Source: an optimization exercise on an open RTL-to-GDS flow (aim: small area, a short achievable clock period and few clock cycles per item). Production flows keep margins and buffers that such runs may drop. RTL that was checked went through simulation tests only; none was proved equivalent to the original. The series may have gaps, and a smaller design here may also do less where the tests do not look. Only the layout flow was run in runs 2 to 10; the RTL was not checked for function there.

==> design/flow/run.sh <==
#!/bin/bash
# synth_recipe.tcl (not shown) runs the flow's synth.tcl, then flattens the netlist and writes it again
# the make line also repeats each setting of config.mk as NAME=value (left out here)
make -C /OpenROAD-flow-scripts/flow DESIGN_CONFIG=/design/flow/config.mk WORK_HOME=/design/flow/orfs CLKGATE_MAP_FILE= SYNTH_SCRIPT=/design/flow/synth_recipe.tcl finish
==> design/flow/config.mk <==
export PLATFORM = sky130hd
export DESIGN_NAME = AES
export DESIGN_NICKNAME = AES
export VERILOG_FILES = /design/flow/design.v
export SDC_FILE = /design/flow/constraint.sdc
export NUM_CORES = 4
export LEC_CHECK = 0
export CAP_MARGIN = 20
export CORE_MARGIN = 2
export CORE_UTILIZATION = 40
export SLEW_MARGIN = 20
==> design/flow/constraint.sdc <==
create_clock -name core_clock -period 5.0 [get_ports {clk}]
set_input_delay 1.0000 -clock core_clock [delete_from_list [all_inputs] [get_ports {clk}]]
set_output_delay 1.0000 -clock core_clock [all_outputs]
set_load 0.01 [all_outputs]
==> design/flow/design.v <==
module NibbleSub(
    input  [3:0] a,
    output reg [3:0] b
    );
    always @(*) begin
        case (a)
            4'h0: b = 4'he; 4'h1: b = 4'h4; 4'h2: b = 4'hd; 4'h3: b = 4'h1;
            4'h4: b = 4'h2; 4'h5: b = 4'hf; 4'h6: b = 4'hb; 4'h7: b = 4'h8;
            4'h8: b = 4'h3; 4'h9: b = 4'ha; 4'ha: b = 4'h6; 4'hb: b = 4'hc;
            4'hc: b = 4'h5; 4'hd: b = 4'h9; 4'he: b = 4'h0; default: b = 4'h7;
        endcase
    end
endmodule
module AES(
    input clk,nrst,load,
    input [15:0] data_input,input_vector,key,
    input  [3:0] round_number,
    output [15:0] data_output,
    output finish
    );
    reg [15:0] s, k;
    reg [3:0]  r;
    reg        last, busy, fin;
    wire [15:0] sb;
    NibbleSub ns0(.a(s[15:12]), .b(sb[15:12]));
    NibbleSub ns1(.a(s[11:8]),  .b(sb[11:8]));
    NibbleSub ns2(.a(s[7:4]),   .b(sb[7:4]));
    NibbleSub ns3(.a(s[3:0]),   .b(sb[3:0]));
    wire [3:0] t0 = sb[15:12], t1 = sb[3:0], t2 = sb[7:4], t3 = sb[11:8];
    function [3:0] x2(input [3:0] a);
        x2 = {a[2:0], 1'b0} ^ {2'b00, a[3], a[3]};
    endfunction
    wire [15:0] t  = {t0, t1, t2, t3};
    wire [15:0] mc = {x2(t0) ^ t0 ^ x2(t1), x2(t0) ^ x2(t1) ^ t1,
                      x2(t2) ^ t2 ^ x2(t3), x2(t2) ^ x2(t3) ^ t3};
    wire [3:0] sk;
    NibbleSub ns4(.a(k[3:0]), .b(sk));
    wire [3:0] w4 = k[15:12] ^ sk ^ r;
    wire [3:0] w5 = k[11:8] ^ w4;
    wire [3:0] w6 = k[7:4] ^ w5;
    wire [3:0] w7 = k[3:0] ^ w6;
    wire [15:0] kn = {w4, w5, w6, w7};
    wire [15:0] sn = (last ? t : mc) ^ kn;
    wire [3:0]  rn1 = load ? 4'd1 : r + 4'd1;
    always @(posedge clk) begin
        if (load) begin
            s <= data_input ^ input_vector ^ key;
            k <= key;
        end else begin
            if (busy) s <= sn;
            k <= kn;
        end
        r    <= rn1;
        last <= (rn1 == round_number);
    end
    always @(posedge clk or negedge nrst) begin
        if (!nrst) begin
            busy <= 1'b0;
            fin  <= 1'b0;
        end else if (load) begin
            busy <= 1'b1;
            fin  <= 1'b0;
        end else if (busy & last) begin
            busy <= 1'b0;
            fin  <= 1'b1;
        end
    end
    assign data_output = s;
    assign finish = fin;
endmodule
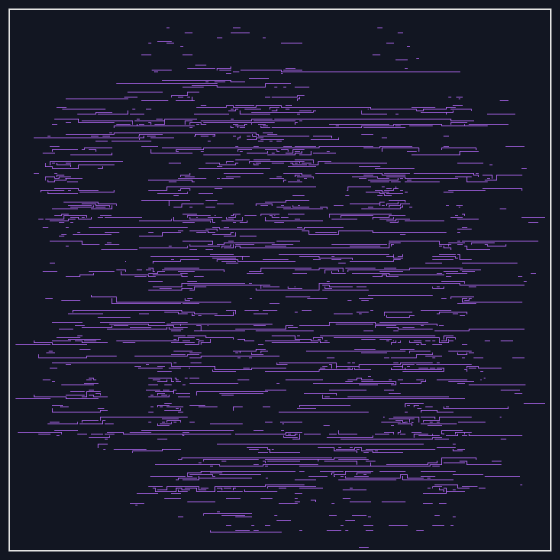
Figure 1: run 1, met1 routing.
wire length on this layer: 4830 um
main direction: horizontal
share of all routed wire: 47%
nets with wire on the layer: 503
longest straight run: 41.4 um

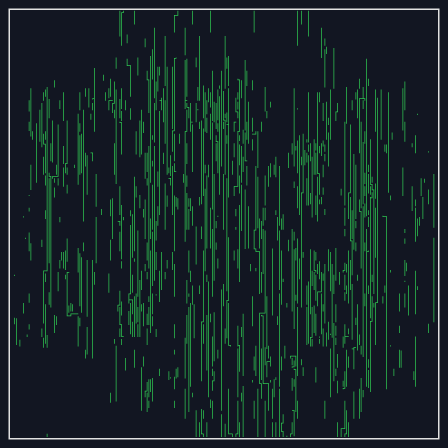
Figure 2: run 1, M2 wires.
main direction: vertical
longest straight run: 51.8 um

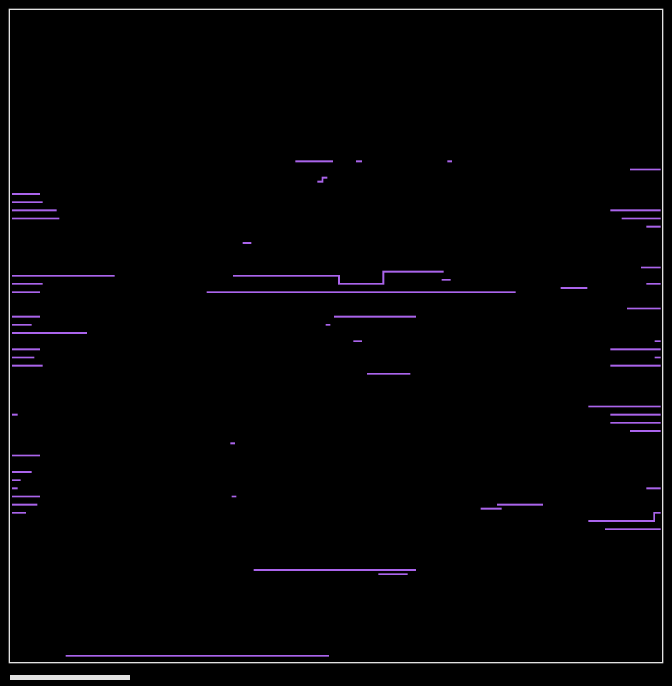
Figure 3: run 1, signal wires on met3.
Bar = 20 um.
nets with wire on the layer: 50
wire length on this layer: 420 um
longest straight run: 51.1 um
main direction: horizontal
share of all routed wire: 4.1%

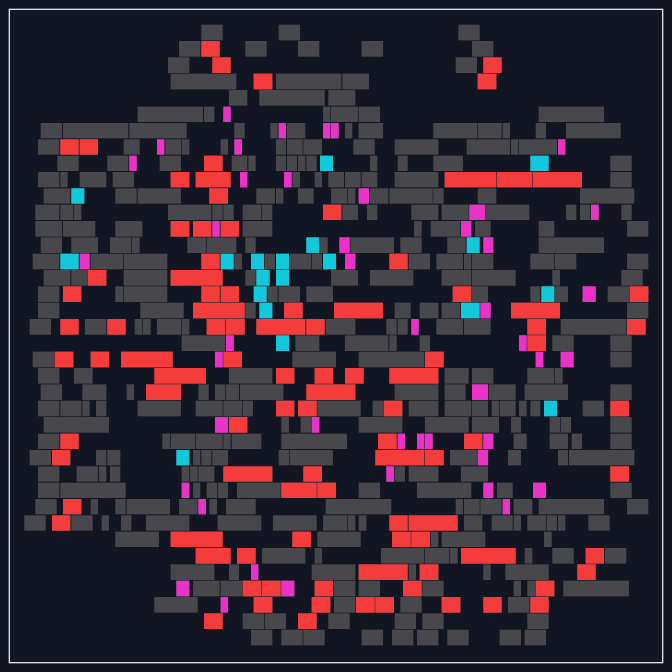
Figure 4: run 1, gate-type map.
| family | colour | cells |
|---|---|---|
| xor and xnor cells | red | 97 |
| and/or cells | cyan | 19 |
| nor cells | magenta | 45 |

==> summary.md, run 1 <==
| Metric | Value |
|---|---|
| Ys Warns | 2 |
| Post-Layout Cell Count | 654 |
| Area delta synth->final | 23.62% |
| Buffers on Ports | between 70 and 80 |
| Tcrit/Tclk final | approximately two thirds |
| Bufs on Longest Clock Path | 2 |
| Mapped Nets | 516 |
| Multi-input gate area | between 2000 and 3000 um^2 |
| Async SR Flop Fraction | about 3.4% |
| Setup_tns | 0 ns |
| Worst path max stage delay | between 0.7 and 0.8 ns |
| Worst Tran Pin Value | between 0.9 and 1 ns |
| HP Start | fin |
| DIE AREA | around 12000 um^2 |
| Status | finished clean |
| Met2 Use GR | 31.52% |
| Multiplexer share of the synthesized area | 7.939% |
| Commonest non-fill, non-tap cell in the layout | clkdlybuf4s50_1 |
| Synth Area in XOR/XNOR | 25.91% |
| Critical Path AT | 3.48 ns |
| Synth top area share | 18.80% |
| Met3 WL | 420 um |
| 1st-pass router iterations | 4 |
| Top layer used by detailed routing | met4 |
| Die H | 108.5 um |
| # hold bufs at CTS | 0 |
| Dpl hpwl | 7.863 mm |
| Multi-In Gates | 348 |
| Worst hold slack | 0.5020 ns |
| Die width | between 100 and 150 um |
| Total grt overflow | 0 |
| Top cells by area, synth | dfxtp_1, edfxtp_1, xnor2_1 |
| TAP cells | 140 |
| Clock Skews | 0.01527 ns |
| Clk latency of the worst-skew pair | 0.35 ns |
| # rows | 38 |
| Post-Synth Simple-Gate Area | 12.35% |
| Adder-Cell Fraction of Synth Area | 6.592% |
| Ys flop type | dfxtp_1 |
| Synth Register Bits | 59 |
| # resized after CTS | 0 |
| FF-to-FF setup slack | 1.73 ns |
| Reg2reg start | busy |
| Number of sequential cells | a little under 60 |
| Cell variety after synth | between 60 and 70 |
| Starting density of the core | 40.63% |
Testbench counts for the RTL of run 1, summed over its fixed seeds: cycles 1,935, items 192.
==> run 1: worst register-to-register path, cell delays in order, from the launching register on <==
cell	delay, ns
dfrtp_1	0.79
inv_1	0.52
nor2_1	0.46
o21ai_1	0.20
nand2_1	0.21
inv_1	0.11
ha_1	0.34
and3_1	0.18
o31ai_1	0.23
o211ai_1	0.11
==> run 1: worst max-delay path by stage <==
stage,endpoint,startpoint,slack [ns],depth (start not counted)
floorplan,t1[0],load,2.21,11
global placement,t1[0],input_vector[1],1.67,11
detailed placement,t1[0],input_vector[1],1.65,11
CTS,t1[0],busy,1.75,9
global route,t1[0],busy,1.51,10
finish,t1[0],busy,1.73,9
==> run 1: cells in the mapped netlist (all sizes together) (10+ instances only) <==
cell and instances:
xnor2 47, nand2 42, dfxtp 41, xor2 33, nor2 27, o21ai 27
ha 23, mux2i 20, a21oi 16, edfxtp 16, inv 16, mux2 12
xnor3 12, nor3 10
==> run 1: metrics by stage <==
stage               area (um^2)  util [%]
finish                     5396     50.22
global route               5396     50.22
CTS                        5396     50.22
detailed placement         5201     48.40
global placement           5201     48.40
floorplan                  4365         -
Figure 5. The whole layout, all layers (run 1).
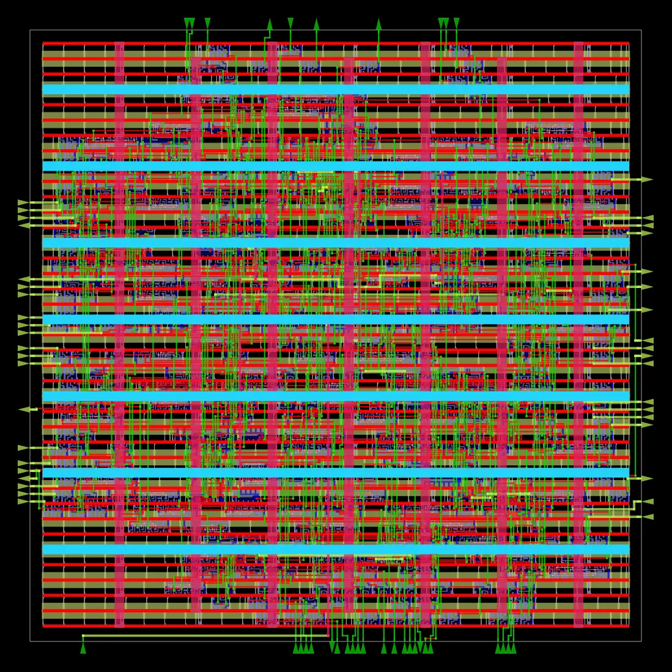

==> run 2, diff against run 1 <==
--- a/design/flow/design.v
+++ b/design/flow/design.v
@@ -1,14 +1,8 @@
 module NibbleSub(
     input  [3:0] a,
-    output reg [3:0] b
+    output [3:0] b
     );
-    always @(*) begin
-        case (a)
-            4'h0: b = 4'he; 4'h1: b = 4'h4; 4'h2: b = 4'hd; 4'h3: b = 4'h1;
-            4'h4: b = 4'h2; 4'h5: b = 4'hf; 4'h6: b = 4'hb; 4'h7: b = 4'h8;
-            4'h8: b = 4'h3; 4'h9: b = 4'ha; 4'ha: b = 4'h6; 4'hb: b = 4'hc;
-            4'hc: b = 4'h5; 4'hd: b = 4'h9; 4'he: b = 4'h0; default: b = 4'h7;
-        endcase
-    end
+    localparam [63:0] SBOX = 64'h7_0_9_5_C_6_A_3_8_B_F_2_1_D_4_E;
+    assign b = SBOX >> {a, 2'b00};
 endmodule
 module AES(
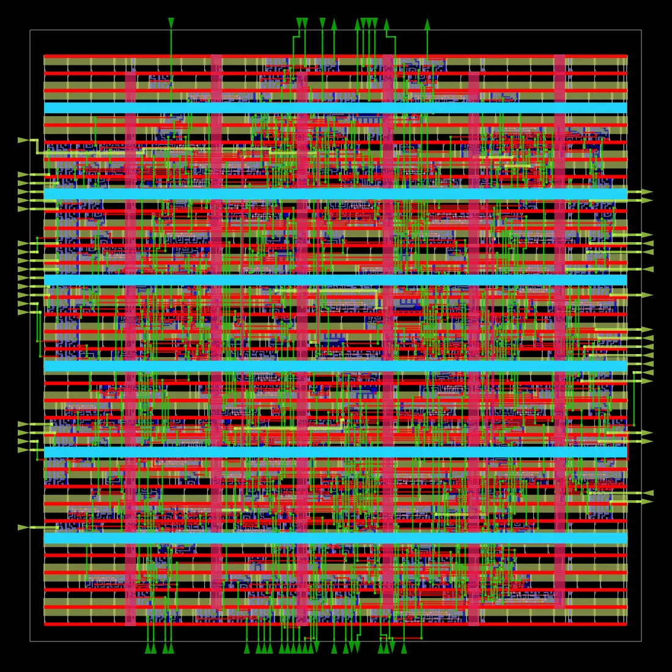
Figure 6: run 2, the whole layout, all layers.
DRT Wirelength: 7.790 mm
final core occ: 51.97%
# rows: 33
die width: 96.63 um
DIE AREA: 9337 um^2

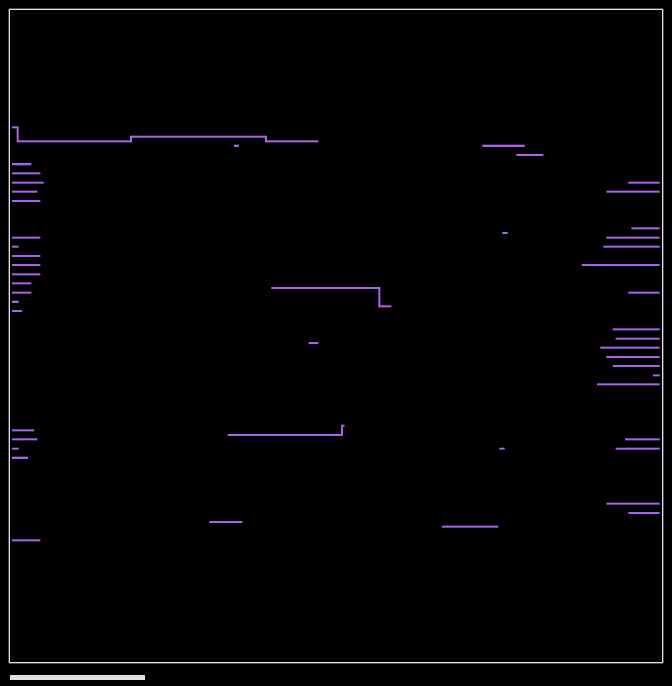
Figure 7: run 2, signal wires on met3.
Bar = 20 um.
share of all routed wire: 3.6%
wire length on this layer: 281 um

==> run 2 against run 1 <==
  * Final cell count is 21% lower
  * Register-to-register slack better by 0.22 ns
  * Flip-flop and latch count is 20 lower
  * Setup slack better by 0.22 ns
  * Via count is 21% lower
  * Design area is 20% lower
  * Synthesized cell count is 21% lower
  * Sequential share of layout area is 2.9 points lower
  * Still clean on timing, DRC and antenna
  * Maximum frequency is 7.2% higher
  * Wire length is 25% lower
==> summary.md, run 2 <==
| Metric | Value |
|---|---|
| Synth cell count leaders | xnor2_1, ha_1, xor2_1, nand2_1, o21ai_0 |
| Number of sequential cells | 39 (-34%) |
| Commonest non-fill, non-tap cell in the layout | clkdlybuf4s50_1 |
| Setup_tns | 0 ns (unchanged) |
| Clock Skews | 0.01058 ns (-0.004689 ns) |
| Status | finished clean |
| Top cells by area, synth | xnor2_1, edfxtp_1, dfxtp_1 |
| Synth Register Bits | 39 (-34%) |
| Clk latency of the worst-skew pair | 0.30 ns (-0.05 ns) |
| 1st-pass router iterations | 4 (unchanged) |
| Worst hold slack | 0.5088 ns (+0.006751 ns) |
| Cell area after layout | 4292 um^2 (-20%) |
| Ys Warns | 1 (-1) |
| DP Area | 4205 um^2 (-19%) |
| Worst path max stage delay | 0.53 ns (-0.26 ns) |
| Buffers on Ports | 71 (unchanged) |
| # resized after CTS | 0 (unchanged) |
| Async SR Flop Fraction | 5.128% (+1.7 points) |
| Mapped Nets | 429 (-17%) |
| Total grt overflow | 0 (unchanged) |
| Multi-input gate area | 2330 um^2 (-19%) |
| FF-to-FF setup slack | 1.95 ns (+0.22 ns) |
| Adder-Cell Fraction of Synth Area | 9.843% (+3.3 points) |
| Post-Synth Simple-Gate Area | 9.807% (-2.5 points) |
| HP Start | r[0] |
| Most frequent cell after synthesis | xnor2_1 |
| Post-Layout Cell Count | 518 (-21%) |
| Ys flop type | dfxtp_1 |
| Synth top area share | 15.31% (-3.5 points) |
| Multiplexer share of the synthesized area | 6.380% (-1.6 points) |
| Bufs on Longest Clock Path | 2 (unchanged) |
| Reg2reg start | s[9] |
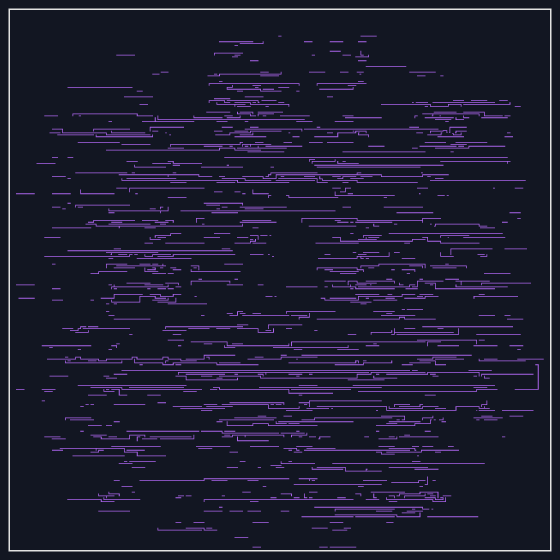
Figure 8: run 2, met1 routing.
via count: 2606
GR Util met1: 22.53%

-- run 2: cell count changes after synthesis, sizes merged, moves of 5 or more --
cell,previous run,this run
dfxtp,41,21
xnor2,47,61
xor2,33,27
and3,6,0
nor2,27,19
nor3,10,4
mux2i,20,5
nand2,42,24
mux2,12,7
-- run 2: worst max-delay path by stage --
stage / end / slack, ns / cells after the start / from
final: s[5] / 1.95 / 9 / s[9]
after detailed placement: s[5] / 1.98 / 9 / s[9]
after global placement: s[5] / 2.08 / 9 / s[8]
after global routing: s[9] / 1.80 / 9 / s[12]
after CTS: s[5] / 1.95 / 9 / s[9]
after floorplan: s[5] / 2.16 / 9 / s[8]
-- run 2: worst max-delay path: cells and delay by family (launching register included) --
| kind | cells | cell delay (ns) |
|---|---|---|
| and+or+nand+nor | 2 | 0.44 |
| adders and majority gates | 1 | 0.23 |
| xor gates and xnor gates | 3 | 0.95 |
| muxes | 1 | 0.51 |
| AOI/OAI and AO/OA | 1 | 0.12 |
| DFF | 1 | 0.53 |
| buffers and inverters | 1 | 0.12 |
-- run 2: metal layers --
metal	global-route usage, %	part of all wire [%]
met1	22.53	48
met2	27.62	46
met3	3.396	3.6
met4	5.634	2.2
met5	0	0
Figure 9. M2 wires (run 2).
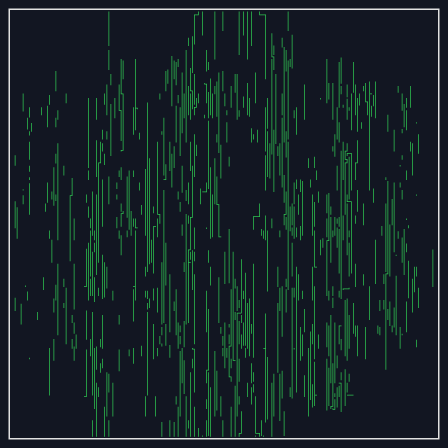

==> run 3, diff against run 2 <==
--- a/design/flow/config.mk
+++ b/design/flow/config.mk
@@ -9,3 +9,4 @@
 export CORE_MARGIN = 2
 export CORE_UTILIZATION = 40
+export SETUP_SLACK_MARGIN = 3.0
 export SLEW_MARGIN = 20
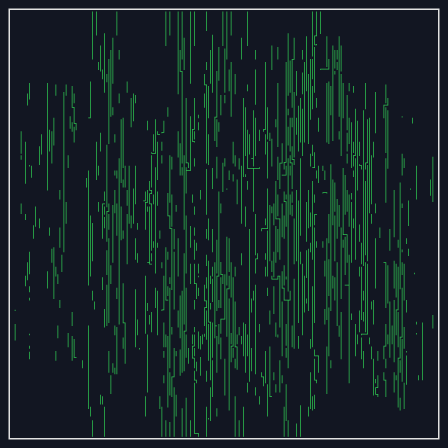
Figure 10: run 3, M2 wires.
wire length on this layer: 4320 um
main direction: vertical
share of all routed wire: 49%
longest straight run: 37.4 um
nets with wire on the layer: 467

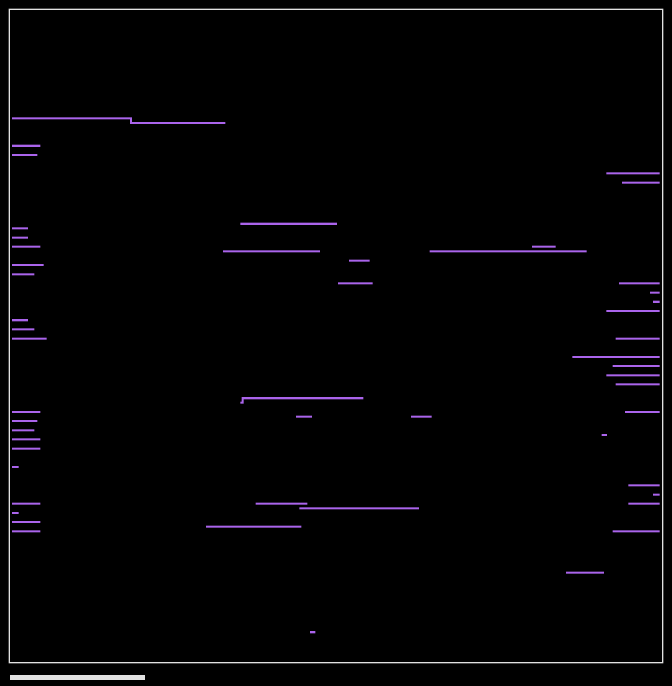
Figure 11: run 3, signal wires on met3.
Bar = 20 um.
main direction: horizontal
longest straight run: 23.0 um

==> run 3 against run 2 <==
  * Still clean on timing, DRC and antenna
  * Utilization is 11 points higher
  * Setup slack better by 0.51 ns
  * Register-to-register slack better by 0.51 ns
  * Sequential share of layout area is 3.6 points lower
  * Via count is 11% higher
  * Synthesized cell count stayed put
  * Final cell count is 13% higher
  * Largest cell class unchanged
  * Highest routed layer unchanged
==> summary.md, run 3 <==
| Metric | Value |
|---|---|
| Status | finished clean |
| Worst path max stage delay | 0.50 ns (-0.03 ns) |
| Root Driver | clkbuf_8 |
| CP Launch Type | register |
| Worst Setup EP | s[9] |
| Nets | between 500 and 600 |
| HP Start | fin |
| Core box area | between 8000 and 9000 um^2 |
| Mapped Nets | 429 (unchanged) |
| DIE AREA | 9337 um^2 (unchanged) |
| Total grt overflow | 0 (unchanged) |
| Ys flop type | dfxtp_1 |
| Synth cell count leaders | xnor2_1, ha_1, xor2_1, nand2_1, o21ai_0 |
| Critical Path Stages | 9 (unchanged) |
| Clk latency of the worst-skew pair | 0.29 ns (about the same) |
| Via count | 2898 (+11%) |
| Place WS | roughly 2.2 ns |
| Top cells by area, synth | xnor2_1, edfxtp_1, dfxtp_1 |
| Final min period | 2.541 ns |
| Worst hold path cell count | 2 |
| GR Util met1 | 23.87% (+1.3 points) |
| Setup_tns | 0 ns (unchanged) |
| Inst Count DP | 510 |
| DP Area | 4293 um^2 (+2.1%) |
| Crit path buf inv count | 1 (unchanged) |
| Vias per cell | 4.937 |
| Bufs on Longest Clock Path | 2 (unchanged) |
| Die width | 96.63 um (unchanged) |
| Most frequent cell after synthesis | xnor2_1 |
| Post-Layout Cell Count | 587 (+13%) |
| Synth top area share | 15.31% (unchanged) |
| Clock Skews | 0.005155 ns (-0.005428 ns) |
| Initial antenna violation count | 0 |
| GRT met3 Usage | 3.613% (+0.22 points) |
| Crit-path leading delay family | XOR/XNOR gates |
| Synth Register Bits | 39 (unchanged) |
| Share of cells above drive strength 1 | 35.27% |
| Worst hold slack | 0.5003 ns (-0.008523 ns) |
| Critical Path AT | 2.58 ns |
| DRT Wirelength | 8.727 mm (+12%) |
| 1st-pass router iterations | 4 (unchanged) |
| # rows | 33 (unchanged) |
| Met2 Use GR | 31.57% (+4.0 points) |
| Final core occ | 62.74% (+11 points) |
| Layer with the highest usage | met2 |
| Setup crit start | s[0] |
| Buffers on Ports | 71 (unchanged) |
| Reg2reg start | s[0] |
| FF-to-FF setup slack | 2.46 ns (+0.51 ns) |
| Async SR Flop Fraction | 5.128% (unchanged) |
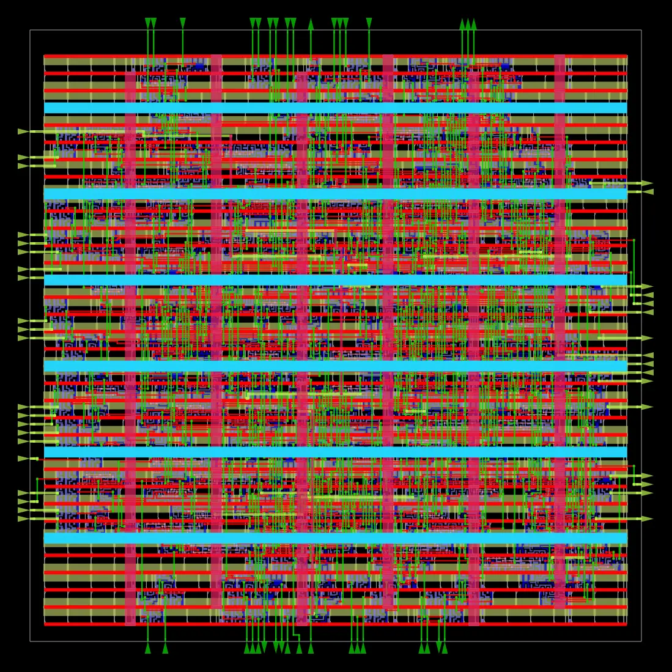
Figure 12: run 3, the whole layout, all layers.
cell area after layout: 5181 um^2
I/O pin count: 72

-- run 3: kinds of logic after synthesis --
group,Yosys count,synth area share (%)
and+or+nand+nor,71,9.807
DFF,39,27.71
buffers and inverters,32,4.411
adders and majority gates,27,9.843
AOI/OAI and AO/OA,62,11.16
xor gates and xnor gates,100,30.70
muxes,16,6.380
-- run 3: repair_timing --
action,in CTS,in global routing
setup endpoints to repair,53,48
endpoints found under the hold margin,0,0
pin swaps,24,18
cloned,0,1
hold buffers,0,0
setup buffers,49,19
gates resized for setup,101,29
-- run 3: metal layers --
metal / share of wire, % / routed length [um]
met2: 49 / 4318
met3: 3.6 / 313
met4: 1.1 / 98
met5: 0 / 0
met1: 46 / 3996
-- run 3: layout make-up --
class | instances | area (um^2)
clock buffers | 5 | 68.82
repair buffers | 140 | 1292
inverters | 18 | 85.08
well taps | 105 | 131.4
multi-input cells | 277 | 2629
fillers | 691 | 3077
clock inverters | 3 | 15.01
flip-flops and latches | 39 | 959.7
==> run 4, diff against run 3 <==
--- a/design/flow/config.mk
+++ b/design/flow/config.mk
@@ -6,4 +6,5 @@
 export NUM_CORES = 4
 export LEC_CHECK = 0
+export ABC_CLOCK_PERIOD_IN_PS = 1500
 export CAP_MARGIN = 20
 export CORE_MARGIN = 2
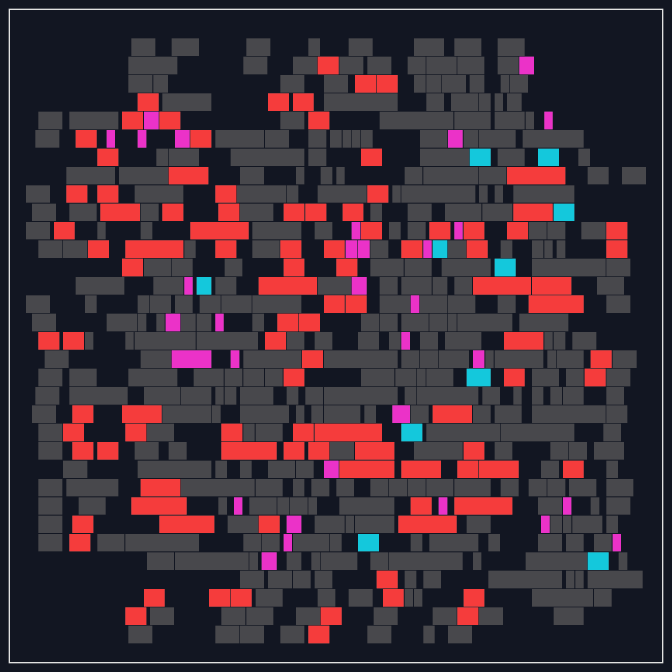
Figure 13: run 4, gate-type map.
Post-Layout Cell Count: 587
fraction of area in multi-input gates: 50.74%

==> run 4 against run 3 <==
  * Clock skew is the same
  * Flip-flop and latch count is the same
  * Setup slack is the same
  * Synthesized cell count is the same
  * Final cell count is the same
  * Critical path type unchanged
==> summary.md, run 4 <==
| Metric | Value |
|---|---|
| Adder-Cell Fraction of Synth Area | 9.843% (unchanged) |
| Worst hold slack | 0.5003 ns (unchanged) |
| Post-Synth Simple-Gate Area | 9.807% (unchanged) |
| Cell area after layout | 5181 um^2 (unchanged) |
| Register area | 959.7 um^2 (unchanged) |
| Number of sequential cells | 39 (unchanged) |
| Initial antenna violation count | 0 (unchanged) |
| GR Util met1 | 23.87% (unchanged) |
| Place WS | 2.232 ns (unchanged) |
| Final core occ | 62.74% (unchanged) |
| Inst Count DP | 510 (unchanged) |
| Number of non-clock buffers | 140 (unchanged) |
| Vias per cell | 4.937 (unchanged) |
| CP Launch Type | register |
| DP Area | 4293 um^2 (unchanged) |
| Clock buffer cells | 5 (unchanged) |
| Seq/total area | 18.52% (unchanged) |
| Core box area | 8258 um^2 (unchanged) |
| Setup_tns | 0 ns (unchanged) |
| Final-layout fill cell count | 691 (unchanged) |
| Synth Register Bits | 39 (unchanged) |
| Buffering overhead | 24.95% (unchanged) |
| Bufs on Longest Clock Path | 2 (unchanged) |
| Crit-path leading delay family | XOR/XNOR gates |
| FF-to-FF setup slack | 2.46 ns (about the same) |
| Clock Skews | 0.005155 ns (unchanged) |
| # hold bufs at CTS | 0 (unchanged) |
| Async SR Flop Fraction | 5.128% (unchanged) |
| DRT Wirelength | 8.727 mm (unchanged) |
| Synth cell count leaders | xnor2_1, ha_1, xor2_1, nand2_1, o21ai_0 |
| Top cells by area, synth | xnor2_1, edfxtp_1, dfxtp_1 |
| Buffers on Ports | 71 (unchanged) |
| Final min period | 2.541 ns (unchanged) |
| Synth Area in XOR/XNOR | 30.70% (unchanged) |
| Root Driver | clkbuf_8 |
| DIE AREA | 9337 um^2 (unchanged) |
| Met2 Use GR | 31.57% (unchanged) |
| Multiplexer share of the synthesized area | 6.380% (unchanged) |
| # rows | 33 (unchanged) |
| Total grt overflow | 0 (unchanged) |
| GRT met3 Usage | 3.613% (unchanged) |
| Worst path max stage delay | 0.50 ns (about the same) |
| Mapped Nets | 429 (unchanged) |
| Reg2reg start | s[0] |
| Ys flop type | dfxtp_1 |
| Status | finished clean |
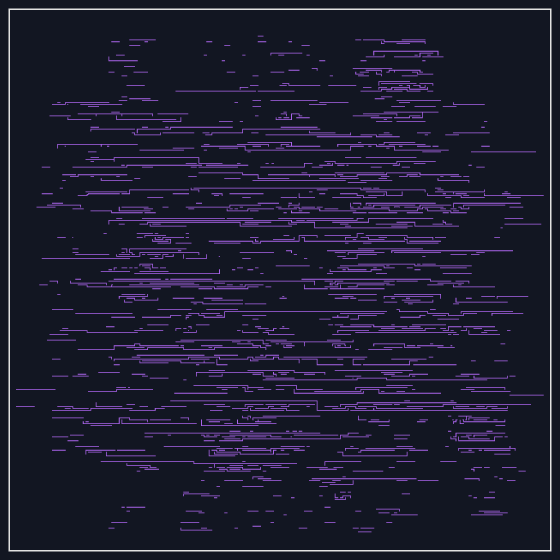
Figure 14: run 4, met1 routing.
longest straight run: 36.8 um
wire length on this layer: 4000 um
main direction: horizontal
share of all routed wire: 46%
nets with wire on the layer: 490

-- run 4: what timing repair did --
| action | CTS | global route |
|---|---|---|
| buffers inserted | 49 | 19 |
| setup endpoints to repair | 53 | 48 |
| pin swaps | 24 | 18 |
| gates cloned | 0 | 1 |
| resized for setup | 101 | 29 |
-- run 4: worst register-to-register path, cell delays in order, from the launching register on --
cell and delay (ns):
edfxtp_1 0.40, inv_2 0.09, ha_2 0.19, or2_4 0.23, mux4_2 0.50, xor2_2 0.21
xnor3_1 0.27, nor2_2 0.15, xnor2_1 0.15, o21ai_2 0.10
-- run 4: worst max-delay path by stage --
stage	slack (ns)	startpoint	end	cells past startpoint
after global placement	2.28	s[8]	s[1]	9
after CTS	2.49	s[1]	s[9]	9
after detailed placement	2.23	s[12]	s[9]	9
after global routing	2.34	s[0]	s[9]	9
final	2.46	s[0]	s[9]	9
after floorplan	2.47	s[12]	s[13]	9
-- run 4: per-layer routing --
metal	share of wire, %	wire length (um)
met1	46	3996
met2	49	4318
met3	3.6	313
met4	1.1	98
met5	0	0
==> run 5, diff against run 4 <==
==> design/flow/design.v (replaced) <==
module NibbleSub(
    input  [3:0] a,
    output [3:0] b
    );
    assign b[0] = (~a[3] & ~a[2] & a[1] & ~a[0])
                 | (~a[3] & ~a[2] & a[1] & a[0])
                 | (~a[3] & a[2] & ~a[1] & a[0])
                 | (~a[3] & a[2] & a[1] & ~a[0])
                 | (a[3] & ~a[2] & ~a[1] & ~a[0])
                 | (a[3] & a[2] & ~a[1] & ~a[0])
                 | (a[3] & a[2] & ~a[1] & a[0])
                 | (a[3] & a[2] & a[1] & a[0]);
    assign b[1] = (~a[3] & ~a[2] & ~a[1] & ~a[0])
                 | (~a[3] & a[2] & ~a[1] & ~a[0])
                 | (~a[3] & a[2] & ~a[1] & a[0])
                 | (~a[3] & a[2] & a[1] & ~a[0])
                 | (a[3] & ~a[2] & ~a[1] & ~a[0])
                 | (a[3] & ~a[2] & ~a[1] & a[0])
                 | (a[3] & ~a[2] & a[1] & ~a[0])
                 | (a[3] & a[2] & a[1] & a[0]);
    assign b[2] = (~a[3] & ~a[2] & ~a[1] & ~a[0])
                 | (~a[3] & ~a[2] & ~a[1] & a[0])
                 | (~a[3] & ~a[2] & a[1] & ~a[0])
                 | (~a[3] & a[2] & ~a[1] & a[0])
                 | (a[3] & ~a[2] & a[1] & ~a[0])
                 | (a[3] & ~a[2] & a[1] & a[0])
                 | (a[3] & a[2] & ~a[1] & ~a[0])
                 | (a[3] & a[2] & a[1] & a[0]);
    assign b[3] = (~a[3] & ~a[2] & ~a[1] & ~a[0])
                 | (~a[3] & ~a[2] & a[1] & ~a[0])
                 | (~a[3] & a[2] & ~a[1] & a[0])
                 | (~a[3] & a[2] & a[1] & ~a[0])
                 | (~a[3] & a[2] & a[1] & a[0])
                 | (a[3] & ~a[2] & ~a[1] & a[0])
                 | (a[3] & ~a[2] & a[1] & a[0])
                 | (a[3] & a[2] & ~a[1] & a[0]);
endmodule
module AES(
    input clk,nrst,load,
    input [15:0] data_input,input_vector,key,
    input  [3:0] round_number,
    output [15:0] data_output,
    output finish
    );
    reg [15:0] s, k;
    reg [3:0]  r;
    reg        last, busy, fin;
    wire [3:0] t0, t1, t2, t3;
    NibbleSub ns0(.a(s[15:12]), .b(t0));
    NibbleSub ns1(.a(s[3:0]),   .b(t1));
    NibbleSub ns2(.a(s[7:4]),   .b(t2));
    NibbleSub ns3(.a(s[11:8]),  .b(t3));
    function [3:0] x2(input [3:0] a);
        x2 = {a[2:0], 1'b0} ^ {2'b00, a[3], a[3]};
    endfunction
    wire [3:0] u01 = x2(t0 ^ t1) & {4{~last}};
    wire [3:0] u23 = x2(t2 ^ t3) & {4{~last}};
    wire [15:0] m = {t0 ^ u01, t1 ^ u01, t2 ^ u23, t3 ^ u23};
    wire [3:0] sk;
    NibbleSub ns4(.a(k[3:0]), .b(sk));
    wire [3:0] p4 = k[15:12] ^ r;
    wire [3:0] p5 = p4 ^ k[11:8];
    wire [3:0] p6 = p5 ^ k[7:4];
    wire [3:0] p7 = p6 ^ k[3:0];
    wire [15:0] kn = {p4 ^ sk, p5 ^ sk, p6 ^ sk, p7 ^ sk};
    wire [15:0] k_d = load ? key : kn;
    wire [15:0] s_d = (load ? (data_input ^ input_vector) : m) ^ k_d;
    wire [3:0]  r_d = load ? 4'd1 : r + 4'd1;
    always @(posedge clk) begin
        if (load | busy) s <= s_d;
        k    <= k_d;
        r    <= r_d;
        last <= (r_d == round_number);
    end
    always @(posedge clk or negedge nrst) begin
        if (!nrst) begin
            busy <= 1'b0;
            fin  <= 1'b0;
        end else if (load) begin
            busy <= 1'b1;
            fin  <= 1'b0;
        end else if (busy & last) begin
            busy <= 1'b0;
            fin  <= 1'b1;
        end
    end
    assign data_output = s;
    assign finish = fin;
endmodule
--- a/design/flow/config.mk
+++ b/design/flow/config.mk
@@ -6,8 +6,8 @@
 export NUM_CORES = 4
 export LEC_CHECK = 0
-export ABC_CLOCK_PERIOD_IN_PS = 1500
 export CAP_MARGIN = 20
 export CORE_MARGIN = 2
 export CORE_UTILIZATION = 40
-export SETUP_SLACK_MARGIN = 3.0
 export SLEW_MARGIN = 20
+export SYNTH_HIERARCHICAL = 1
+export SYNTH_MINIMUM_KEEP_SIZE = 0
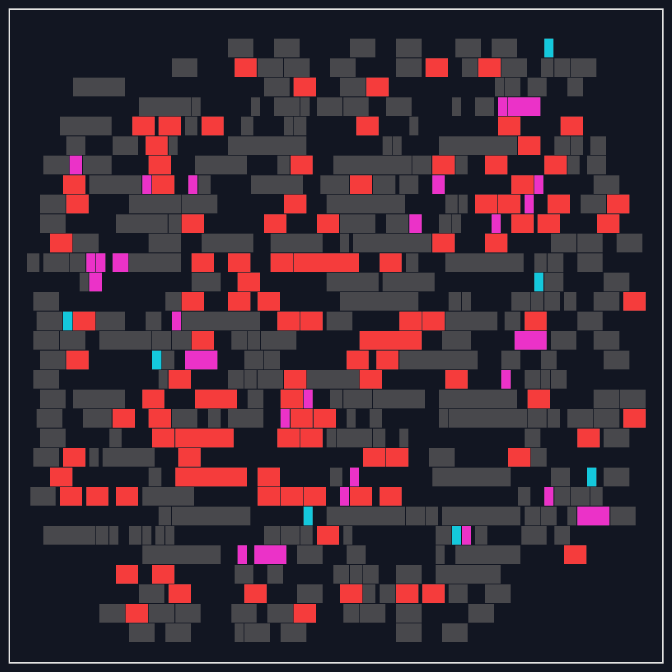
Figure 15: run 5, gate-type map.
Post-Layout Cell Count: 490
commonest non-fill, non-tap cell in the layout: clkdlybuf4s50_1
fraction of area in multi-input gates: 50.81%

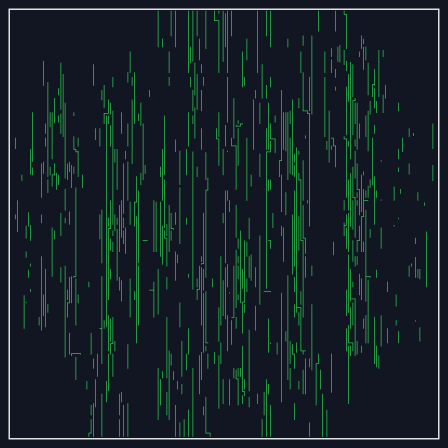
Figure 16: run 5, M2 wires.
DRT Wirelength: 6.501 mm
via count: 2382
met2 Use GR: 25.74%

==> run 5 against run 4 <==
  * Global-route usage shrank 2.1 points
  * First-iteration DRC count shrank 15%
  * Highest routed layer unchanged
  * Synthesized cell count shrank 5.2%
  * Still clean on timing, DRC and antenna
==> summary.md, run 5 <==
| Metric | Value |
|---|---|
| Status | finished clean |
| CP Launch Type | register |
| Initial antenna violation count | 0 (unchanged) |
| Synth cell count leaders | xnor2_1, xor2_1, nand2_1, dfxtp_1 |
| # hold bufs at CTS | 0 (unchanged) |
| Met2 Wirelength | 3.034 mm (-30%) |
| GRT met3 Usage | 3.320% (-0.29 points) |
| Synth Register Bits | 39 (unchanged) |
| CTS tree | yes |
| DP Area | 3772 um^2 (-12%) |
| Core box area | 7292 um^2 (-12%) |
| Adder-Cell Fraction of Synth Area | 0.4132% (-9.4 points) |
| Post-Synth Simple-Gate Area | 15.12% (+5.3 points) |
| FF-to-FF setup slack | 2.39 ns (-0.07 ns) |
| DIE AREA | 8282 um^2 (-11%) |
| Ys flop type | dfxtp_1 |
| Mapped Nets | 385 (-10%) |
| Place WS | 2.223 ns (-0.009760 ns) |
| Clock Skews | 0.005673 ns (+0.0005182 ns) |
| Synth Area in XOR/XNOR | 32.15% (+1.5 points) |
| Top cells by area, synth | xnor2_1, edfxtp_1, dfxtp_1 |
| Cell area after layout | 3854 um^2 (-26%) |
| # rows | 31 (-6.1%) |
| Async SR Flop Fraction | 5.128% (unchanged) |
| Final min period | 2.608 ns (+0.06612 ns) |
| Worst hold slack | 0.5092 ns (+0.008920 ns) |
| # resized after CTS | 0 (-100%) |
| Final core occ | 52.85% (-9.9 points) |
| Inst Count DP | 482 (-5.5%) |
| Root Driver | clkbuf_8 |
| Multiplexer share of the synthesized area | 5.248% (-1.1 points) |
| Setup_tns | 0 ns (unchanged) |
| Worst path max stage delay | 0.54 ns (+0.04 ns) |
| Post-CTS Setup Repair Bufs | 0 (-100%) |
| Critical Path Stages | 8 (-1) |
| Reg2reg start | k[1] |
| Top layer used by detailed routing | met4 |
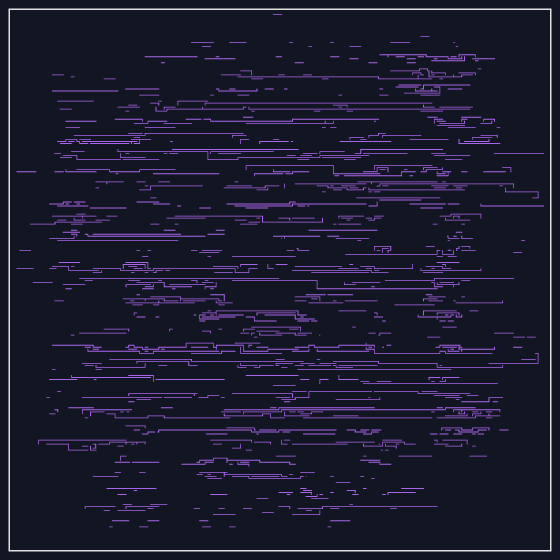
Figure 17: run 5, met1 routing.
GR Util met1: 22.94%

## run 5: how the worst max path moves through the flow
| stage | endpoint | startpoint | slack, ns |
|---|---|---|---|
| floorplan | s[2] | k[1] | 2.67 |
| global placement | s[15] | load | 2.25 |
| detailed placement | s[15] | load | 2.22 |
| CTS | s[0] | k[1] | 2.39 |
| global route | s[0] | k[1] | 2.14 |
| finish | s[6] | k[1] | 2.39 |
## run 5: Yosys stat by module (local to each module, per instance)
module | area, um^2 | times used
NibbleSub | 138.9 | 5
AES | 2333 | 1
## run 5: area by class of cell
class	count	area, um^2
multi-input cells	265	1958
flip-flops and latches	39	950.9
fillers	722	3438
clock inverters	1	5.005
clock buffers	7	76.32
well taps	99	123.9
inverters	7	26.28
repair buffers	72	713.2
## run 5: logic make-up (layout without fill, tap and decap cells)
group / count (synthesis) / count (layout)
flip-flops: 39 / 39
buffers and inverters: 25 / 87
AO/OA/AOI/OAI: 58 / 58
adder cells (fa/ha/maj): 1 / 1
AND/OR/NAND/NOR: 88 / 88
XOR/XNOR: 103 / 103
multiplexers: 15 / 15
## run 5: worst min-delay path, stage by stage, from the launching register on
cell,delay (ns)
dfrtp_1,0.36
a21oi_1,0.04
nor2_1,0.07
Figure 18. Signal wires on met3 (run 5).
Bar = 20 um.
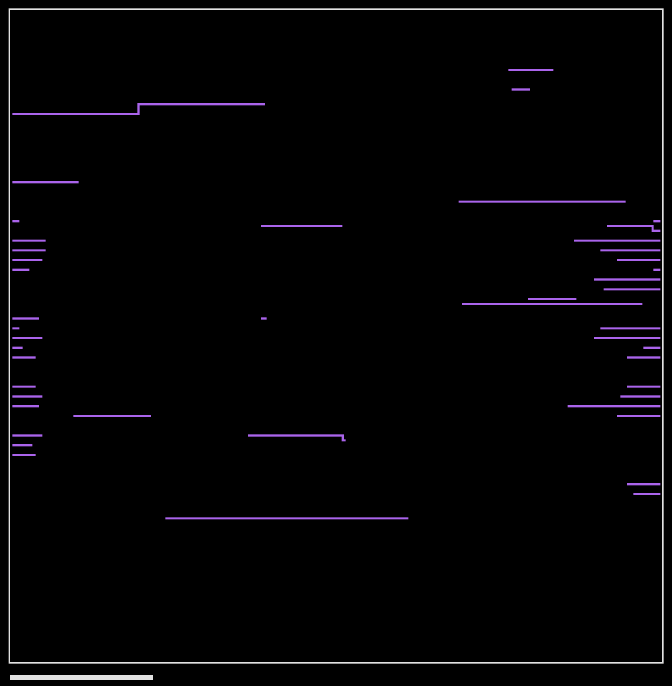

==> run 6, diff against run 5 <==
==> design/flow/flow/run.sh (new file) <==
#!/bin/bash
# The standard layout (standard.sh, standard synthesis included), with the
# ports buffered by plain buffers instead of the delay buffers buffer_ports picks.
set -euo pipefail
export BUFFER_PORTS_ARGS="-buffer_cell sky130_fd_sc_hd__buf_1"
bash standard.sh > standard.log 2>&1
==> design/flow/standard.sh (new file) <==
#!/bin/bash
# synth_recipe.tcl (not shown) runs the flow's synth.tcl, then flattens the netlist and writes it again
# the make line also repeats each setting of config.mk as NAME=value (left out here)
make -C /OpenROAD-flow-scripts/flow DESIGN_CONFIG=/design/flow/config.mk WORK_HOME=/design/flow/orfs CLKGATE_MAP_FILE= SYNTH_SCRIPT=/design/flow/synth_recipe.tcl "${@:-finish}"
removed: design/flow/run.sh
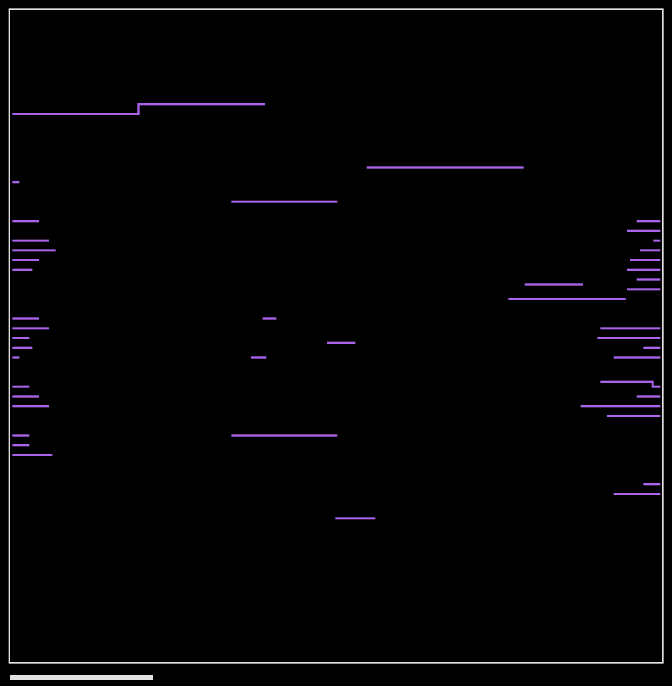
Figure 19: run 6, signal wires on met3.
Bar = 20 um.
GRT met3 Usage: 3.071%
via count: 2334
DRT Wirelength: 6.408 mm

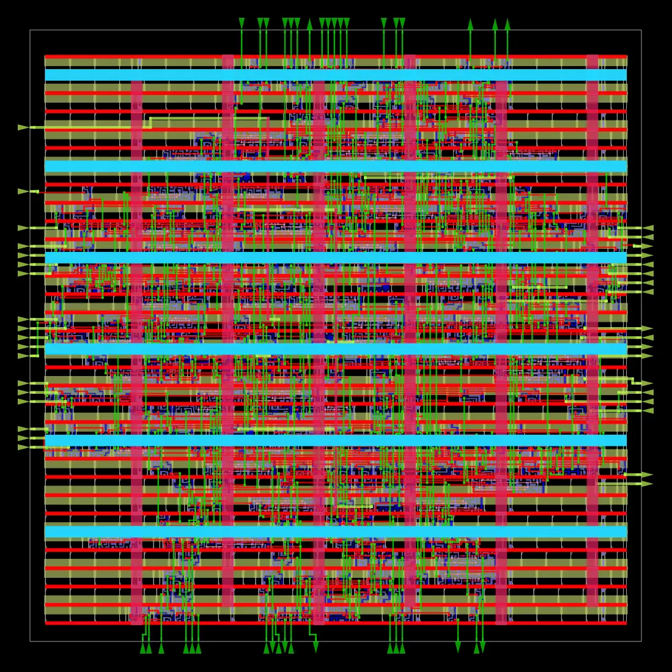
Figure 20: run 6, the whole layout, all layers.
Die H: 91.01 um
die width: 91.01 um
final core occ: 46.89%
DIE AREA: 8282 um^2

==> run 6 against run 5 <==
  * Still clean on timing, DRC and antenna
  * First-iteration DRC count shrank 19%
  * Die area is the same
  * Area after synthesis is the same
  * Non-clock buffer count is the same
  * Clock-buffer cell count shrank 1
  * Flip-flop and latch count is the same
  * Register-to-register slack lost 0.06 ns
  * Worst hold slack lost 0.041 ns
  * Critical path type unchanged
  * Critical endpoint is now s[2]
==> summary.md, run 6 <==
| Metric | Value |
|---|---|
| Status | finished clean |
| Root Driver | clkbuf_8 |
| Clock-cell share | 2.488% (+0.38 points) |
| Final min period | 2.668 ns (+0.06009 ns) |
| Number of sequential cells | 39 (unchanged) |
| Synth Area in XOR/XNOR | 32.15% (unchanged) |
| Number of ordinary inverters in the final layout | 7 (unchanged) |
| Post-Layout Cell Count | 490 (unchanged) |
| # resized after CTS | 0 (unchanged) |
| Core box area | 7292 um^2 (unchanged) |
| Cell area after layout | 3420 um^2 (-11%) |
| Synth Register Bits | 39 (unchanged) |
| Top cells by area, synth | xnor2_1, edfxtp_1, dfxtp_1 |
| CP Launch Type | register |
| Setup_tns | 0 ns (unchanged) |
| DP Area | 3334 um^2 (-12%) |
| Initial antenna violation count | 0 (unchanged) |
| Worst path max stage delay | 0.54 ns (about the same) |
| TAP cells | 99 (unchanged) |
| CTS tree | yes |
| Seq/total area | 27.81% (+3.1 points) |
| # hold bufs at CTS | 0 (unchanged) |
| Register area | 950.9 um^2 (unchanged) |
| Final-layout fill cell count | 748 (+3.6%) |
| Ys flop type | dfxtp_1 |
| Clock Skews | 0.006480 ns (+0.0008067 ns) |
| Area-dominant class | multi-input combinational cells |
| Commonest non-fill, non-tap cell in the layout | buf_1 |
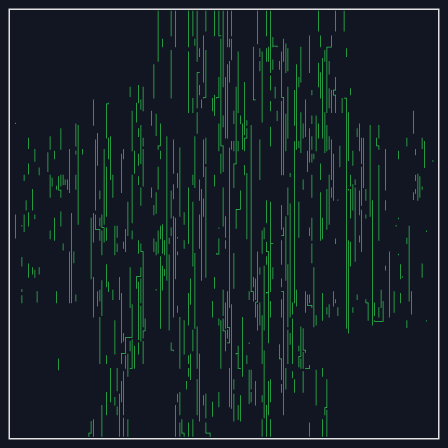
Figure 21: run 6, M2 wires.
main direction: vertical
nets with wire on the layer: 355
wire length on this layer: 2900 um
longest straight run: 49.0 um
share of all routed wire: 45%

==> run 6: cell counts after synthesis <==
No cell type changed its count.
==> run 6: routing by layer <==
metal	global-route usage, %	vias up	wire (um)
met2	25.56	50	2896
li1	-	1219	-
met1	22.22	1059	3171
met5	0	-	0
met4	4.545	0	74
met3	3.071	6	266
==> run 6: logic make-up (layout without fill, tap and decap cells) <==
family,Yosys count,count (layout)
XOR/XNOR,103,103
AND/OR/NAND/NOR,88,88
AO/OA/AOI/OAI,58,58
flip-flops,39,39
buffers and inverters,25,87
multiplexers,15,15
adder cells (fa/ha/maj),1,1
==> run 6: critical path, delay by kind of cell (launching register included) <==
family | cells | cell delay (ns)
xor gates and xnor gates | 4 | 1.34
DFF | 1 | 0.54
and+or+nand+nor | 1 | 0.18
AOI/OAI and AO/OA | 1 | 0.17
muxes | 2 | 0.17
Figure 22. Gate-type map (run 6).
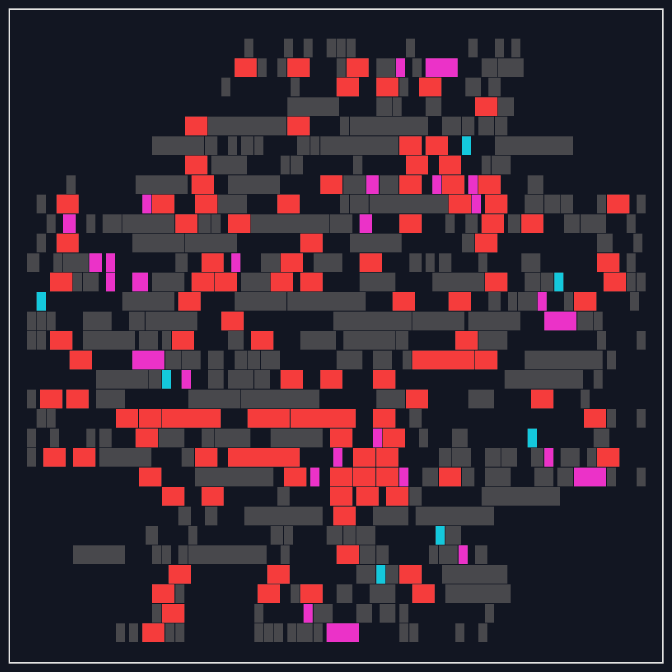

==> run 7, diff against run 6 <==
--- a/design/flow/config.mk
+++ b/design/flow/config.mk
@@ -9,4 +9,5 @@
 export CORE_MARGIN = 2
 export CORE_UTILIZATION = 40
+export SETUP_SLACK_MARGIN = 2.6
 export SLEW_MARGIN = 20
 export SYNTH_HIERARCHICAL = 1
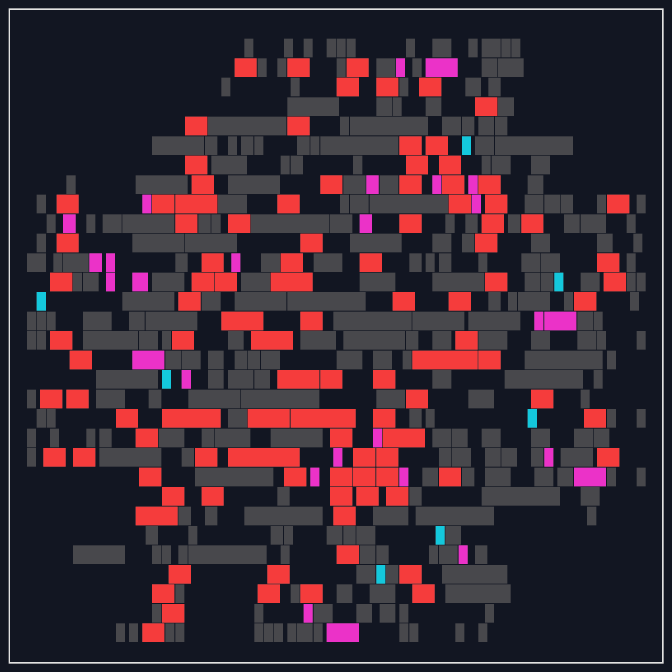
Figure 23: run 7, gate-type map.
| family | colour | cells |
|---|---|---|
| nor cells | magenta | 27 |
| inv cells | cyan | 7 |
| xor and xnor cells | red | 103 |

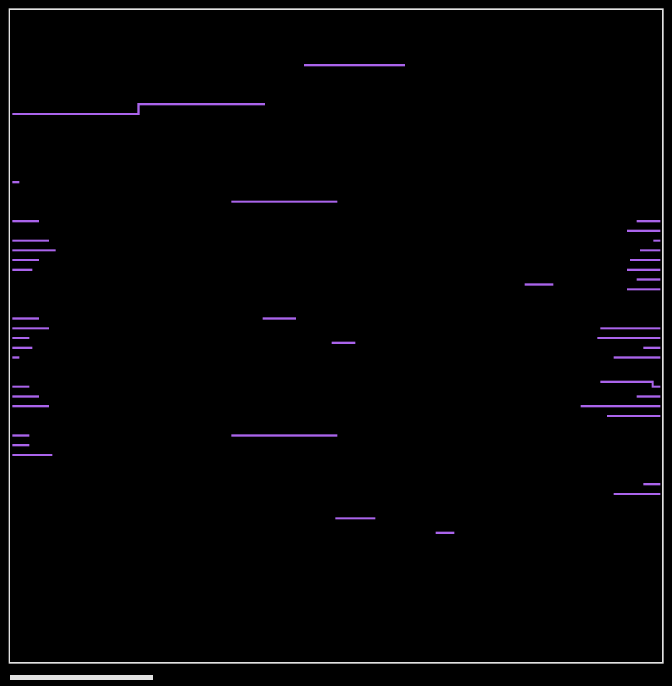
Figure 24: run 7, signal wires on met3.
Bar = 20 um.
via count: 2402
DRT Wirelength: 6.629 mm

==> run 7 against run 6 <==
  * Still clean
  * Final cell count increased by 3.9%
  * Maximum frequency increased by 14%
  * Design area increased by 6.5%
  * Via count increased by 2.9%
  * Sequential share of layout area decreased by 1.3 points
  * Highest routed layer unchanged
==> summary.md, run 7 <==
| Metric | Value |
|---|---|
| Status | finished clean |
| Register area | 963.4 um^2 (+1.3%) |
| Crit path buf inv count | 0 (unchanged) |
| TAP cells | 99 (unchanged) |
| Post-route ant nets | 0 |
| Initial antenna violation count | 0 (unchanged) |
| DP Area | 3334 um^2 (unchanged) |
| Final Worst Setup Slack | around 2.7 ns |
| GRT met3 Usage | 3.071% (unchanged) |
| # resized after CTS | 8 (+8) |
| Ys flop type | dfxtp_1 |
| CP Launch Type | register |
| Critical Path Stages | 8 (unchanged) |
| Area delta synth->final | 20.25% |
| Root Driver | clkbuf_8 |
| Clock Skews | 0.007544 ns (+0.001063 ns) |
| # hold bufs at CTS | 0 (unchanged) |
| Core box area | 7292 um^2 (unchanged) |
| Vias in the first global route | 2260 |
| Fin. Hold Viols | 0 |
| Die width | 91.01 um (unchanged) |
| Post-Layout Cell Count | 509 (+3.9%) |
| Final core occ | 49.93% (+3.0 points) |
| Number of ordinary inverters in the final layout | 7 (unchanged) |
| Die H | 91.01 um (unchanged) |
| DIE AREA | 8282 um^2 (unchanged) |
| RSZ-0062 raised after global routing | true |
| Layer with the highest usage | met2 |
| Worst hold path class | in2async |
| Crit-path leading delay family | XOR/XNOR gates |
| Seq/total area | 26.46% (-1.3 points) |
| Clock-cell share | 2.337% (-0.15 points) |
| Cell area after layout | 3641 um^2 (+6.5%) |
| Area-dominant class | multi-input combinational cells |
| Met2 Use GR | 25.62% (+0.062 points) |
| Synth Register Bits | 39 (unchanged) |
| Final min period | 2.335 ns (-0.3330 ns) |
| Setup_tns | 0 ns (unchanged) |
| Final-layout fill cell count | 737 (-1.5%) |
| CTS tree | yes |
| Worst path max stage delay | 0.44 ns (-0.10 ns) |
| Total CTS buffers | 5 |
| Commonest non-fill, non-tap cell in the layout | buf_1 |
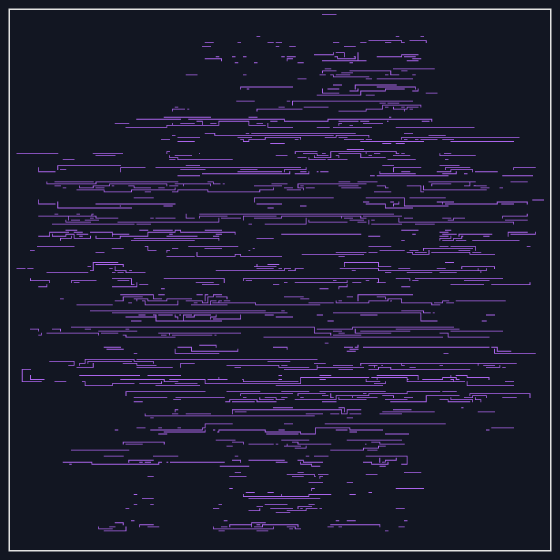
Figure 25: run 7, met1 routing.
GR Util met1: 22.34%

[run 7: kinds of logic (layout without fill, tap and decap cells)]
logic type | Yosys count | after routing | share of synthesized area (%)
XOR/XNOR | 103 | 103 | 32.15
AND/OR/NAND/NOR | 88 | 88 | 15.12
AO/OA/AOI/OAI | 58 | 58 | 11.74
flip-flops | 39 | 39 | 31.40
buffers and inverters | 25 | 106 | 3.926
multiplexers | 15 | 15 | 5.248
adder cells (fa/ha/maj) | 1 | 1 | 0.4132
[run 7: modules after synthesis, one instance, submodules excluded]
module	cells	area, um^2	times used
AES	224	2333	1
NibbleSub	21	138.9	5
[run 7: routing by layer]
metal	part of all wire, %	wire [um]
met5	0	0
met4	1.1	74
met3	3.6	240
met2	46	3041
met1	49	3273
Figure 26. M2 wires (run 7).
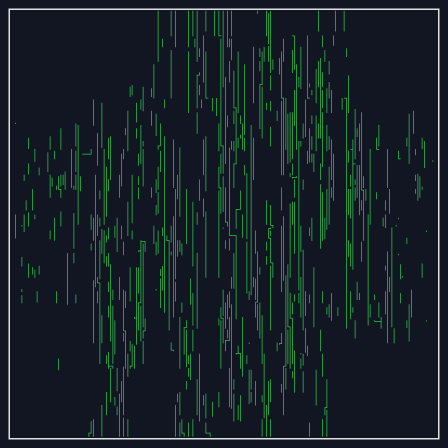

==> run 8, diff against run 7 <==
--- a/design/flow/config.mk
+++ b/design/flow/config.mk
@@ -9,5 +9,5 @@
 export CORE_MARGIN = 2
 export CORE_UTILIZATION = 40
-export SETUP_SLACK_MARGIN = 2.6
+export SETUP_SLACK_MARGIN = 2.9
 export SLEW_MARGIN = 20
 export SYNTH_HIERARCHICAL = 1
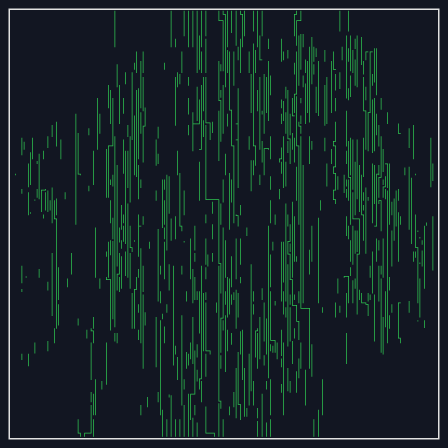
Figure 27: run 8, M2 wires.
met2 Use GR: 29.88%
DRT Wirelength: 7.402 mm
via count: 2618

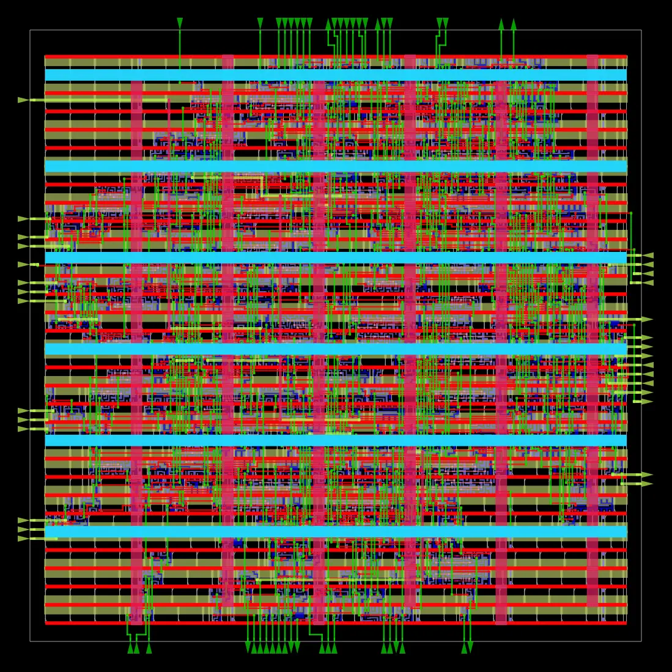
Figure 28: run 8, the whole layout, all layers.
final core occ: 58.27%
cell area after layout: 4249 um^2
Post-Layout Cell Count: 557
# rows: 31

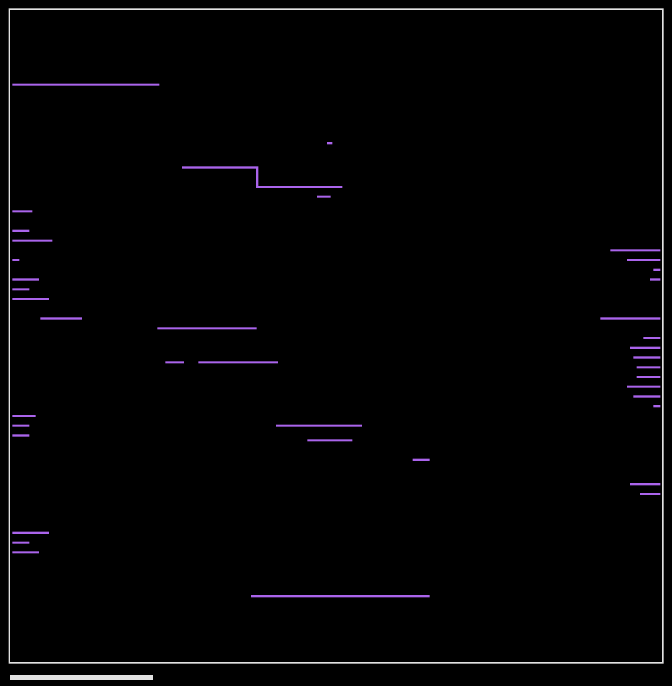
Figure 29: run 8, signal wires on met3.
Bar = 20 um.
nets with wire on the layer: 35
share of all routed wire: 2.9%

==> run 8 against run 7 <==
  * Register-to-register slack better by 0.02 ns
  * Via count is 9.0% higher
  * Clock-buffer cell count grew 1
  * Sequential share of layout area fell by 3.7 points
  * Maximum frequency rose by 0.94%
  * Wire length rose by 12%
  * Design area grew 17%
  * Critical endpoint is now s[9]
==> summary.md, run 8 <==
| Metric | Value |
|---|---|
| Status | finished clean |
| Final Worst Setup Slack | 2.687 ns (+0.02172 ns) |
| # hold bufs at CTS | 0 (unchanged) |
| Initial antenna violation count | 0 (unchanged) |
| # resized after CTS | 33 (+25) |
| Layer with the highest usage | met2 |
| Die H | 91.01 um (unchanged) |
| Met2 Wirelength | 3.663 mm (+20%) |
| GRT met3 Usage | 3.568% (+0.50 points) |
| Post-Synth Simple-Gate Area | 15.12% (unchanged) |
| DP Area | 3366 um^2 (+0.94%) |
| Vias in the first global route | 2491 (+10%) |
| CTS tree | yes |
| Fin. Hold Viols | 0 (unchanged) |
| DIE AREA | 8282 um^2 (unchanged) |
| Adder-Cell Fraction of Synth Area | 0.4132% (unchanged) |
| Setup_tns | 0 ns (unchanged) |
| Clock Skews | 0.003794 ns (-0.003750 ns) |
| Ys flop type | dfxtp_1 |
| Root Driver | clkbuf_8 |
| Core box area | 7292 um^2 (unchanged) |
| CP Launch Type | register |
| GR Util met1 | 21.67% (-0.67 points) |
| Die width | 91.01 um (unchanged) |
| Commonest non-fill, non-tap cell in the layout | buf_1 |
| Total CTS buffers | 5 (unchanged) |
| Met1 wire length | 3.432 mm (+4.9%) |
| Top layer used by detailed routing | met4 |
| Inst Count DP | 482 |
| Crit-path leading delay family | XOR/XNOR gates |
| Compound-Gate Fraction of Synth Area | 11.74% (unchanged) |
| Met3 WL | 213 um (-11%) |
| Main combinational cell family by area after synthesis | XOR/XNOR gates |
| Final min period | 2.313 ns (-0.02172 ns) |
| Post-route ant nets | 0 (unchanged) |
| Synth Area in XOR/XNOR | 32.15% (unchanged) |
| Worst hold path class | in2async |
run 8: changes by cell type in the layout (fill, tap and decap cells not counted), sizes merged:
cell / previous run / this run
buf: 90 / 137
clkbuf: 7 / 9
clkinvlp: 1 / 0
run 8: layout make-up:
cell class	count	area [um^2]
tap	99	123.9
timing repair buffer	139	839.6
inverter	7	26.28
sequential	39	965.9
fill	656	3043
clock inverter	1	5.005
clock buffer	7	86.33
multi-input combinational	265	2202
run 8: final timing paths:
path	depth (start not counted)	slack [ns]	from	endpoint
max reg2reg	9	2.69	s[15]	s[9]
max in group asynchronous	1	4.41	nrst	busy
min	1	0.47	nrst	fin
max	9	2.69	s[15]	s[9]
min reg2reg	2	0.51	fin	fin
min in group core_clock	2	0.51	fin	fin
run 8: Yosys stat by module, one instance, submodules excluded:
module | times used | flip-flops and latches | cells
AES | 1 | 39 | 224
NibbleSub | 5 | 0 | 21
Figure 30. Gate-type map (run 8).
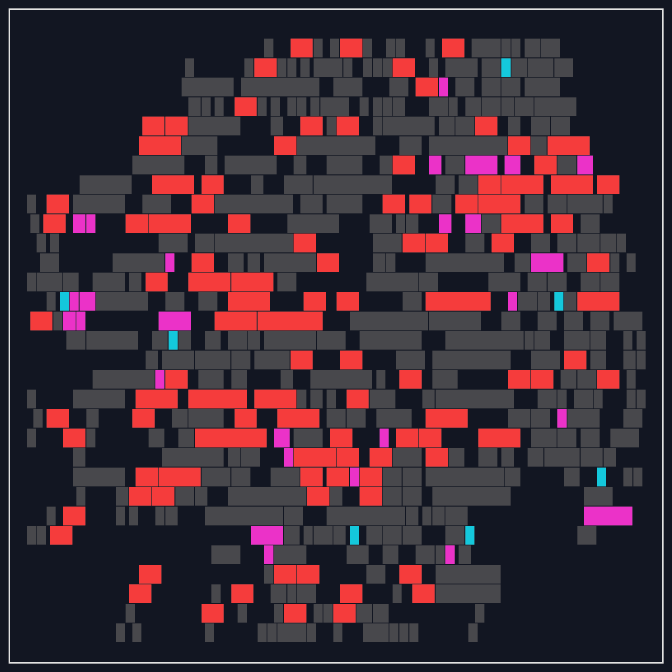

==> run 9, diff against run 8 <==
--- a/design/flow/design.v
+++ b/design/flow/design.v
@@ -36,4 +36,32 @@
                  | (a[3] & a[2] & ~a[1] & a[0]);
 endmodule
+module key_generation(
+    input  [15:0] k,
+    input  [3:0]  r,
+    output [15:0] p
+    );
+    wire [3:0] p4 = k[15:12] ^ r;
+    wire [3:0] p5 = p4 ^ k[11:8];
+    wire [3:0] p6 = p5 ^ k[7:4];
+    wire [3:0] p7 = p6 ^ k[3:0];
+    assign p = {p4, p5, p6, p7};
+endmodule
+module AES_datapath(
+    input         load, last,
+    input  [15:0] t, p,
+    input  [3:0]  sk,
+    input  [15:0] data_input, input_vector, key,
+    output [15:0] s_d, k_d
+    );
+    function [3:0] x2(input [3:0] a);
+        x2 = {a[2:0], 1'b0} ^ {2'b00, a[3], a[3]};
+    endfunction
+    wire [3:0] u01 = x2(t[15:12] ^ t[11:8]) & {4{~last}};
+    wire [3:0] u23 = x2(t[7:4] ^ t[3:0]) & {4{~last}};
+    wire [15:0] kn = p ^ {4{sk}};
+    wire [15:0] sn = t ^ kn ^ {u01, u01, u23, u23};
+    assign k_d = load ? key : kn;
+    assign s_d = load ? (data_input ^ input_vector ^ key) : sn;
+endmodule
 module AES(
     input clk,nrst,load,
@@ -51,19 +79,12 @@
     NibbleSub ns2(.a(s[7:4]),   .b(t2));
     NibbleSub ns3(.a(s[11:8]),  .b(t3));
-    function [3:0] x2(input [3:0] a);
-        x2 = {a[2:0], 1'b0} ^ {2'b00, a[3], a[3]};
-    endfunction
-    wire [3:0] u01 = x2(t0 ^ t1) & {4{~last}};
-    wire [3:0] u23 = x2(t2 ^ t3) & {4{~last}};
-    wire [15:0] m = {t0 ^ u01, t1 ^ u01, t2 ^ u23, t3 ^ u23};
     wire [3:0] sk;
     NibbleSub ns4(.a(k[3:0]), .b(sk));
-    wire [3:0] p4 = k[15:12] ^ r;
-    wire [3:0] p5 = p4 ^ k[11:8];
-    wire [3:0] p6 = p5 ^ k[7:4];
-    wire [3:0] p7 = p6 ^ k[3:0];
-    wire [15:0] kn = {p4 ^ sk, p5 ^ sk, p6 ^ sk, p7 ^ sk};
-    wire [15:0] k_d = load ? key : kn;
-    wire [15:0] s_d = (load ? (data_input ^ input_vector) : m) ^ k_d;
+    wire [15:0] p;
+    key_generation kp(.k(k), .r(r), .p(p));
+    wire [15:0] s_d, k_d;
+    AES_datapath dp(.load(load), .last(last), .t({t0, t1, t2, t3}), .sk(sk), .p(p),
+                    .data_input(data_input), .input_vector(input_vector), .key(key),
+                    .s_d(s_d), .k_d(k_d));
     wire [3:0]  r_d = load ? 4'd1 : r + 4'd1;
     always @(posedge clk) begin
--- a/design/flow/config.mk
+++ b/design/flow/config.mk
@@ -9,5 +9,5 @@
 export CORE_MARGIN = 2
 export CORE_UTILIZATION = 40
-export SETUP_SLACK_MARGIN = 2.9
+export SETUP_SLACK_MARGIN = 2.6
 export SLEW_MARGIN = 20
 export SYNTH_HIERARCHICAL = 1
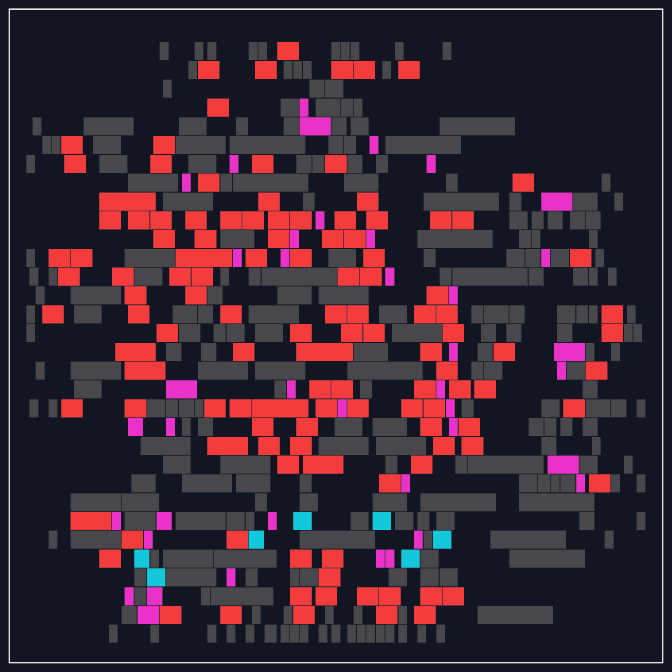
Figure 31: run 9, gate-type map.
| family | colour | cells |
|---|---|---|
| xor and xnor cells | red | 120 |
| and/or cells | cyan | 7 |
| nor cells | magenta | 40 |

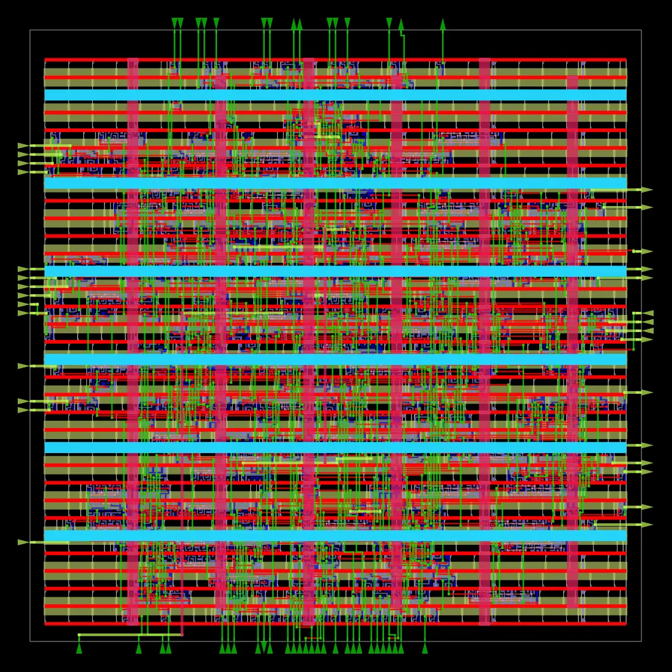
Figure 32: run 9, the whole layout, all layers.
DRT Wirelength: 7.147 mm
cell area after layout: 3682 um^2
die width: 94.36 um

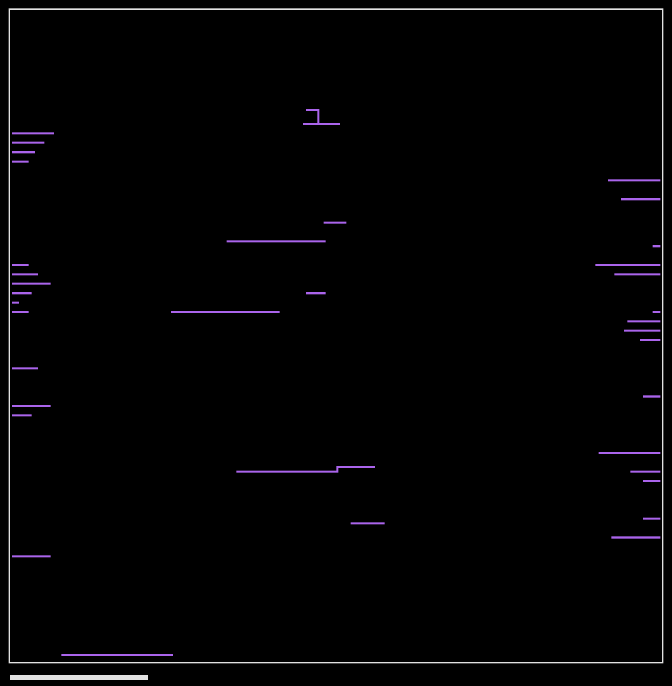
Figure 33: run 9, signal wires on met3.
Bar = 20 um.
wire length on this layer: 200 um
longest straight run: 15.9 um
share of all routed wire: 2.8%
main direction: horizontal

==> run 9 against run 8 <==
  * Register-to-register slack better by 0.07 ns
  * Synthesized cell count is 4.9% higher
  * Setup slack better by 0.066 ns
  * Non-clock buffer count is 67 lower
  * Global-route usage is 0.25 points higher
  * Critical endpoint is now s[5]
  * Critical path type unchanged
  * First-iteration DRC count is 34% lower
==> summary.md, run 9 <==
| Metric | Value |
|---|---|
| Status | finished clean |
| Initial antenna violation count | 0 (unchanged) |
| CP Launch Type | register |
| # rows | 32 (+3.2%) |
| Post-Synth Simple-Gate Area | 14.29% (-0.83 points) |
| Register area | 950.9 um^2 (-1.6%) |
| Final core occ | 47.16% (-11 points) |
| Crit-path leading delay family | simple AND/OR/NAND/NOR gates |
| Final min period | 2.247 ns (-0.06633 ns) |
| Final-layout fill cell count | 776 (+18%) |
| Post-route ant nets | 0 (unchanged) |
| DP Area | 3565 um^2 (+5.9%) |
| Clock Skews | 0.006713 ns (+0.002920 ns) |
| Multi-input gate area | 2202 um^2 (unchanged) |
| Vias in the first global route | 2491 (unchanged) |
| Final Worst Setup Slack | 2.753 ns (+0.06633 ns) |
| Synth Area in XOR/XNOR | 35.02% (+2.9 points) |
| # hold bufs at CTS | 0 (unchanged) |
| DIE AREA | 8903 um^2 (+7.5%) |
| Adder-Cell Fraction of Synth Area | 0.3831% (-0.030 points) |
| Inst Count DP | 501 (+3.9%) |
| CTS tree | yes |
| Setup_tns | 0 ns (unchanged) |
| Main combinational cell family by area after synthesis | XOR/XNOR gates |
| Worst hold path class | in2async |
-- run 9: changes by cell type in the layout (fill, tap and decap cells not counted), sizes merged, moves of 4 or more --
cell    delta
buf       -65
nand2     -23
o21ai     -18
a21oi     +16
nor2      +14
xor2      +14
o211ai     +8
mux2       +6
nor3       -4
or4        +4
-- run 9: area by class of cell --
class	instances	share of cell area [%]
tap	102	3.466
sequential	39	25.82
timing repair buffer	72	7.475
clock buffer	8	2.718
inverter	7	0.7136
multi-input combinational	281	59.80
-- run 9: final timing paths --
path,startpoint,endpoint,slack (ns),cells past startpoint
min in group core_clock,fin,fin,0.50,2
max,s[11],s[5],2.75,6
max reg2reg,s[11],s[5],2.75,6
min reg2reg,fin,fin,0.50,2
max in group asynchronous,nrst,busy,4.39,1
min,nrst,fin,0.48,1
-- run 9: routing by layer --
layer | track usage [%] | vias to the layer above | routed length, um
met3 | 2.474 | 6 | 200
met2 | 30.30 | 42 | 3509
li1 | - | 1278 | -
met5 | 0 | - | 0
met4 | 5.193 | 0 | 85
met1 | 22.74 | 1165 | 3351
-- run 9: repair_timing --
action	4_1_cts	5_1_grt
endpoints found under the setup margin	11	5
gates resized for setup	2	2
pin swaps	0	0
Figure 34. M2 wires (run 9).
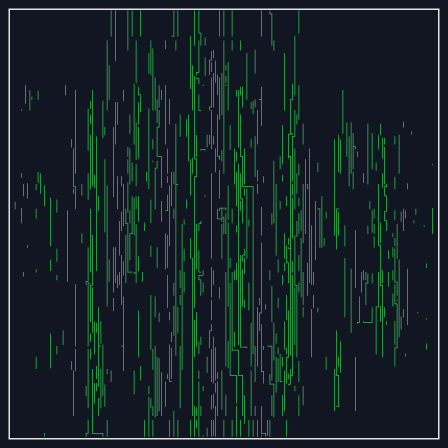

==> run 10, diff against run 9 <==
==> design/flow/run.sh (new file) <==
#!/bin/bash
# synth_recipe.tcl (not shown) runs the flow's synth.tcl, then flattens the netlist and writes it again
# the make line also repeats each setting of config.mk as NAME=value (left out here)
make -C /OpenROAD-flow-scripts/flow DESIGN_CONFIG=/design/flow/config.mk WORK_HOME=/design/flow/orfs CLKGATE_MAP_FILE= SYNTH_SCRIPT=/design/flow/synth_recipe.tcl finish
--- a/design/flow/config.mk
+++ b/design/flow/config.mk
@@ -9,5 +9,4 @@
 export CORE_MARGIN = 2
 export CORE_UTILIZATION = 40
-export SETUP_SLACK_MARGIN = 2.6
 export SLEW_MARGIN = 20
 export SYNTH_HIERARCHICAL = 1
removed: design/flow/flow/run.sh
removed: design/flow/standard.sh
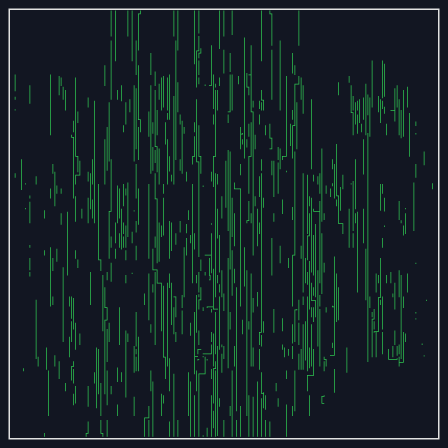
Figure 35: run 10, M2 wires.
longest straight run: 50.3 um
main direction: vertical
share of all routed wire: 49%
wire length on this layer: 3470 um
nets with wire on the layer: 384

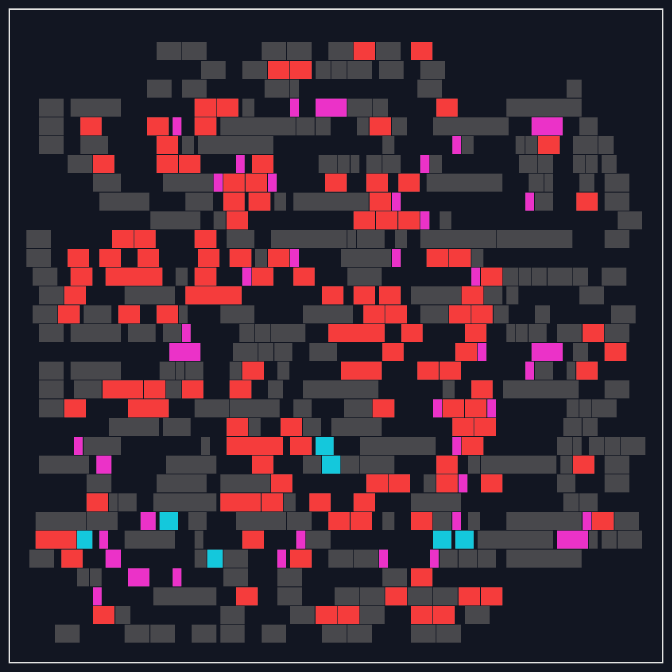
Figure 36: run 10, gate-type map.
| family | colour | cells |
|---|---|---|
| xor and xnor cells | red | 120 |
| nor cells | magenta | 40 |
| and/or cells | cyan | 7 |

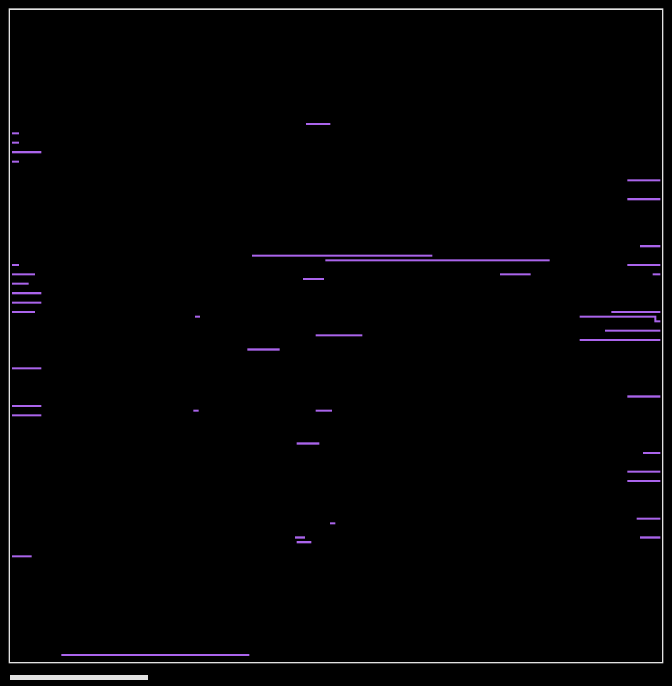
Figure 37: run 10, signal wires on met3.
Bar = 20 um.
longest straight run: 32.2 um
wire length on this layer: 227 um

==> run 10 against run 9 <==
  * Global-route usage down 0.47 points
  * Die area stayed put
  * Setup slack worse by 0.29 ns
  * Worst hold slack better by 0.022 ns
  * Critical path type unchanged
  * Register-to-register slack got worse by 0.29 ns
  * Area after synthesis unchanged
  * Final cell count stayed put
  * Clock skew decreased by 0.0027 ns
  * Still clean on timing, DRC and antenna
  * Synthesized cell count is the same
==> summary.md, run 10 <==
| Metric | Value |
|---|---|
| Iteration-0 DRC Markers | 91 |
| Status | finished clean |
| Final Worst Setup Slack | 2.464 ns (-0.2895 ns) |
| # resized after CTS | 0 (-2) |
| GR Util met1 | 22.26% (-0.49 points) |
| Top layer used by detailed routing | met4 |
| Starting density of the core | between 40% and 50% |
| # rows | 32 (unchanged) |
| Post-route ant nets | 0 (unchanged) |
| Final min period | 2.536 ns (+0.2895 ns) |
| Synth Area in XOR/XNOR | 35.02% (unchanged) |
| # DRC | 0 |
| Adder-Cell Fraction of Synth Area | 0.3831% (unchanged) |
| Multi-input gate area | 2186 um^2 (-0.74%) |
| Initial antenna violation count | 0 (unchanged) |
| Register area | 950.9 um^2 (unchanged) |
| DIE AREA | 8903 um^2 (unchanged) |
| Post-Synth Simple-Gate Area | 14.29% (unchanged) |
| Met3 WL | 227 um (+14%) |
| DP Area | 4009 um^2 (+12%) |
| DRT Wirelength | 7.155 mm (+0.11%) |
| Final-layout fill cell count | 721 (-7.1%) |
| # hold bufs at CTS | 0 (unchanged) |
| Nets | 462 |
| Layer with the highest usage | met2 |
| Clock Skews | 0.004044 ns (-0.002669 ns) |
| Met2 Wirelength | 3.472 mm (-1.1%) |
| Most used cell, CP | xnor2_1 |
| Crit-path leading delay family | compound AO/OA/AOI/OAI gates |
| Die H | 94.36 um |
| CTS tree | yes |
| Die width | 94.36 um (unchanged) |
| Setup_tns | 0 ns (unchanged) |
| Met1 wire length | 3.358 mm (+0.21%) |
| Main combinational cell family by area after synthesis | XOR/XNOR gates |
| GRT met3 Usage | 2.075% (-0.40 points) |
run 10: worst reg2reg max path: stages (launching register included):
cell and delay, ns:
dfxtp_1 0.52, nand2_1 0.11, xor2_1 0.15, a211oi_1 0.67, xnor2_1 0.23, xnor2_1 0.18
or4_1 0.42, o211ai_1 0.11
run 10: metrics by stage:
step,utilization (%),instances
after detailed placement,51.35,501
after CTS,52.39,509
after global placement,51.35,501
after floorplan,-,345
final,52.39,509
after global routing,52.39,509
run 10: final timing paths:
check / depth (start not counted) / end / slack (ns) / start
worst max-delay path: 7 / s[5] / 2.46 / k[2]
worst min-delay path: 1 / busy / 0.50 / busy
worst max register to register: 7 / s[5] / 2.46 / k[2]
worst min register to register: 1 / busy / 0.50 / busy
max in group asynchronous: 1 / busy / 4.00 / nrst
min in group asynchronous: 1 / fin / 0.88 / nrst
run 10: final cells by class:
class / instances / share of cell area (%)
clock buffers: 7 / 1.866
well taps: 102 / 3.120
clock inverters: 1 / 0.1224
repair buffers: 72 / 17.56
inverters: 7 / 0.6424
multi-input cells: 281 / 53.44
flip-flops and latches: 39 / 23.25
Figure 38. The whole layout, all layers (run 10).
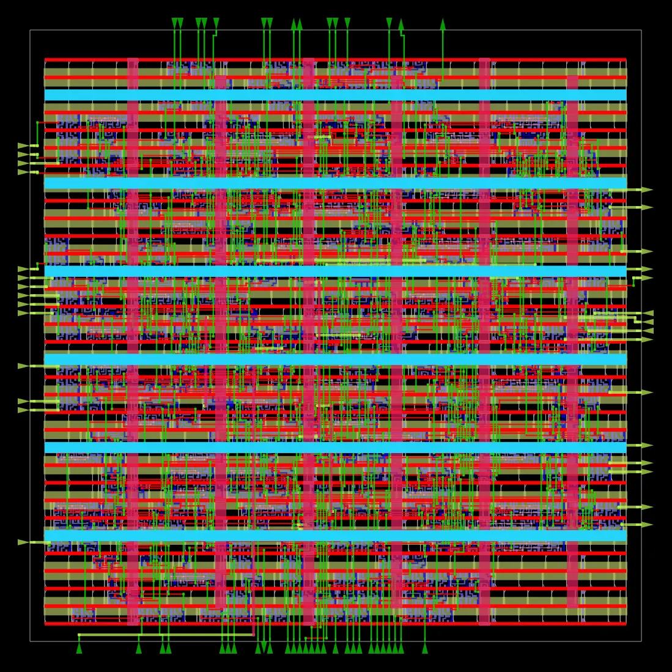

==> run 11, diff against run 10 <==
--- a/design/flow/design.v
+++ b/design/flow/design.v
@@ -59,8 +59,8 @@
     wire [3:0] u01 = x2(t[15:12] ^ t[11:8]) & {4{~last}};
     wire [3:0] u23 = x2(t[7:4] ^ t[3:0]) & {4{~last}};
+    wire [15:0] m = t ^ {u01, u01, u23, u23};
     wire [15:0] kn = p ^ {4{sk}};
-    wire [15:0] sn = t ^ kn ^ {u01, u01, u23, u23};
     assign k_d = load ? key : kn;
-    assign s_d = load ? (data_input ^ input_vector ^ key) : sn;
+    assign s_d = (load ? (data_input ^ input_vector) : m) ^ k_d;
 endmodule
 module AES(
==> design/flow/flow/run.sh (new file) <==
#!/bin/bash
# The standard layout (standard.sh, standard synthesis included), with the
# ports buffered by plain buffers instead of the delay buffers buffer_ports picks.
set -euo pipefail
export BUFFER_PORTS_ARGS="-buffer_cell sky130_fd_sc_hd__buf_1"
bash standard.sh > standard.log 2>&1
==> design/flow/standard.sh (new file) <==
#!/bin/bash
# synth_recipe.tcl (not shown) runs the flow's synth.tcl, then flattens the netlist and writes it again
# the make line also repeats each setting of config.mk as NAME=value (left out here)
make -C /OpenROAD-flow-scripts/flow DESIGN_CONFIG=/design/flow/config.mk WORK_HOME=/design/flow/orfs CLKGATE_MAP_FILE= SYNTH_SCRIPT=/design/flow/synth_recipe.tcl "${@:-finish}"
--- a/design/flow/config.mk
+++ b/design/flow/config.mk
@@ -9,4 +9,5 @@
 export CORE_MARGIN = 2
 export CORE_UTILIZATION = 40
+export SETUP_SLACK_MARGIN = 2.8
 export SLEW_MARGIN = 20
 export SYNTH_HIERARCHICAL = 1
removed: design/flow/run.sh
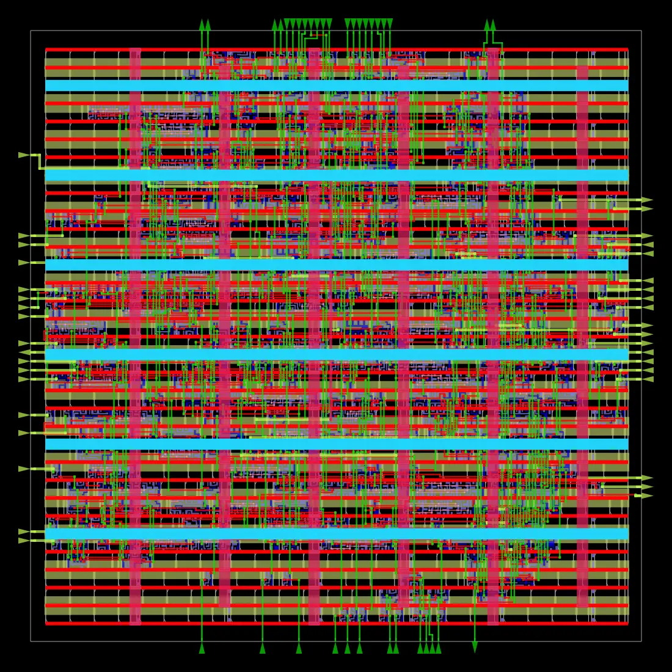
Figure 39: run 11, the whole layout, all layers.
DIE AREA: 8586 um^2
DRT Wirelength: 7.179 mm
# rows: 32
cell area after layout: 3983 um^2
final core occ: 51.81%

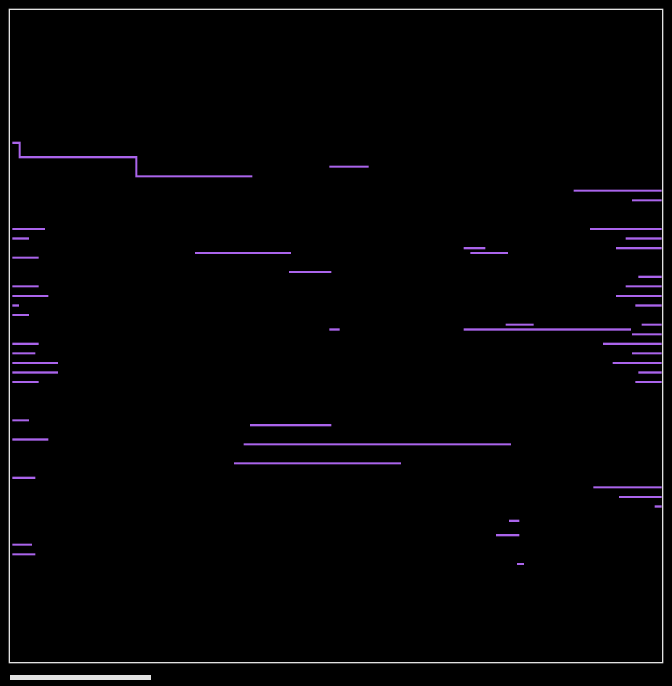
Figure 40: run 11, signal wires on met3.
Bar = 20 um.
main direction: horizontal
share of all routed wire: 4.7%
longest straight run: 37.7 um
wire length on this layer: 337 um

==> run 11 against run 10 <==
  * Still clean
  * First-iteration DRC count up 21%
  * Utilization decreased by 0.58 points
  * Area after synthesis decreased by 3.7%
  * Flip-flop and latch count is the same
  * Via count is 3.7% higher
  * Worst hold slack got worse by 0.023 ns
  * Sequential share of layout area is 0.63 points higher
  * Design area fell by 2.6%
  * Synthesized cell count increased by 1.2%
  * Critical endpoint is now s[13]
==> summary.md, run 11 <==
| Metric | Value |
|---|---|
| Initial antenna violation count | 0 (unchanged) |
| Number of non-clock buffers | 117 (+63%) |
| Most used cell, CP | xnor2_1 |
| Critical Path Stages | 9 (+2) |
| Register area | 950.9 um^2 (unchanged) |
| Post-Synth Simple-Gate Area | 16.43% (+2.1 points) |
| Multi-In Gates | 281 (unchanged) |
| Area-dominant class | multi-input combinational cells |
| Buffering overhead | 15.77% (-1.8 points) |
| Clock buffer cells | 5 (-2) |
| Path depth of the worst reg2reg path | 9 (+2) |
| Post-Layout Cell Count | 553 (+8.6%) |
| Die H | 92.66 um (-1.8%) |
| Starting density of the core | 40.90% (-0.93 points) |
| Status | finished clean |
| Crit-path leading delay family | XOR/XNOR gates |
| Setup_tns | 0 ns (unchanged) |
| Post-route ant nets | 0 (unchanged) |
| Die width | 92.66 um (-1.8%) |
| Number of ordinary inverters in the final layout | 6 (-1) |
| Iteration-0 DRC Markers | 110 (+21%) |
| Worst Setup EP | s[13] |
| Setup crit start | s[15] |
| Final min period | 2.225 ns (-0.3110 ns) |
| Clock-cell share | 2.231% (+0.24 points) |
| Number of sequential cells | 39 (unchanged) |
| Clock Skews | 0.008026 ns (+0.003982 ns) |
| Main combinational cell family by area after synthesis | XOR/XNOR gates |
| Final-layout fill cell count | 730 (+1.2%) |
| # DRC | 0 (unchanged) |
| FF-to-FF setup slack | 2.77 ns (+0.31 ns) |
| DP Area | 3432 um^2 (-14%) |
Testbench counts for the RTL of run 11, summed over its fixed seeds: cycles 1,935, items 192.
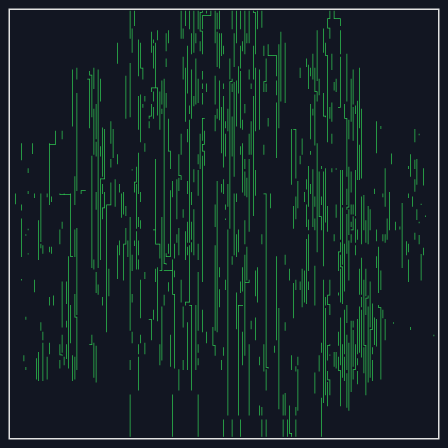
Figure 41: run 11, M2 wires.
share of all routed wire: 48%
main direction: vertical

## run 11: cell count changes after synthesis, sizes merged
| cell | delta |
|---|---|
| o21a | +4 |
| mux2 | -12 |
| o21ai | +28 |
| nand2 | +32 |
| clkinv | -1 |
| a21oi | -16 |
| nor3 | +4 |
| o211ai | -8 |
| o31ai | +4 |
| nor2 | -16 |
| xor2 | -16 |
| buf | +1 |
| clkbuf | +4 |
| or4 | -4 |
## run 11: layer usage
layer | share of wire, % | up-vias | track usage, %
met3 | 4.7 | 7 | 2.848
met5 | 0 | - | 0
met4 | 0.59 | 0 | 2.941
met1 | 47 | 1193 | 22.40
met2 | 48 | 58 | 25.30
li1 | - | 1359 | -
## run 11: timing repair
item | in CTS | in global routing
pin swaps | 6 | 19
gates resized for setup | 8 | 24
buffers inserted | 9 | 36
setup endpoints to repair | 15 | 17
Figure 42. Gate-type map (run 11).
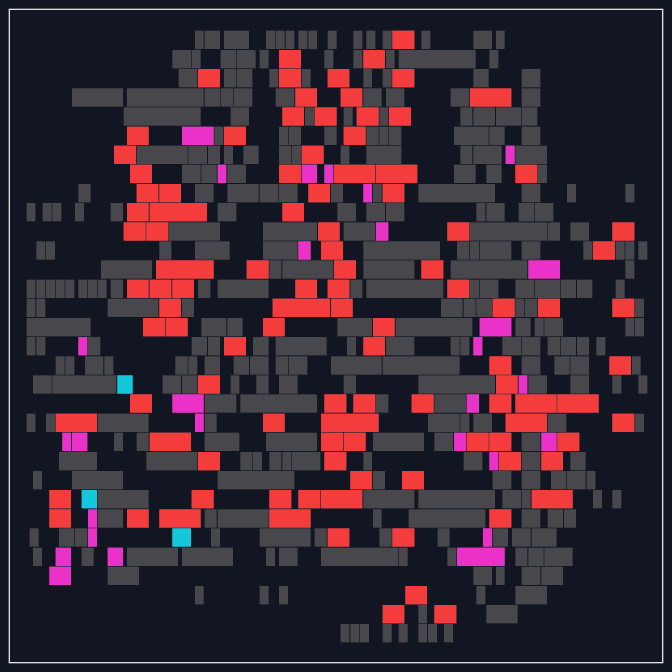

==> run 12, diff against run 11 <==
--- a/design/flow/config.mk
+++ b/design/flow/config.mk
@@ -9,5 +9,5 @@
 export CORE_MARGIN = 2
 export CORE_UTILIZATION = 40
-export SETUP_SLACK_MARGIN = 2.8
+export SETUP_SLACK_MARGIN = 2.4
 export SLEW_MARGIN = 20
 export SYNTH_HIERARCHICAL = 1
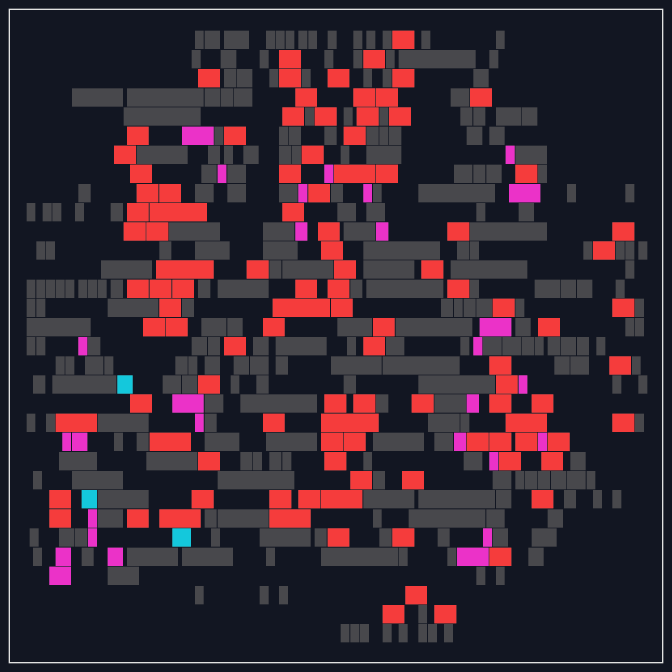
Figure 43: run 12, gate-type map.
| family | colour | cells |
|---|---|---|
| xor and xnor cells | red | 104 |
| nor cells | magenta | 28 |
| and/or cells | cyan | 3 |

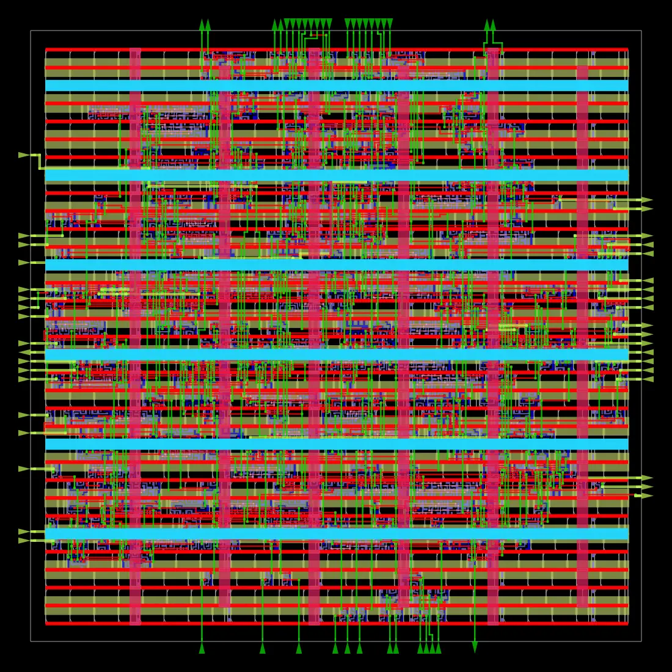
Figure 44: run 12, the whole layout, all layers.
cell area after layout: 3526 um^2
DRT Wirelength: 6.484 mm
die width: 92.66 um

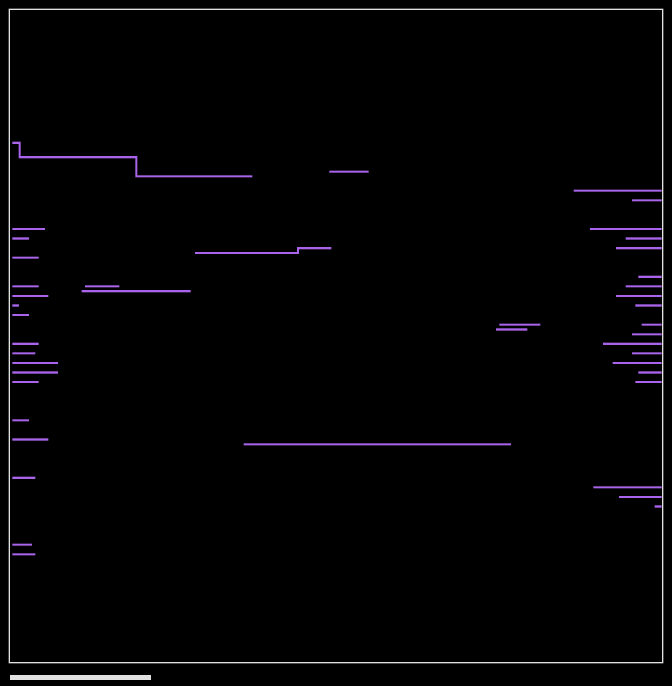
Figure 45: run 12, signal wires on met3.
Bar = 20 um.
share of all routed wire: 4.5%
main direction: horizontal
wire length on this layer: 291 um
longest straight run: 37.7 um

==> run 12 against run 11 <==
  * Non-clock buffer count shrank 45
  * Final cell count shrank 8.1%
  * Sequential share of layout area grew 3.1 points
  * Design area shrank 11%
  * Synthesized cell count is the same
  * Highest routed layer unchanged
  * Via count shrank 7.5%
  * Still clean on timing, DRC and antenna
==> summary.md, run 12 <==
| Metric | Value |
|---|---|
| Register area | 950.9 um^2 (unchanged) |
| Status | finished clean |
| # rows | 32 (unchanged) |
| Initial antenna violation count | 0 (unchanged) |
| Path depth of the worst reg2reg path | 8 (-1) |
| # resized after CTS | 0 (-8) |
| Post-Synth Simple-Gate Area | 16.43% (unchanged) |
| Post-route ant nets | 0 (unchanged) |
| Synth cell count leaders | xnor2_1, nand2_1, o21ai_0, xor2_1, dfxtp_1 |
| Bufs on Longest Clock Path | 2 |
| Buffering overhead | 7.807% (-8.0 points) |
| Iteration-0 DRC Markers | 106 (-3.6%) |
| Post-CTS Setup Repair Bufs | 0 (-9) |
| Ys flop type | dfxtp_1 |
| Area-dominant class | multi-input combinational cells |
| Final min period | 2.426 ns (+0.2004 ns) |
| Final core occ | 45.87% (-5.9 points) |
| Biggest regs | k (16), s (16), r (4) |
| Clock Skews | 0.007348 ns (-0.0006787 ns) |
| Reg2reg start | s[2] |
| Crit-path leading delay family | buffers and inverters |
| Final-layout fill cell count | 758 (+3.8%) |
| Number of non-clock buffers | 72 (-38%) |
| Clock buffer cells | 5 (unchanged) |
| Number of ordinary inverters in the final layout | 6 (unchanged) |
| Starting density of the core | 40.90% (unchanged) |
| Clock-cell share | 2.520% (+0.29 points) |
| DIE AREA | 8586 um^2 (unchanged) |
| # DRC | 0 (unchanged) |
| Root Driver | clkbuf_8 |
-- run 12: cell families (layout without fill, tap and decap cells) --
| family | count (synthesis) | after routing |
|---|---|---|
| xor gates and xnor gates | 104 | 104 |
| and+or+nand+nor | 99 | 99 |
| AOI/OAI and AO/OA | 71 | 71 |
| DFF | 39 | 39 |
| buffers and inverters | 29 | 86 |
| muxes | 6 | 6 |
| adders and majority gates | 1 | 1 |
-- run 12: how the worst max path moves through the flow --
stage / to / from / slack (ns) / cells after the start
after global placement: last / load / 2.28 / 6
after detailed placement: last / load / 2.25 / 6
final: last / load / 2.57 / 6
after floorplan: s[1] / s[7] / 2.94 / 9
after global routing: last / load / 2.47 / 6
after CTS: last / load / 2.57 / 6
-- run 12: routing by layer --
metal  vias up  routed length (um)  track usage (%)
li1       1271                   -                -
met3         2                 291            2.848
met2        52                2966            23.78
met4         0                  10            2.941
met1      1096                3215            21.68
met5         -                   0                0
-- run 12: metrics by stage --
step	instance area, um^2	instances	hold WS, ns	setup WS [ns]
after CTS	3521	508	0.4694	2.569
after global placement	3432	500	0.4796	2.276
after floorplan	3144	349	0.4673	2.940
final	3526	508	0.4833	2.574
after global routing	3526	508	0.4714	2.473
after detailed placement	3432	500	0.4875	2.251
Figure 46. M2 wires (run 12).
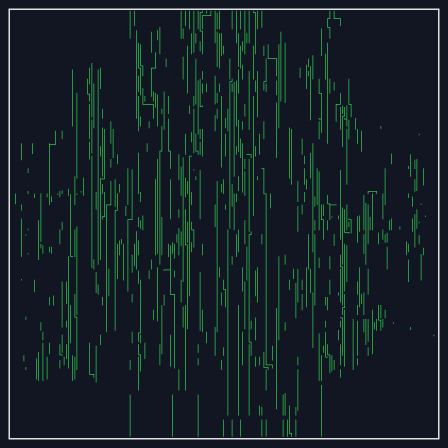

==> run 13, diff against run 12 <==
--- a/design/flow/config.mk
+++ b/design/flow/config.mk
@@ -6,8 +6,9 @@
 export NUM_CORES = 4
 export LEC_CHECK = 0
+export ABC_AREA = 1
 export CAP_MARGIN = 20
 export CORE_MARGIN = 2
 export CORE_UTILIZATION = 40
-export SETUP_SLACK_MARGIN = 2.4
+export SETUP_SLACK_MARGIN = 2.6
 export SLEW_MARGIN = 20
 export SYNTH_HIERARCHICAL = 1
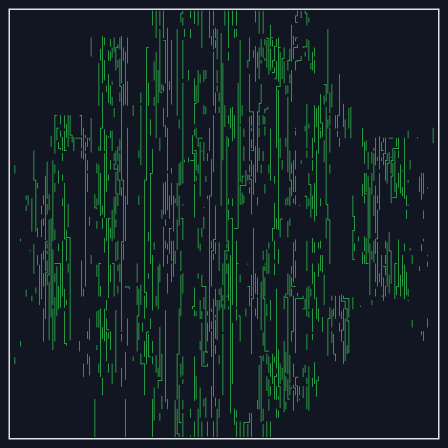
Figure 47: run 13, M2 wires.
via count: 3984
met2 Use GR: 32.47%

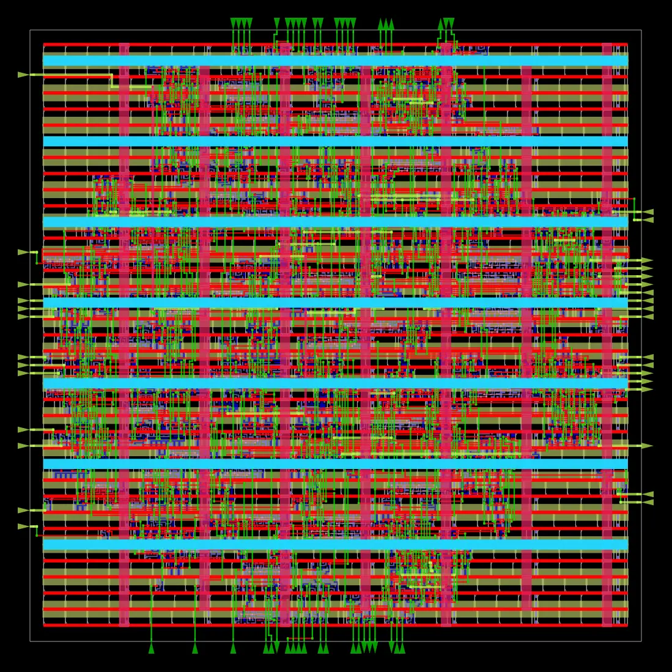
Figure 48: run 13, the whole layout, all layers.
Post-Layout Cell Count: 830
Die H: 103.1 um

==> run 13 against run 12 <==
  * Still clean on timing, DRC and antenna
  * Global-route usage is 3.0 points higher
  * Worst hold slack got worse by 0.014 ns
  * Maximum frequency is 9.2% higher
  * Critical path type unchanged
  * Critical endpoint is now s[8]
==> summary.md, run 13 <==
| Metric | Value |
|---|---|
| Most frequent cells in the layout | nand2_1, nand3_1, buf_1 |
| Biggest regs | k (16), s (16), r (4) |
| Status | finished clean |
| # hold bufs at CTS | 0 |
| Layer with the highest usage | met2 |
| Final core occ | 45.13% (-0.73 points) |
| Register area | 950.9 um^2 (unchanged) |
| Top layer used by detailed routing | met4 |
| Met2 Wirelength | 4.506 mm (+52%) |
| Routed len/inst | 11.32 um |
| GRT met3 Usage | 2.373% (-0.47 points) |
| Final min period | 2.221 ns (-0.2050 ns) |
| Post-CTS Setup Repair Bufs | 0 (unchanged) |
| First-pass GRT wire length | ~15 mm |
| Synth cell count leaders | nand2_1, nand3_1, inv_1, nand2_2, nor2_1 |
| I/O pin count | 72 |
| Initial antenna violation count | 0 (unchanged) |
| Ys flop type | dfxtp_1 |
| Cell area after layout | 4350 um^2 (+23%) |
| # DRC | 0 (unchanged) |
| Final Worst Setup Slack | 2.779 ns (+0.2050 ns) |
| # resized after CTS | 1 (+1) |
| Area delta synth->final | 10.77% |
| Multiplexer share of the synthesized area | 0% |
| Met1 wire length | 4.483 mm (+39%) |
| DRT Wirelength | 9.397 mm (+45%) |
| Iteration-0 DRC Markers | 168 (+58%) |
| Worst hold slack | 0.4692 ns (-0.01408 ns) |
| GR Util met1 | 23.55% (+1.9 points) |
| CP Launch Type | primary input |
| DP Area | 4264 um^2 (+24%) |
| Inst Count DP | 822 (+64%) |
| Synth Register Bits | 39 |
| Place WS | 2.039 ns (-0.2119 ns) |
| Root Driver | clkbuf_8 |
| Starting density of the core | 40.75% (-0.16 points) |
| DIE AREA | 10630 um^2 (+24%) |
| Met3 WL | 344 um (+18%) |
| Clock Skews | 0.01002 ns (+0.002670 ns) |
| Post-route ant nets | 0 (unchanged) |
| Final-layout fill cell count | 1030 (+36%) |
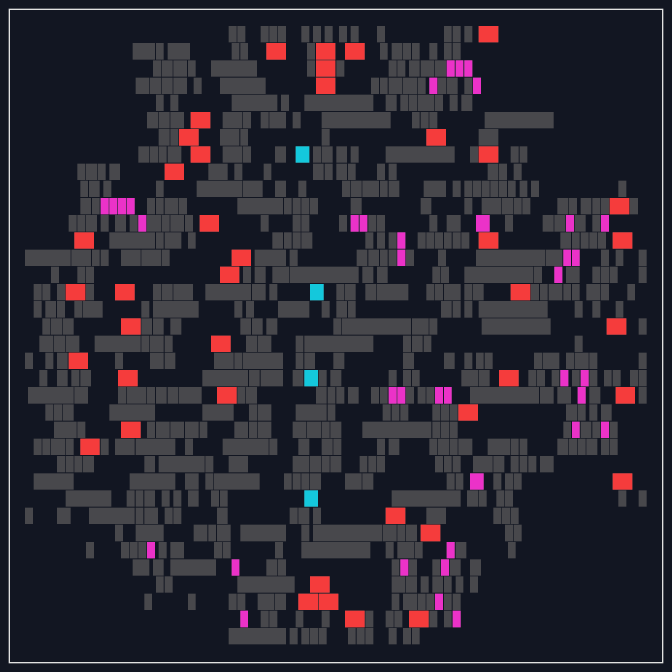
Figure 49: run 13, gate-type map.
| family | colour | cells | where |
|---|---|---|---|
| and/or cells | cyan | 4 | centre |
| nor cells | magenta | 38 | widely spread |
| xor and xnor cells | red | 41 | widely spread |

==> run 13: cell count changes after synthesis, sizes merged, moves of 22 or more <==
cell and change:
nand2 +208, nand3 +103, inv +83, xnor2 -37, nor2 +23, xor2 -22
==> run 13: worst paths after layout <==
check,to,from,cells after the start
setup / recovery,s[8],load,3
hold / removal,fin,nrst,1
setup reg to reg,s[1],s[9],13
hold reg to reg,fin,fin,2
max in group asynchronous,busy,nrst,1
min in group core_clock,fin,fin,2
==> run 13: area by class of cell <==
class	count	area share, %
Clock buffer	6	1.668
Tap cell	133	3.825
Timing Repair Buffer	71	6.212
Multi-Input combinational cell	490	58.38
Sequential cell	39	21.86
Inverter	89	7.794
Clock inverter	2	0.2588
==> run 13: worst max-delay path: stages <==
cell,delay [ns]
clkbuf_4,0.45
inv_4,0.12
nand2_1,0.56
Figure 50. Signal wires on met3 (run 13).
Bar = 20 um.
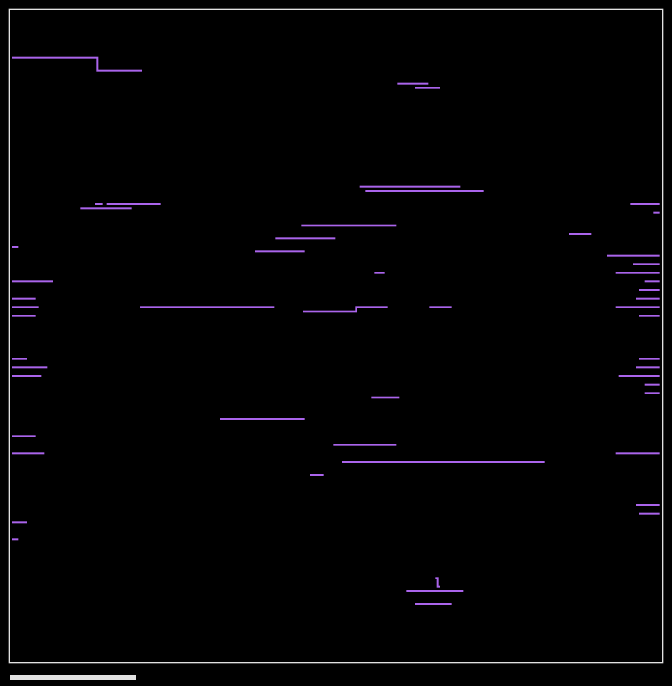

==> run 14, diff against run 13 <==
--- a/design/flow/config.mk
+++ b/design/flow/config.mk
@@ -6,5 +6,4 @@
 export NUM_CORES = 4
 export LEC_CHECK = 0
-export ABC_AREA = 1
 export CAP_MARGIN = 20
 export CORE_MARGIN = 2
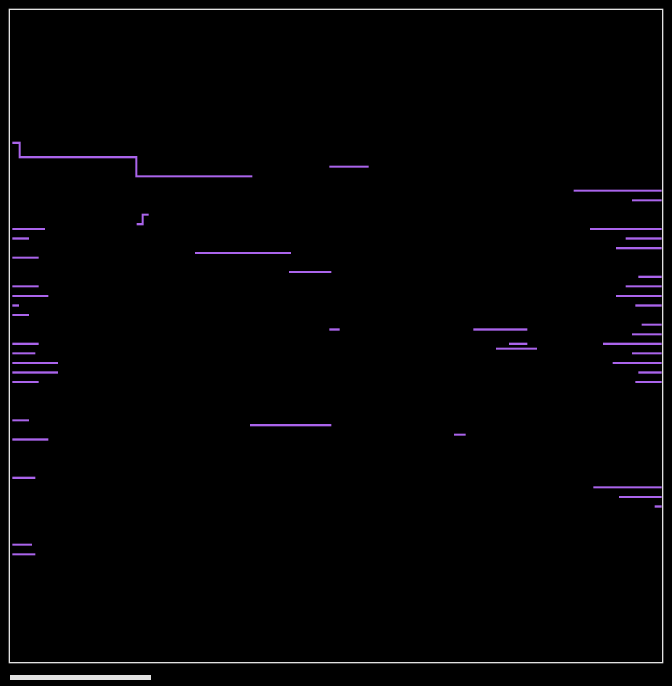
Figure 51: run 14, signal wires on met3.
Bar = 20 um.
nets with wire on the layer: 43
wire length on this layer: 255 um

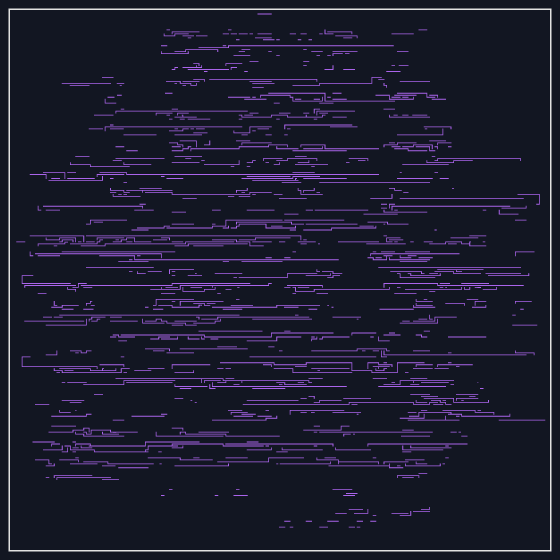
Figure 52: run 14, met1 routing.
GR Util met1: 21.68%
via count: 2419
DRT Wirelength: 6.560 mm

==> run 14 against run 13 <==
  * Still clean on timing, DRC and antenna
  * Sequential share of layout area rose by 4.9 points
  * Final cell count shrank 39%
  * First-iteration DRC count decreased by 47%
  * Non-clock buffer count is 1 higher
  * Die area down 19%
  * Synthesized cell count down 45%
  * Critical path depth grew 5
  * Critical path type is now reg2reg
  * Critical endpoint is now s[15]
==> summary.md, run 14 <==
| Metric | Value |
|---|---|
| Starting density of the core | 40.90% (+0.16 points) |
| Path depth of the worst reg2reg path | 8 (-5) |
| Die H | 92.66 um (-10%) |
| Crit path buf inv count | 0 (-2) |
| Inst Count DP | 500 (-39%) |
| Final Worst Setup Slack | 2.753 ns (-0.02689 ns) |
| Post-CTS Setup Repair Bufs | 0 (unchanged) |
| Ordered list of cells on the worst path | nand2b_1, mux2i_1, a21oi_1, xnor2_1, nor2_1, xor2_1, o21ai_0, xnor2_1 |
| Final min period | 2.247 ns (+0.02689 ns) |
| Cell area after layout | 3551 um^2 (-18%) |
| Worst path max stage delay | 0.53 ns (-0.03 ns) |
| Met1 wire length | 3.278 mm (-27%) |
| Synth Register Bits | 39 (unchanged) |
| Area delta synth->final | 12.93% |
| I/O pin count | 72 (unchanged) |
| Most used cell, CP | xnor2_1 |
| Layer with the highest usage | met2 |
| DP Area | 3432 um^2 (-20%) |
| Crit-path leading delay family | flip-flops |
| Iteration-0 DRC Markers | 89 (-47%) |
| Ys flop type | dfxtp_1 |
| Most frequent cells in the layout | buf_1, xnor2_1, nand2_1 |
| First-pass GRT wire length | 10.15 mm (-34%) |
| Synth cell count leaders | xnor2_1, nand2_1, o21ai_0, xor2_1, dfxtp_1 |
| # resized after CTS | 1 (unchanged) |
| Status | finished clean |
| Reg2reg start | s[13] |
| Initial antenna violation count | 0 (unchanged) |
| Met3 WL | 255 um (-26%) |
| Met2 Wirelength | 2.990 mm (-34%) |
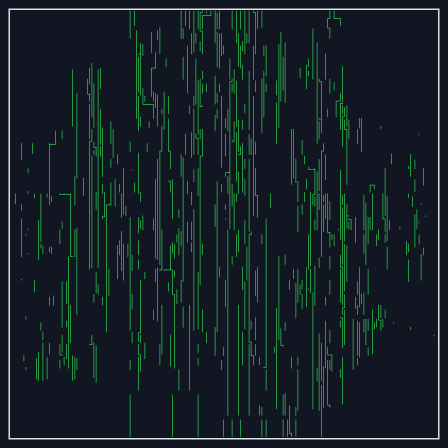
Figure 53: run 14, M2 wires.
met2 Use GR: 23.78%

==> run 14: cell types whose count changed after synthesis, sizes merged, moves of 10 or more <==
cell    change
nand2     -208
nand3     -103
inv        -83
xnor2      +37
nor2       -23
xor2       +22
nand2b     +20
a21oi      +10
==> run 14: layout make-up <==
| class | instances | area (um^2) |
|---|---|---|
| Fill cell | 754 | 4136 |
| Multi-Input combinational cell | 281 | 2083 |
| Sequential cell | 39 | 950.9 |
| Timing Repair Buffer | 72 | 277.8 |
| Tap cell | 102 | 127.6 |
| Clock buffer | 5 | 68.82 |
| Inverter | 6 | 22.52 |
| Clock inverter | 3 | 20.02 |
==> run 14: how the worst max path moves through the flow <==
stage          start    end  slack, ns
5_1_grt         s[5]   s[6]       2.57
4_1_cts        s[10]   s[6]       2.64
3_3_place_gp    load   last       2.28
2_1_floorplan   s[7]   s[1]       2.94
3_5_place_dp    load   last       2.25
6_report       s[13]  s[15]       2.75

-- separate check: timing with driven ports --
The flow's constraints put no driver on any port. The routed layouts listed below were extracted and timed again, unchanged, in two steps.
Step 1: set_driving_cell puts a clkbuf_16 on clk and a buf_2 on each other input, an assumption about the parent block.
Step 2 also shifts input and output timing later by t, the mid clock arrival at the registers, as if the neighbouring blocks saw the same clock.
Slacks: ideal / step 1 / step 2; pairs: ideal / step 1.
| run | t (ns) | slack for setup (ns) | worst hold slack (ns) | clock arrival spread, ns | pins driven straight from the clock port |
|---|---|---|---|---|---|
| run 1 | 0.371 | 1.735 / 1.735 / 1.654 | 0.502 / 0.502 / 0.502 | 0.015 / 0.015 | 1 |
| run 2 | 0.323 | 1.953 / 1.953 / 1.953 | 0.509 / 0.509 / 0.509 | 0.010 / 0.011 | 1 |
| run 3 | 0.318 | 2.459 / 2.459 / 2.459 | 0.500 / 0.500 / 0.500 | 0.005 / 0.005 | 1 |
| run 4 | 0.318 | 2.459 / 2.459 / 2.459 | 0.500 / 0.500 / 0.500 | 0.005 / 0.005 | 1 |
| run 5 | 0.310 | 2.392 / 2.392 / 2.259 | 0.509 / 0.509 / 0.509 | 0.005 / 0.006 | 1 |
| run 6 | 0.323 | 2.332 / 2.332 / 2.222 | 0.468 / 0.462 / 0.508 | 0.006 / 0.007 | 1 |
| run 7 | 0.326 | 2.665 / 2.665 / 2.471 | 0.466 / 0.460 / 0.508 | 0.007 / 0.007 | 1 |
| run 8 | 0.319 | 2.687 / 2.687 / 2.677 | 0.472 / 0.465 / 0.509 | 0.004 / 0.004 | 1 |
| run 9 | 0.322 | 2.753 / 2.753 / 2.551 | 0.480 / 0.472 / 0.498 | 0.007 / 0.007 | 1 |
| run 10 | 0.312 | 2.464 / 2.464 / 2.177 | 0.503 / 0.503 / 0.503 | 0.005 / 0.004 | 1 |
| run 11 | 0.318 | 2.775 / 2.773 / 2.531 | 0.480 / 0.477 / 0.508 | 0.008 / 0.008 | 1 |
| run 12 | 0.314 | 2.574 / 2.577 / 2.263 | 0.483 / 0.481 / 0.507 | 0.008 / 0.008 | 1 |
| run 13 | 0.322 | 2.779 / 2.784 / 2.462 | 0.469 / 0.463 / 0.498 | 0.010 / 0.010 | 1 |
| run 14 | 0.317 | 2.753 / 2.753 / 2.456 | 0.479 / 0.477 / 0.508 | 0.008 / 0.008 | 1 |
After both steps setup and hold are still met in every run listed. The setup slack of run 13, which loses most, moves by +0.005 ns with the drivers and by -0.317 ns with both steps.
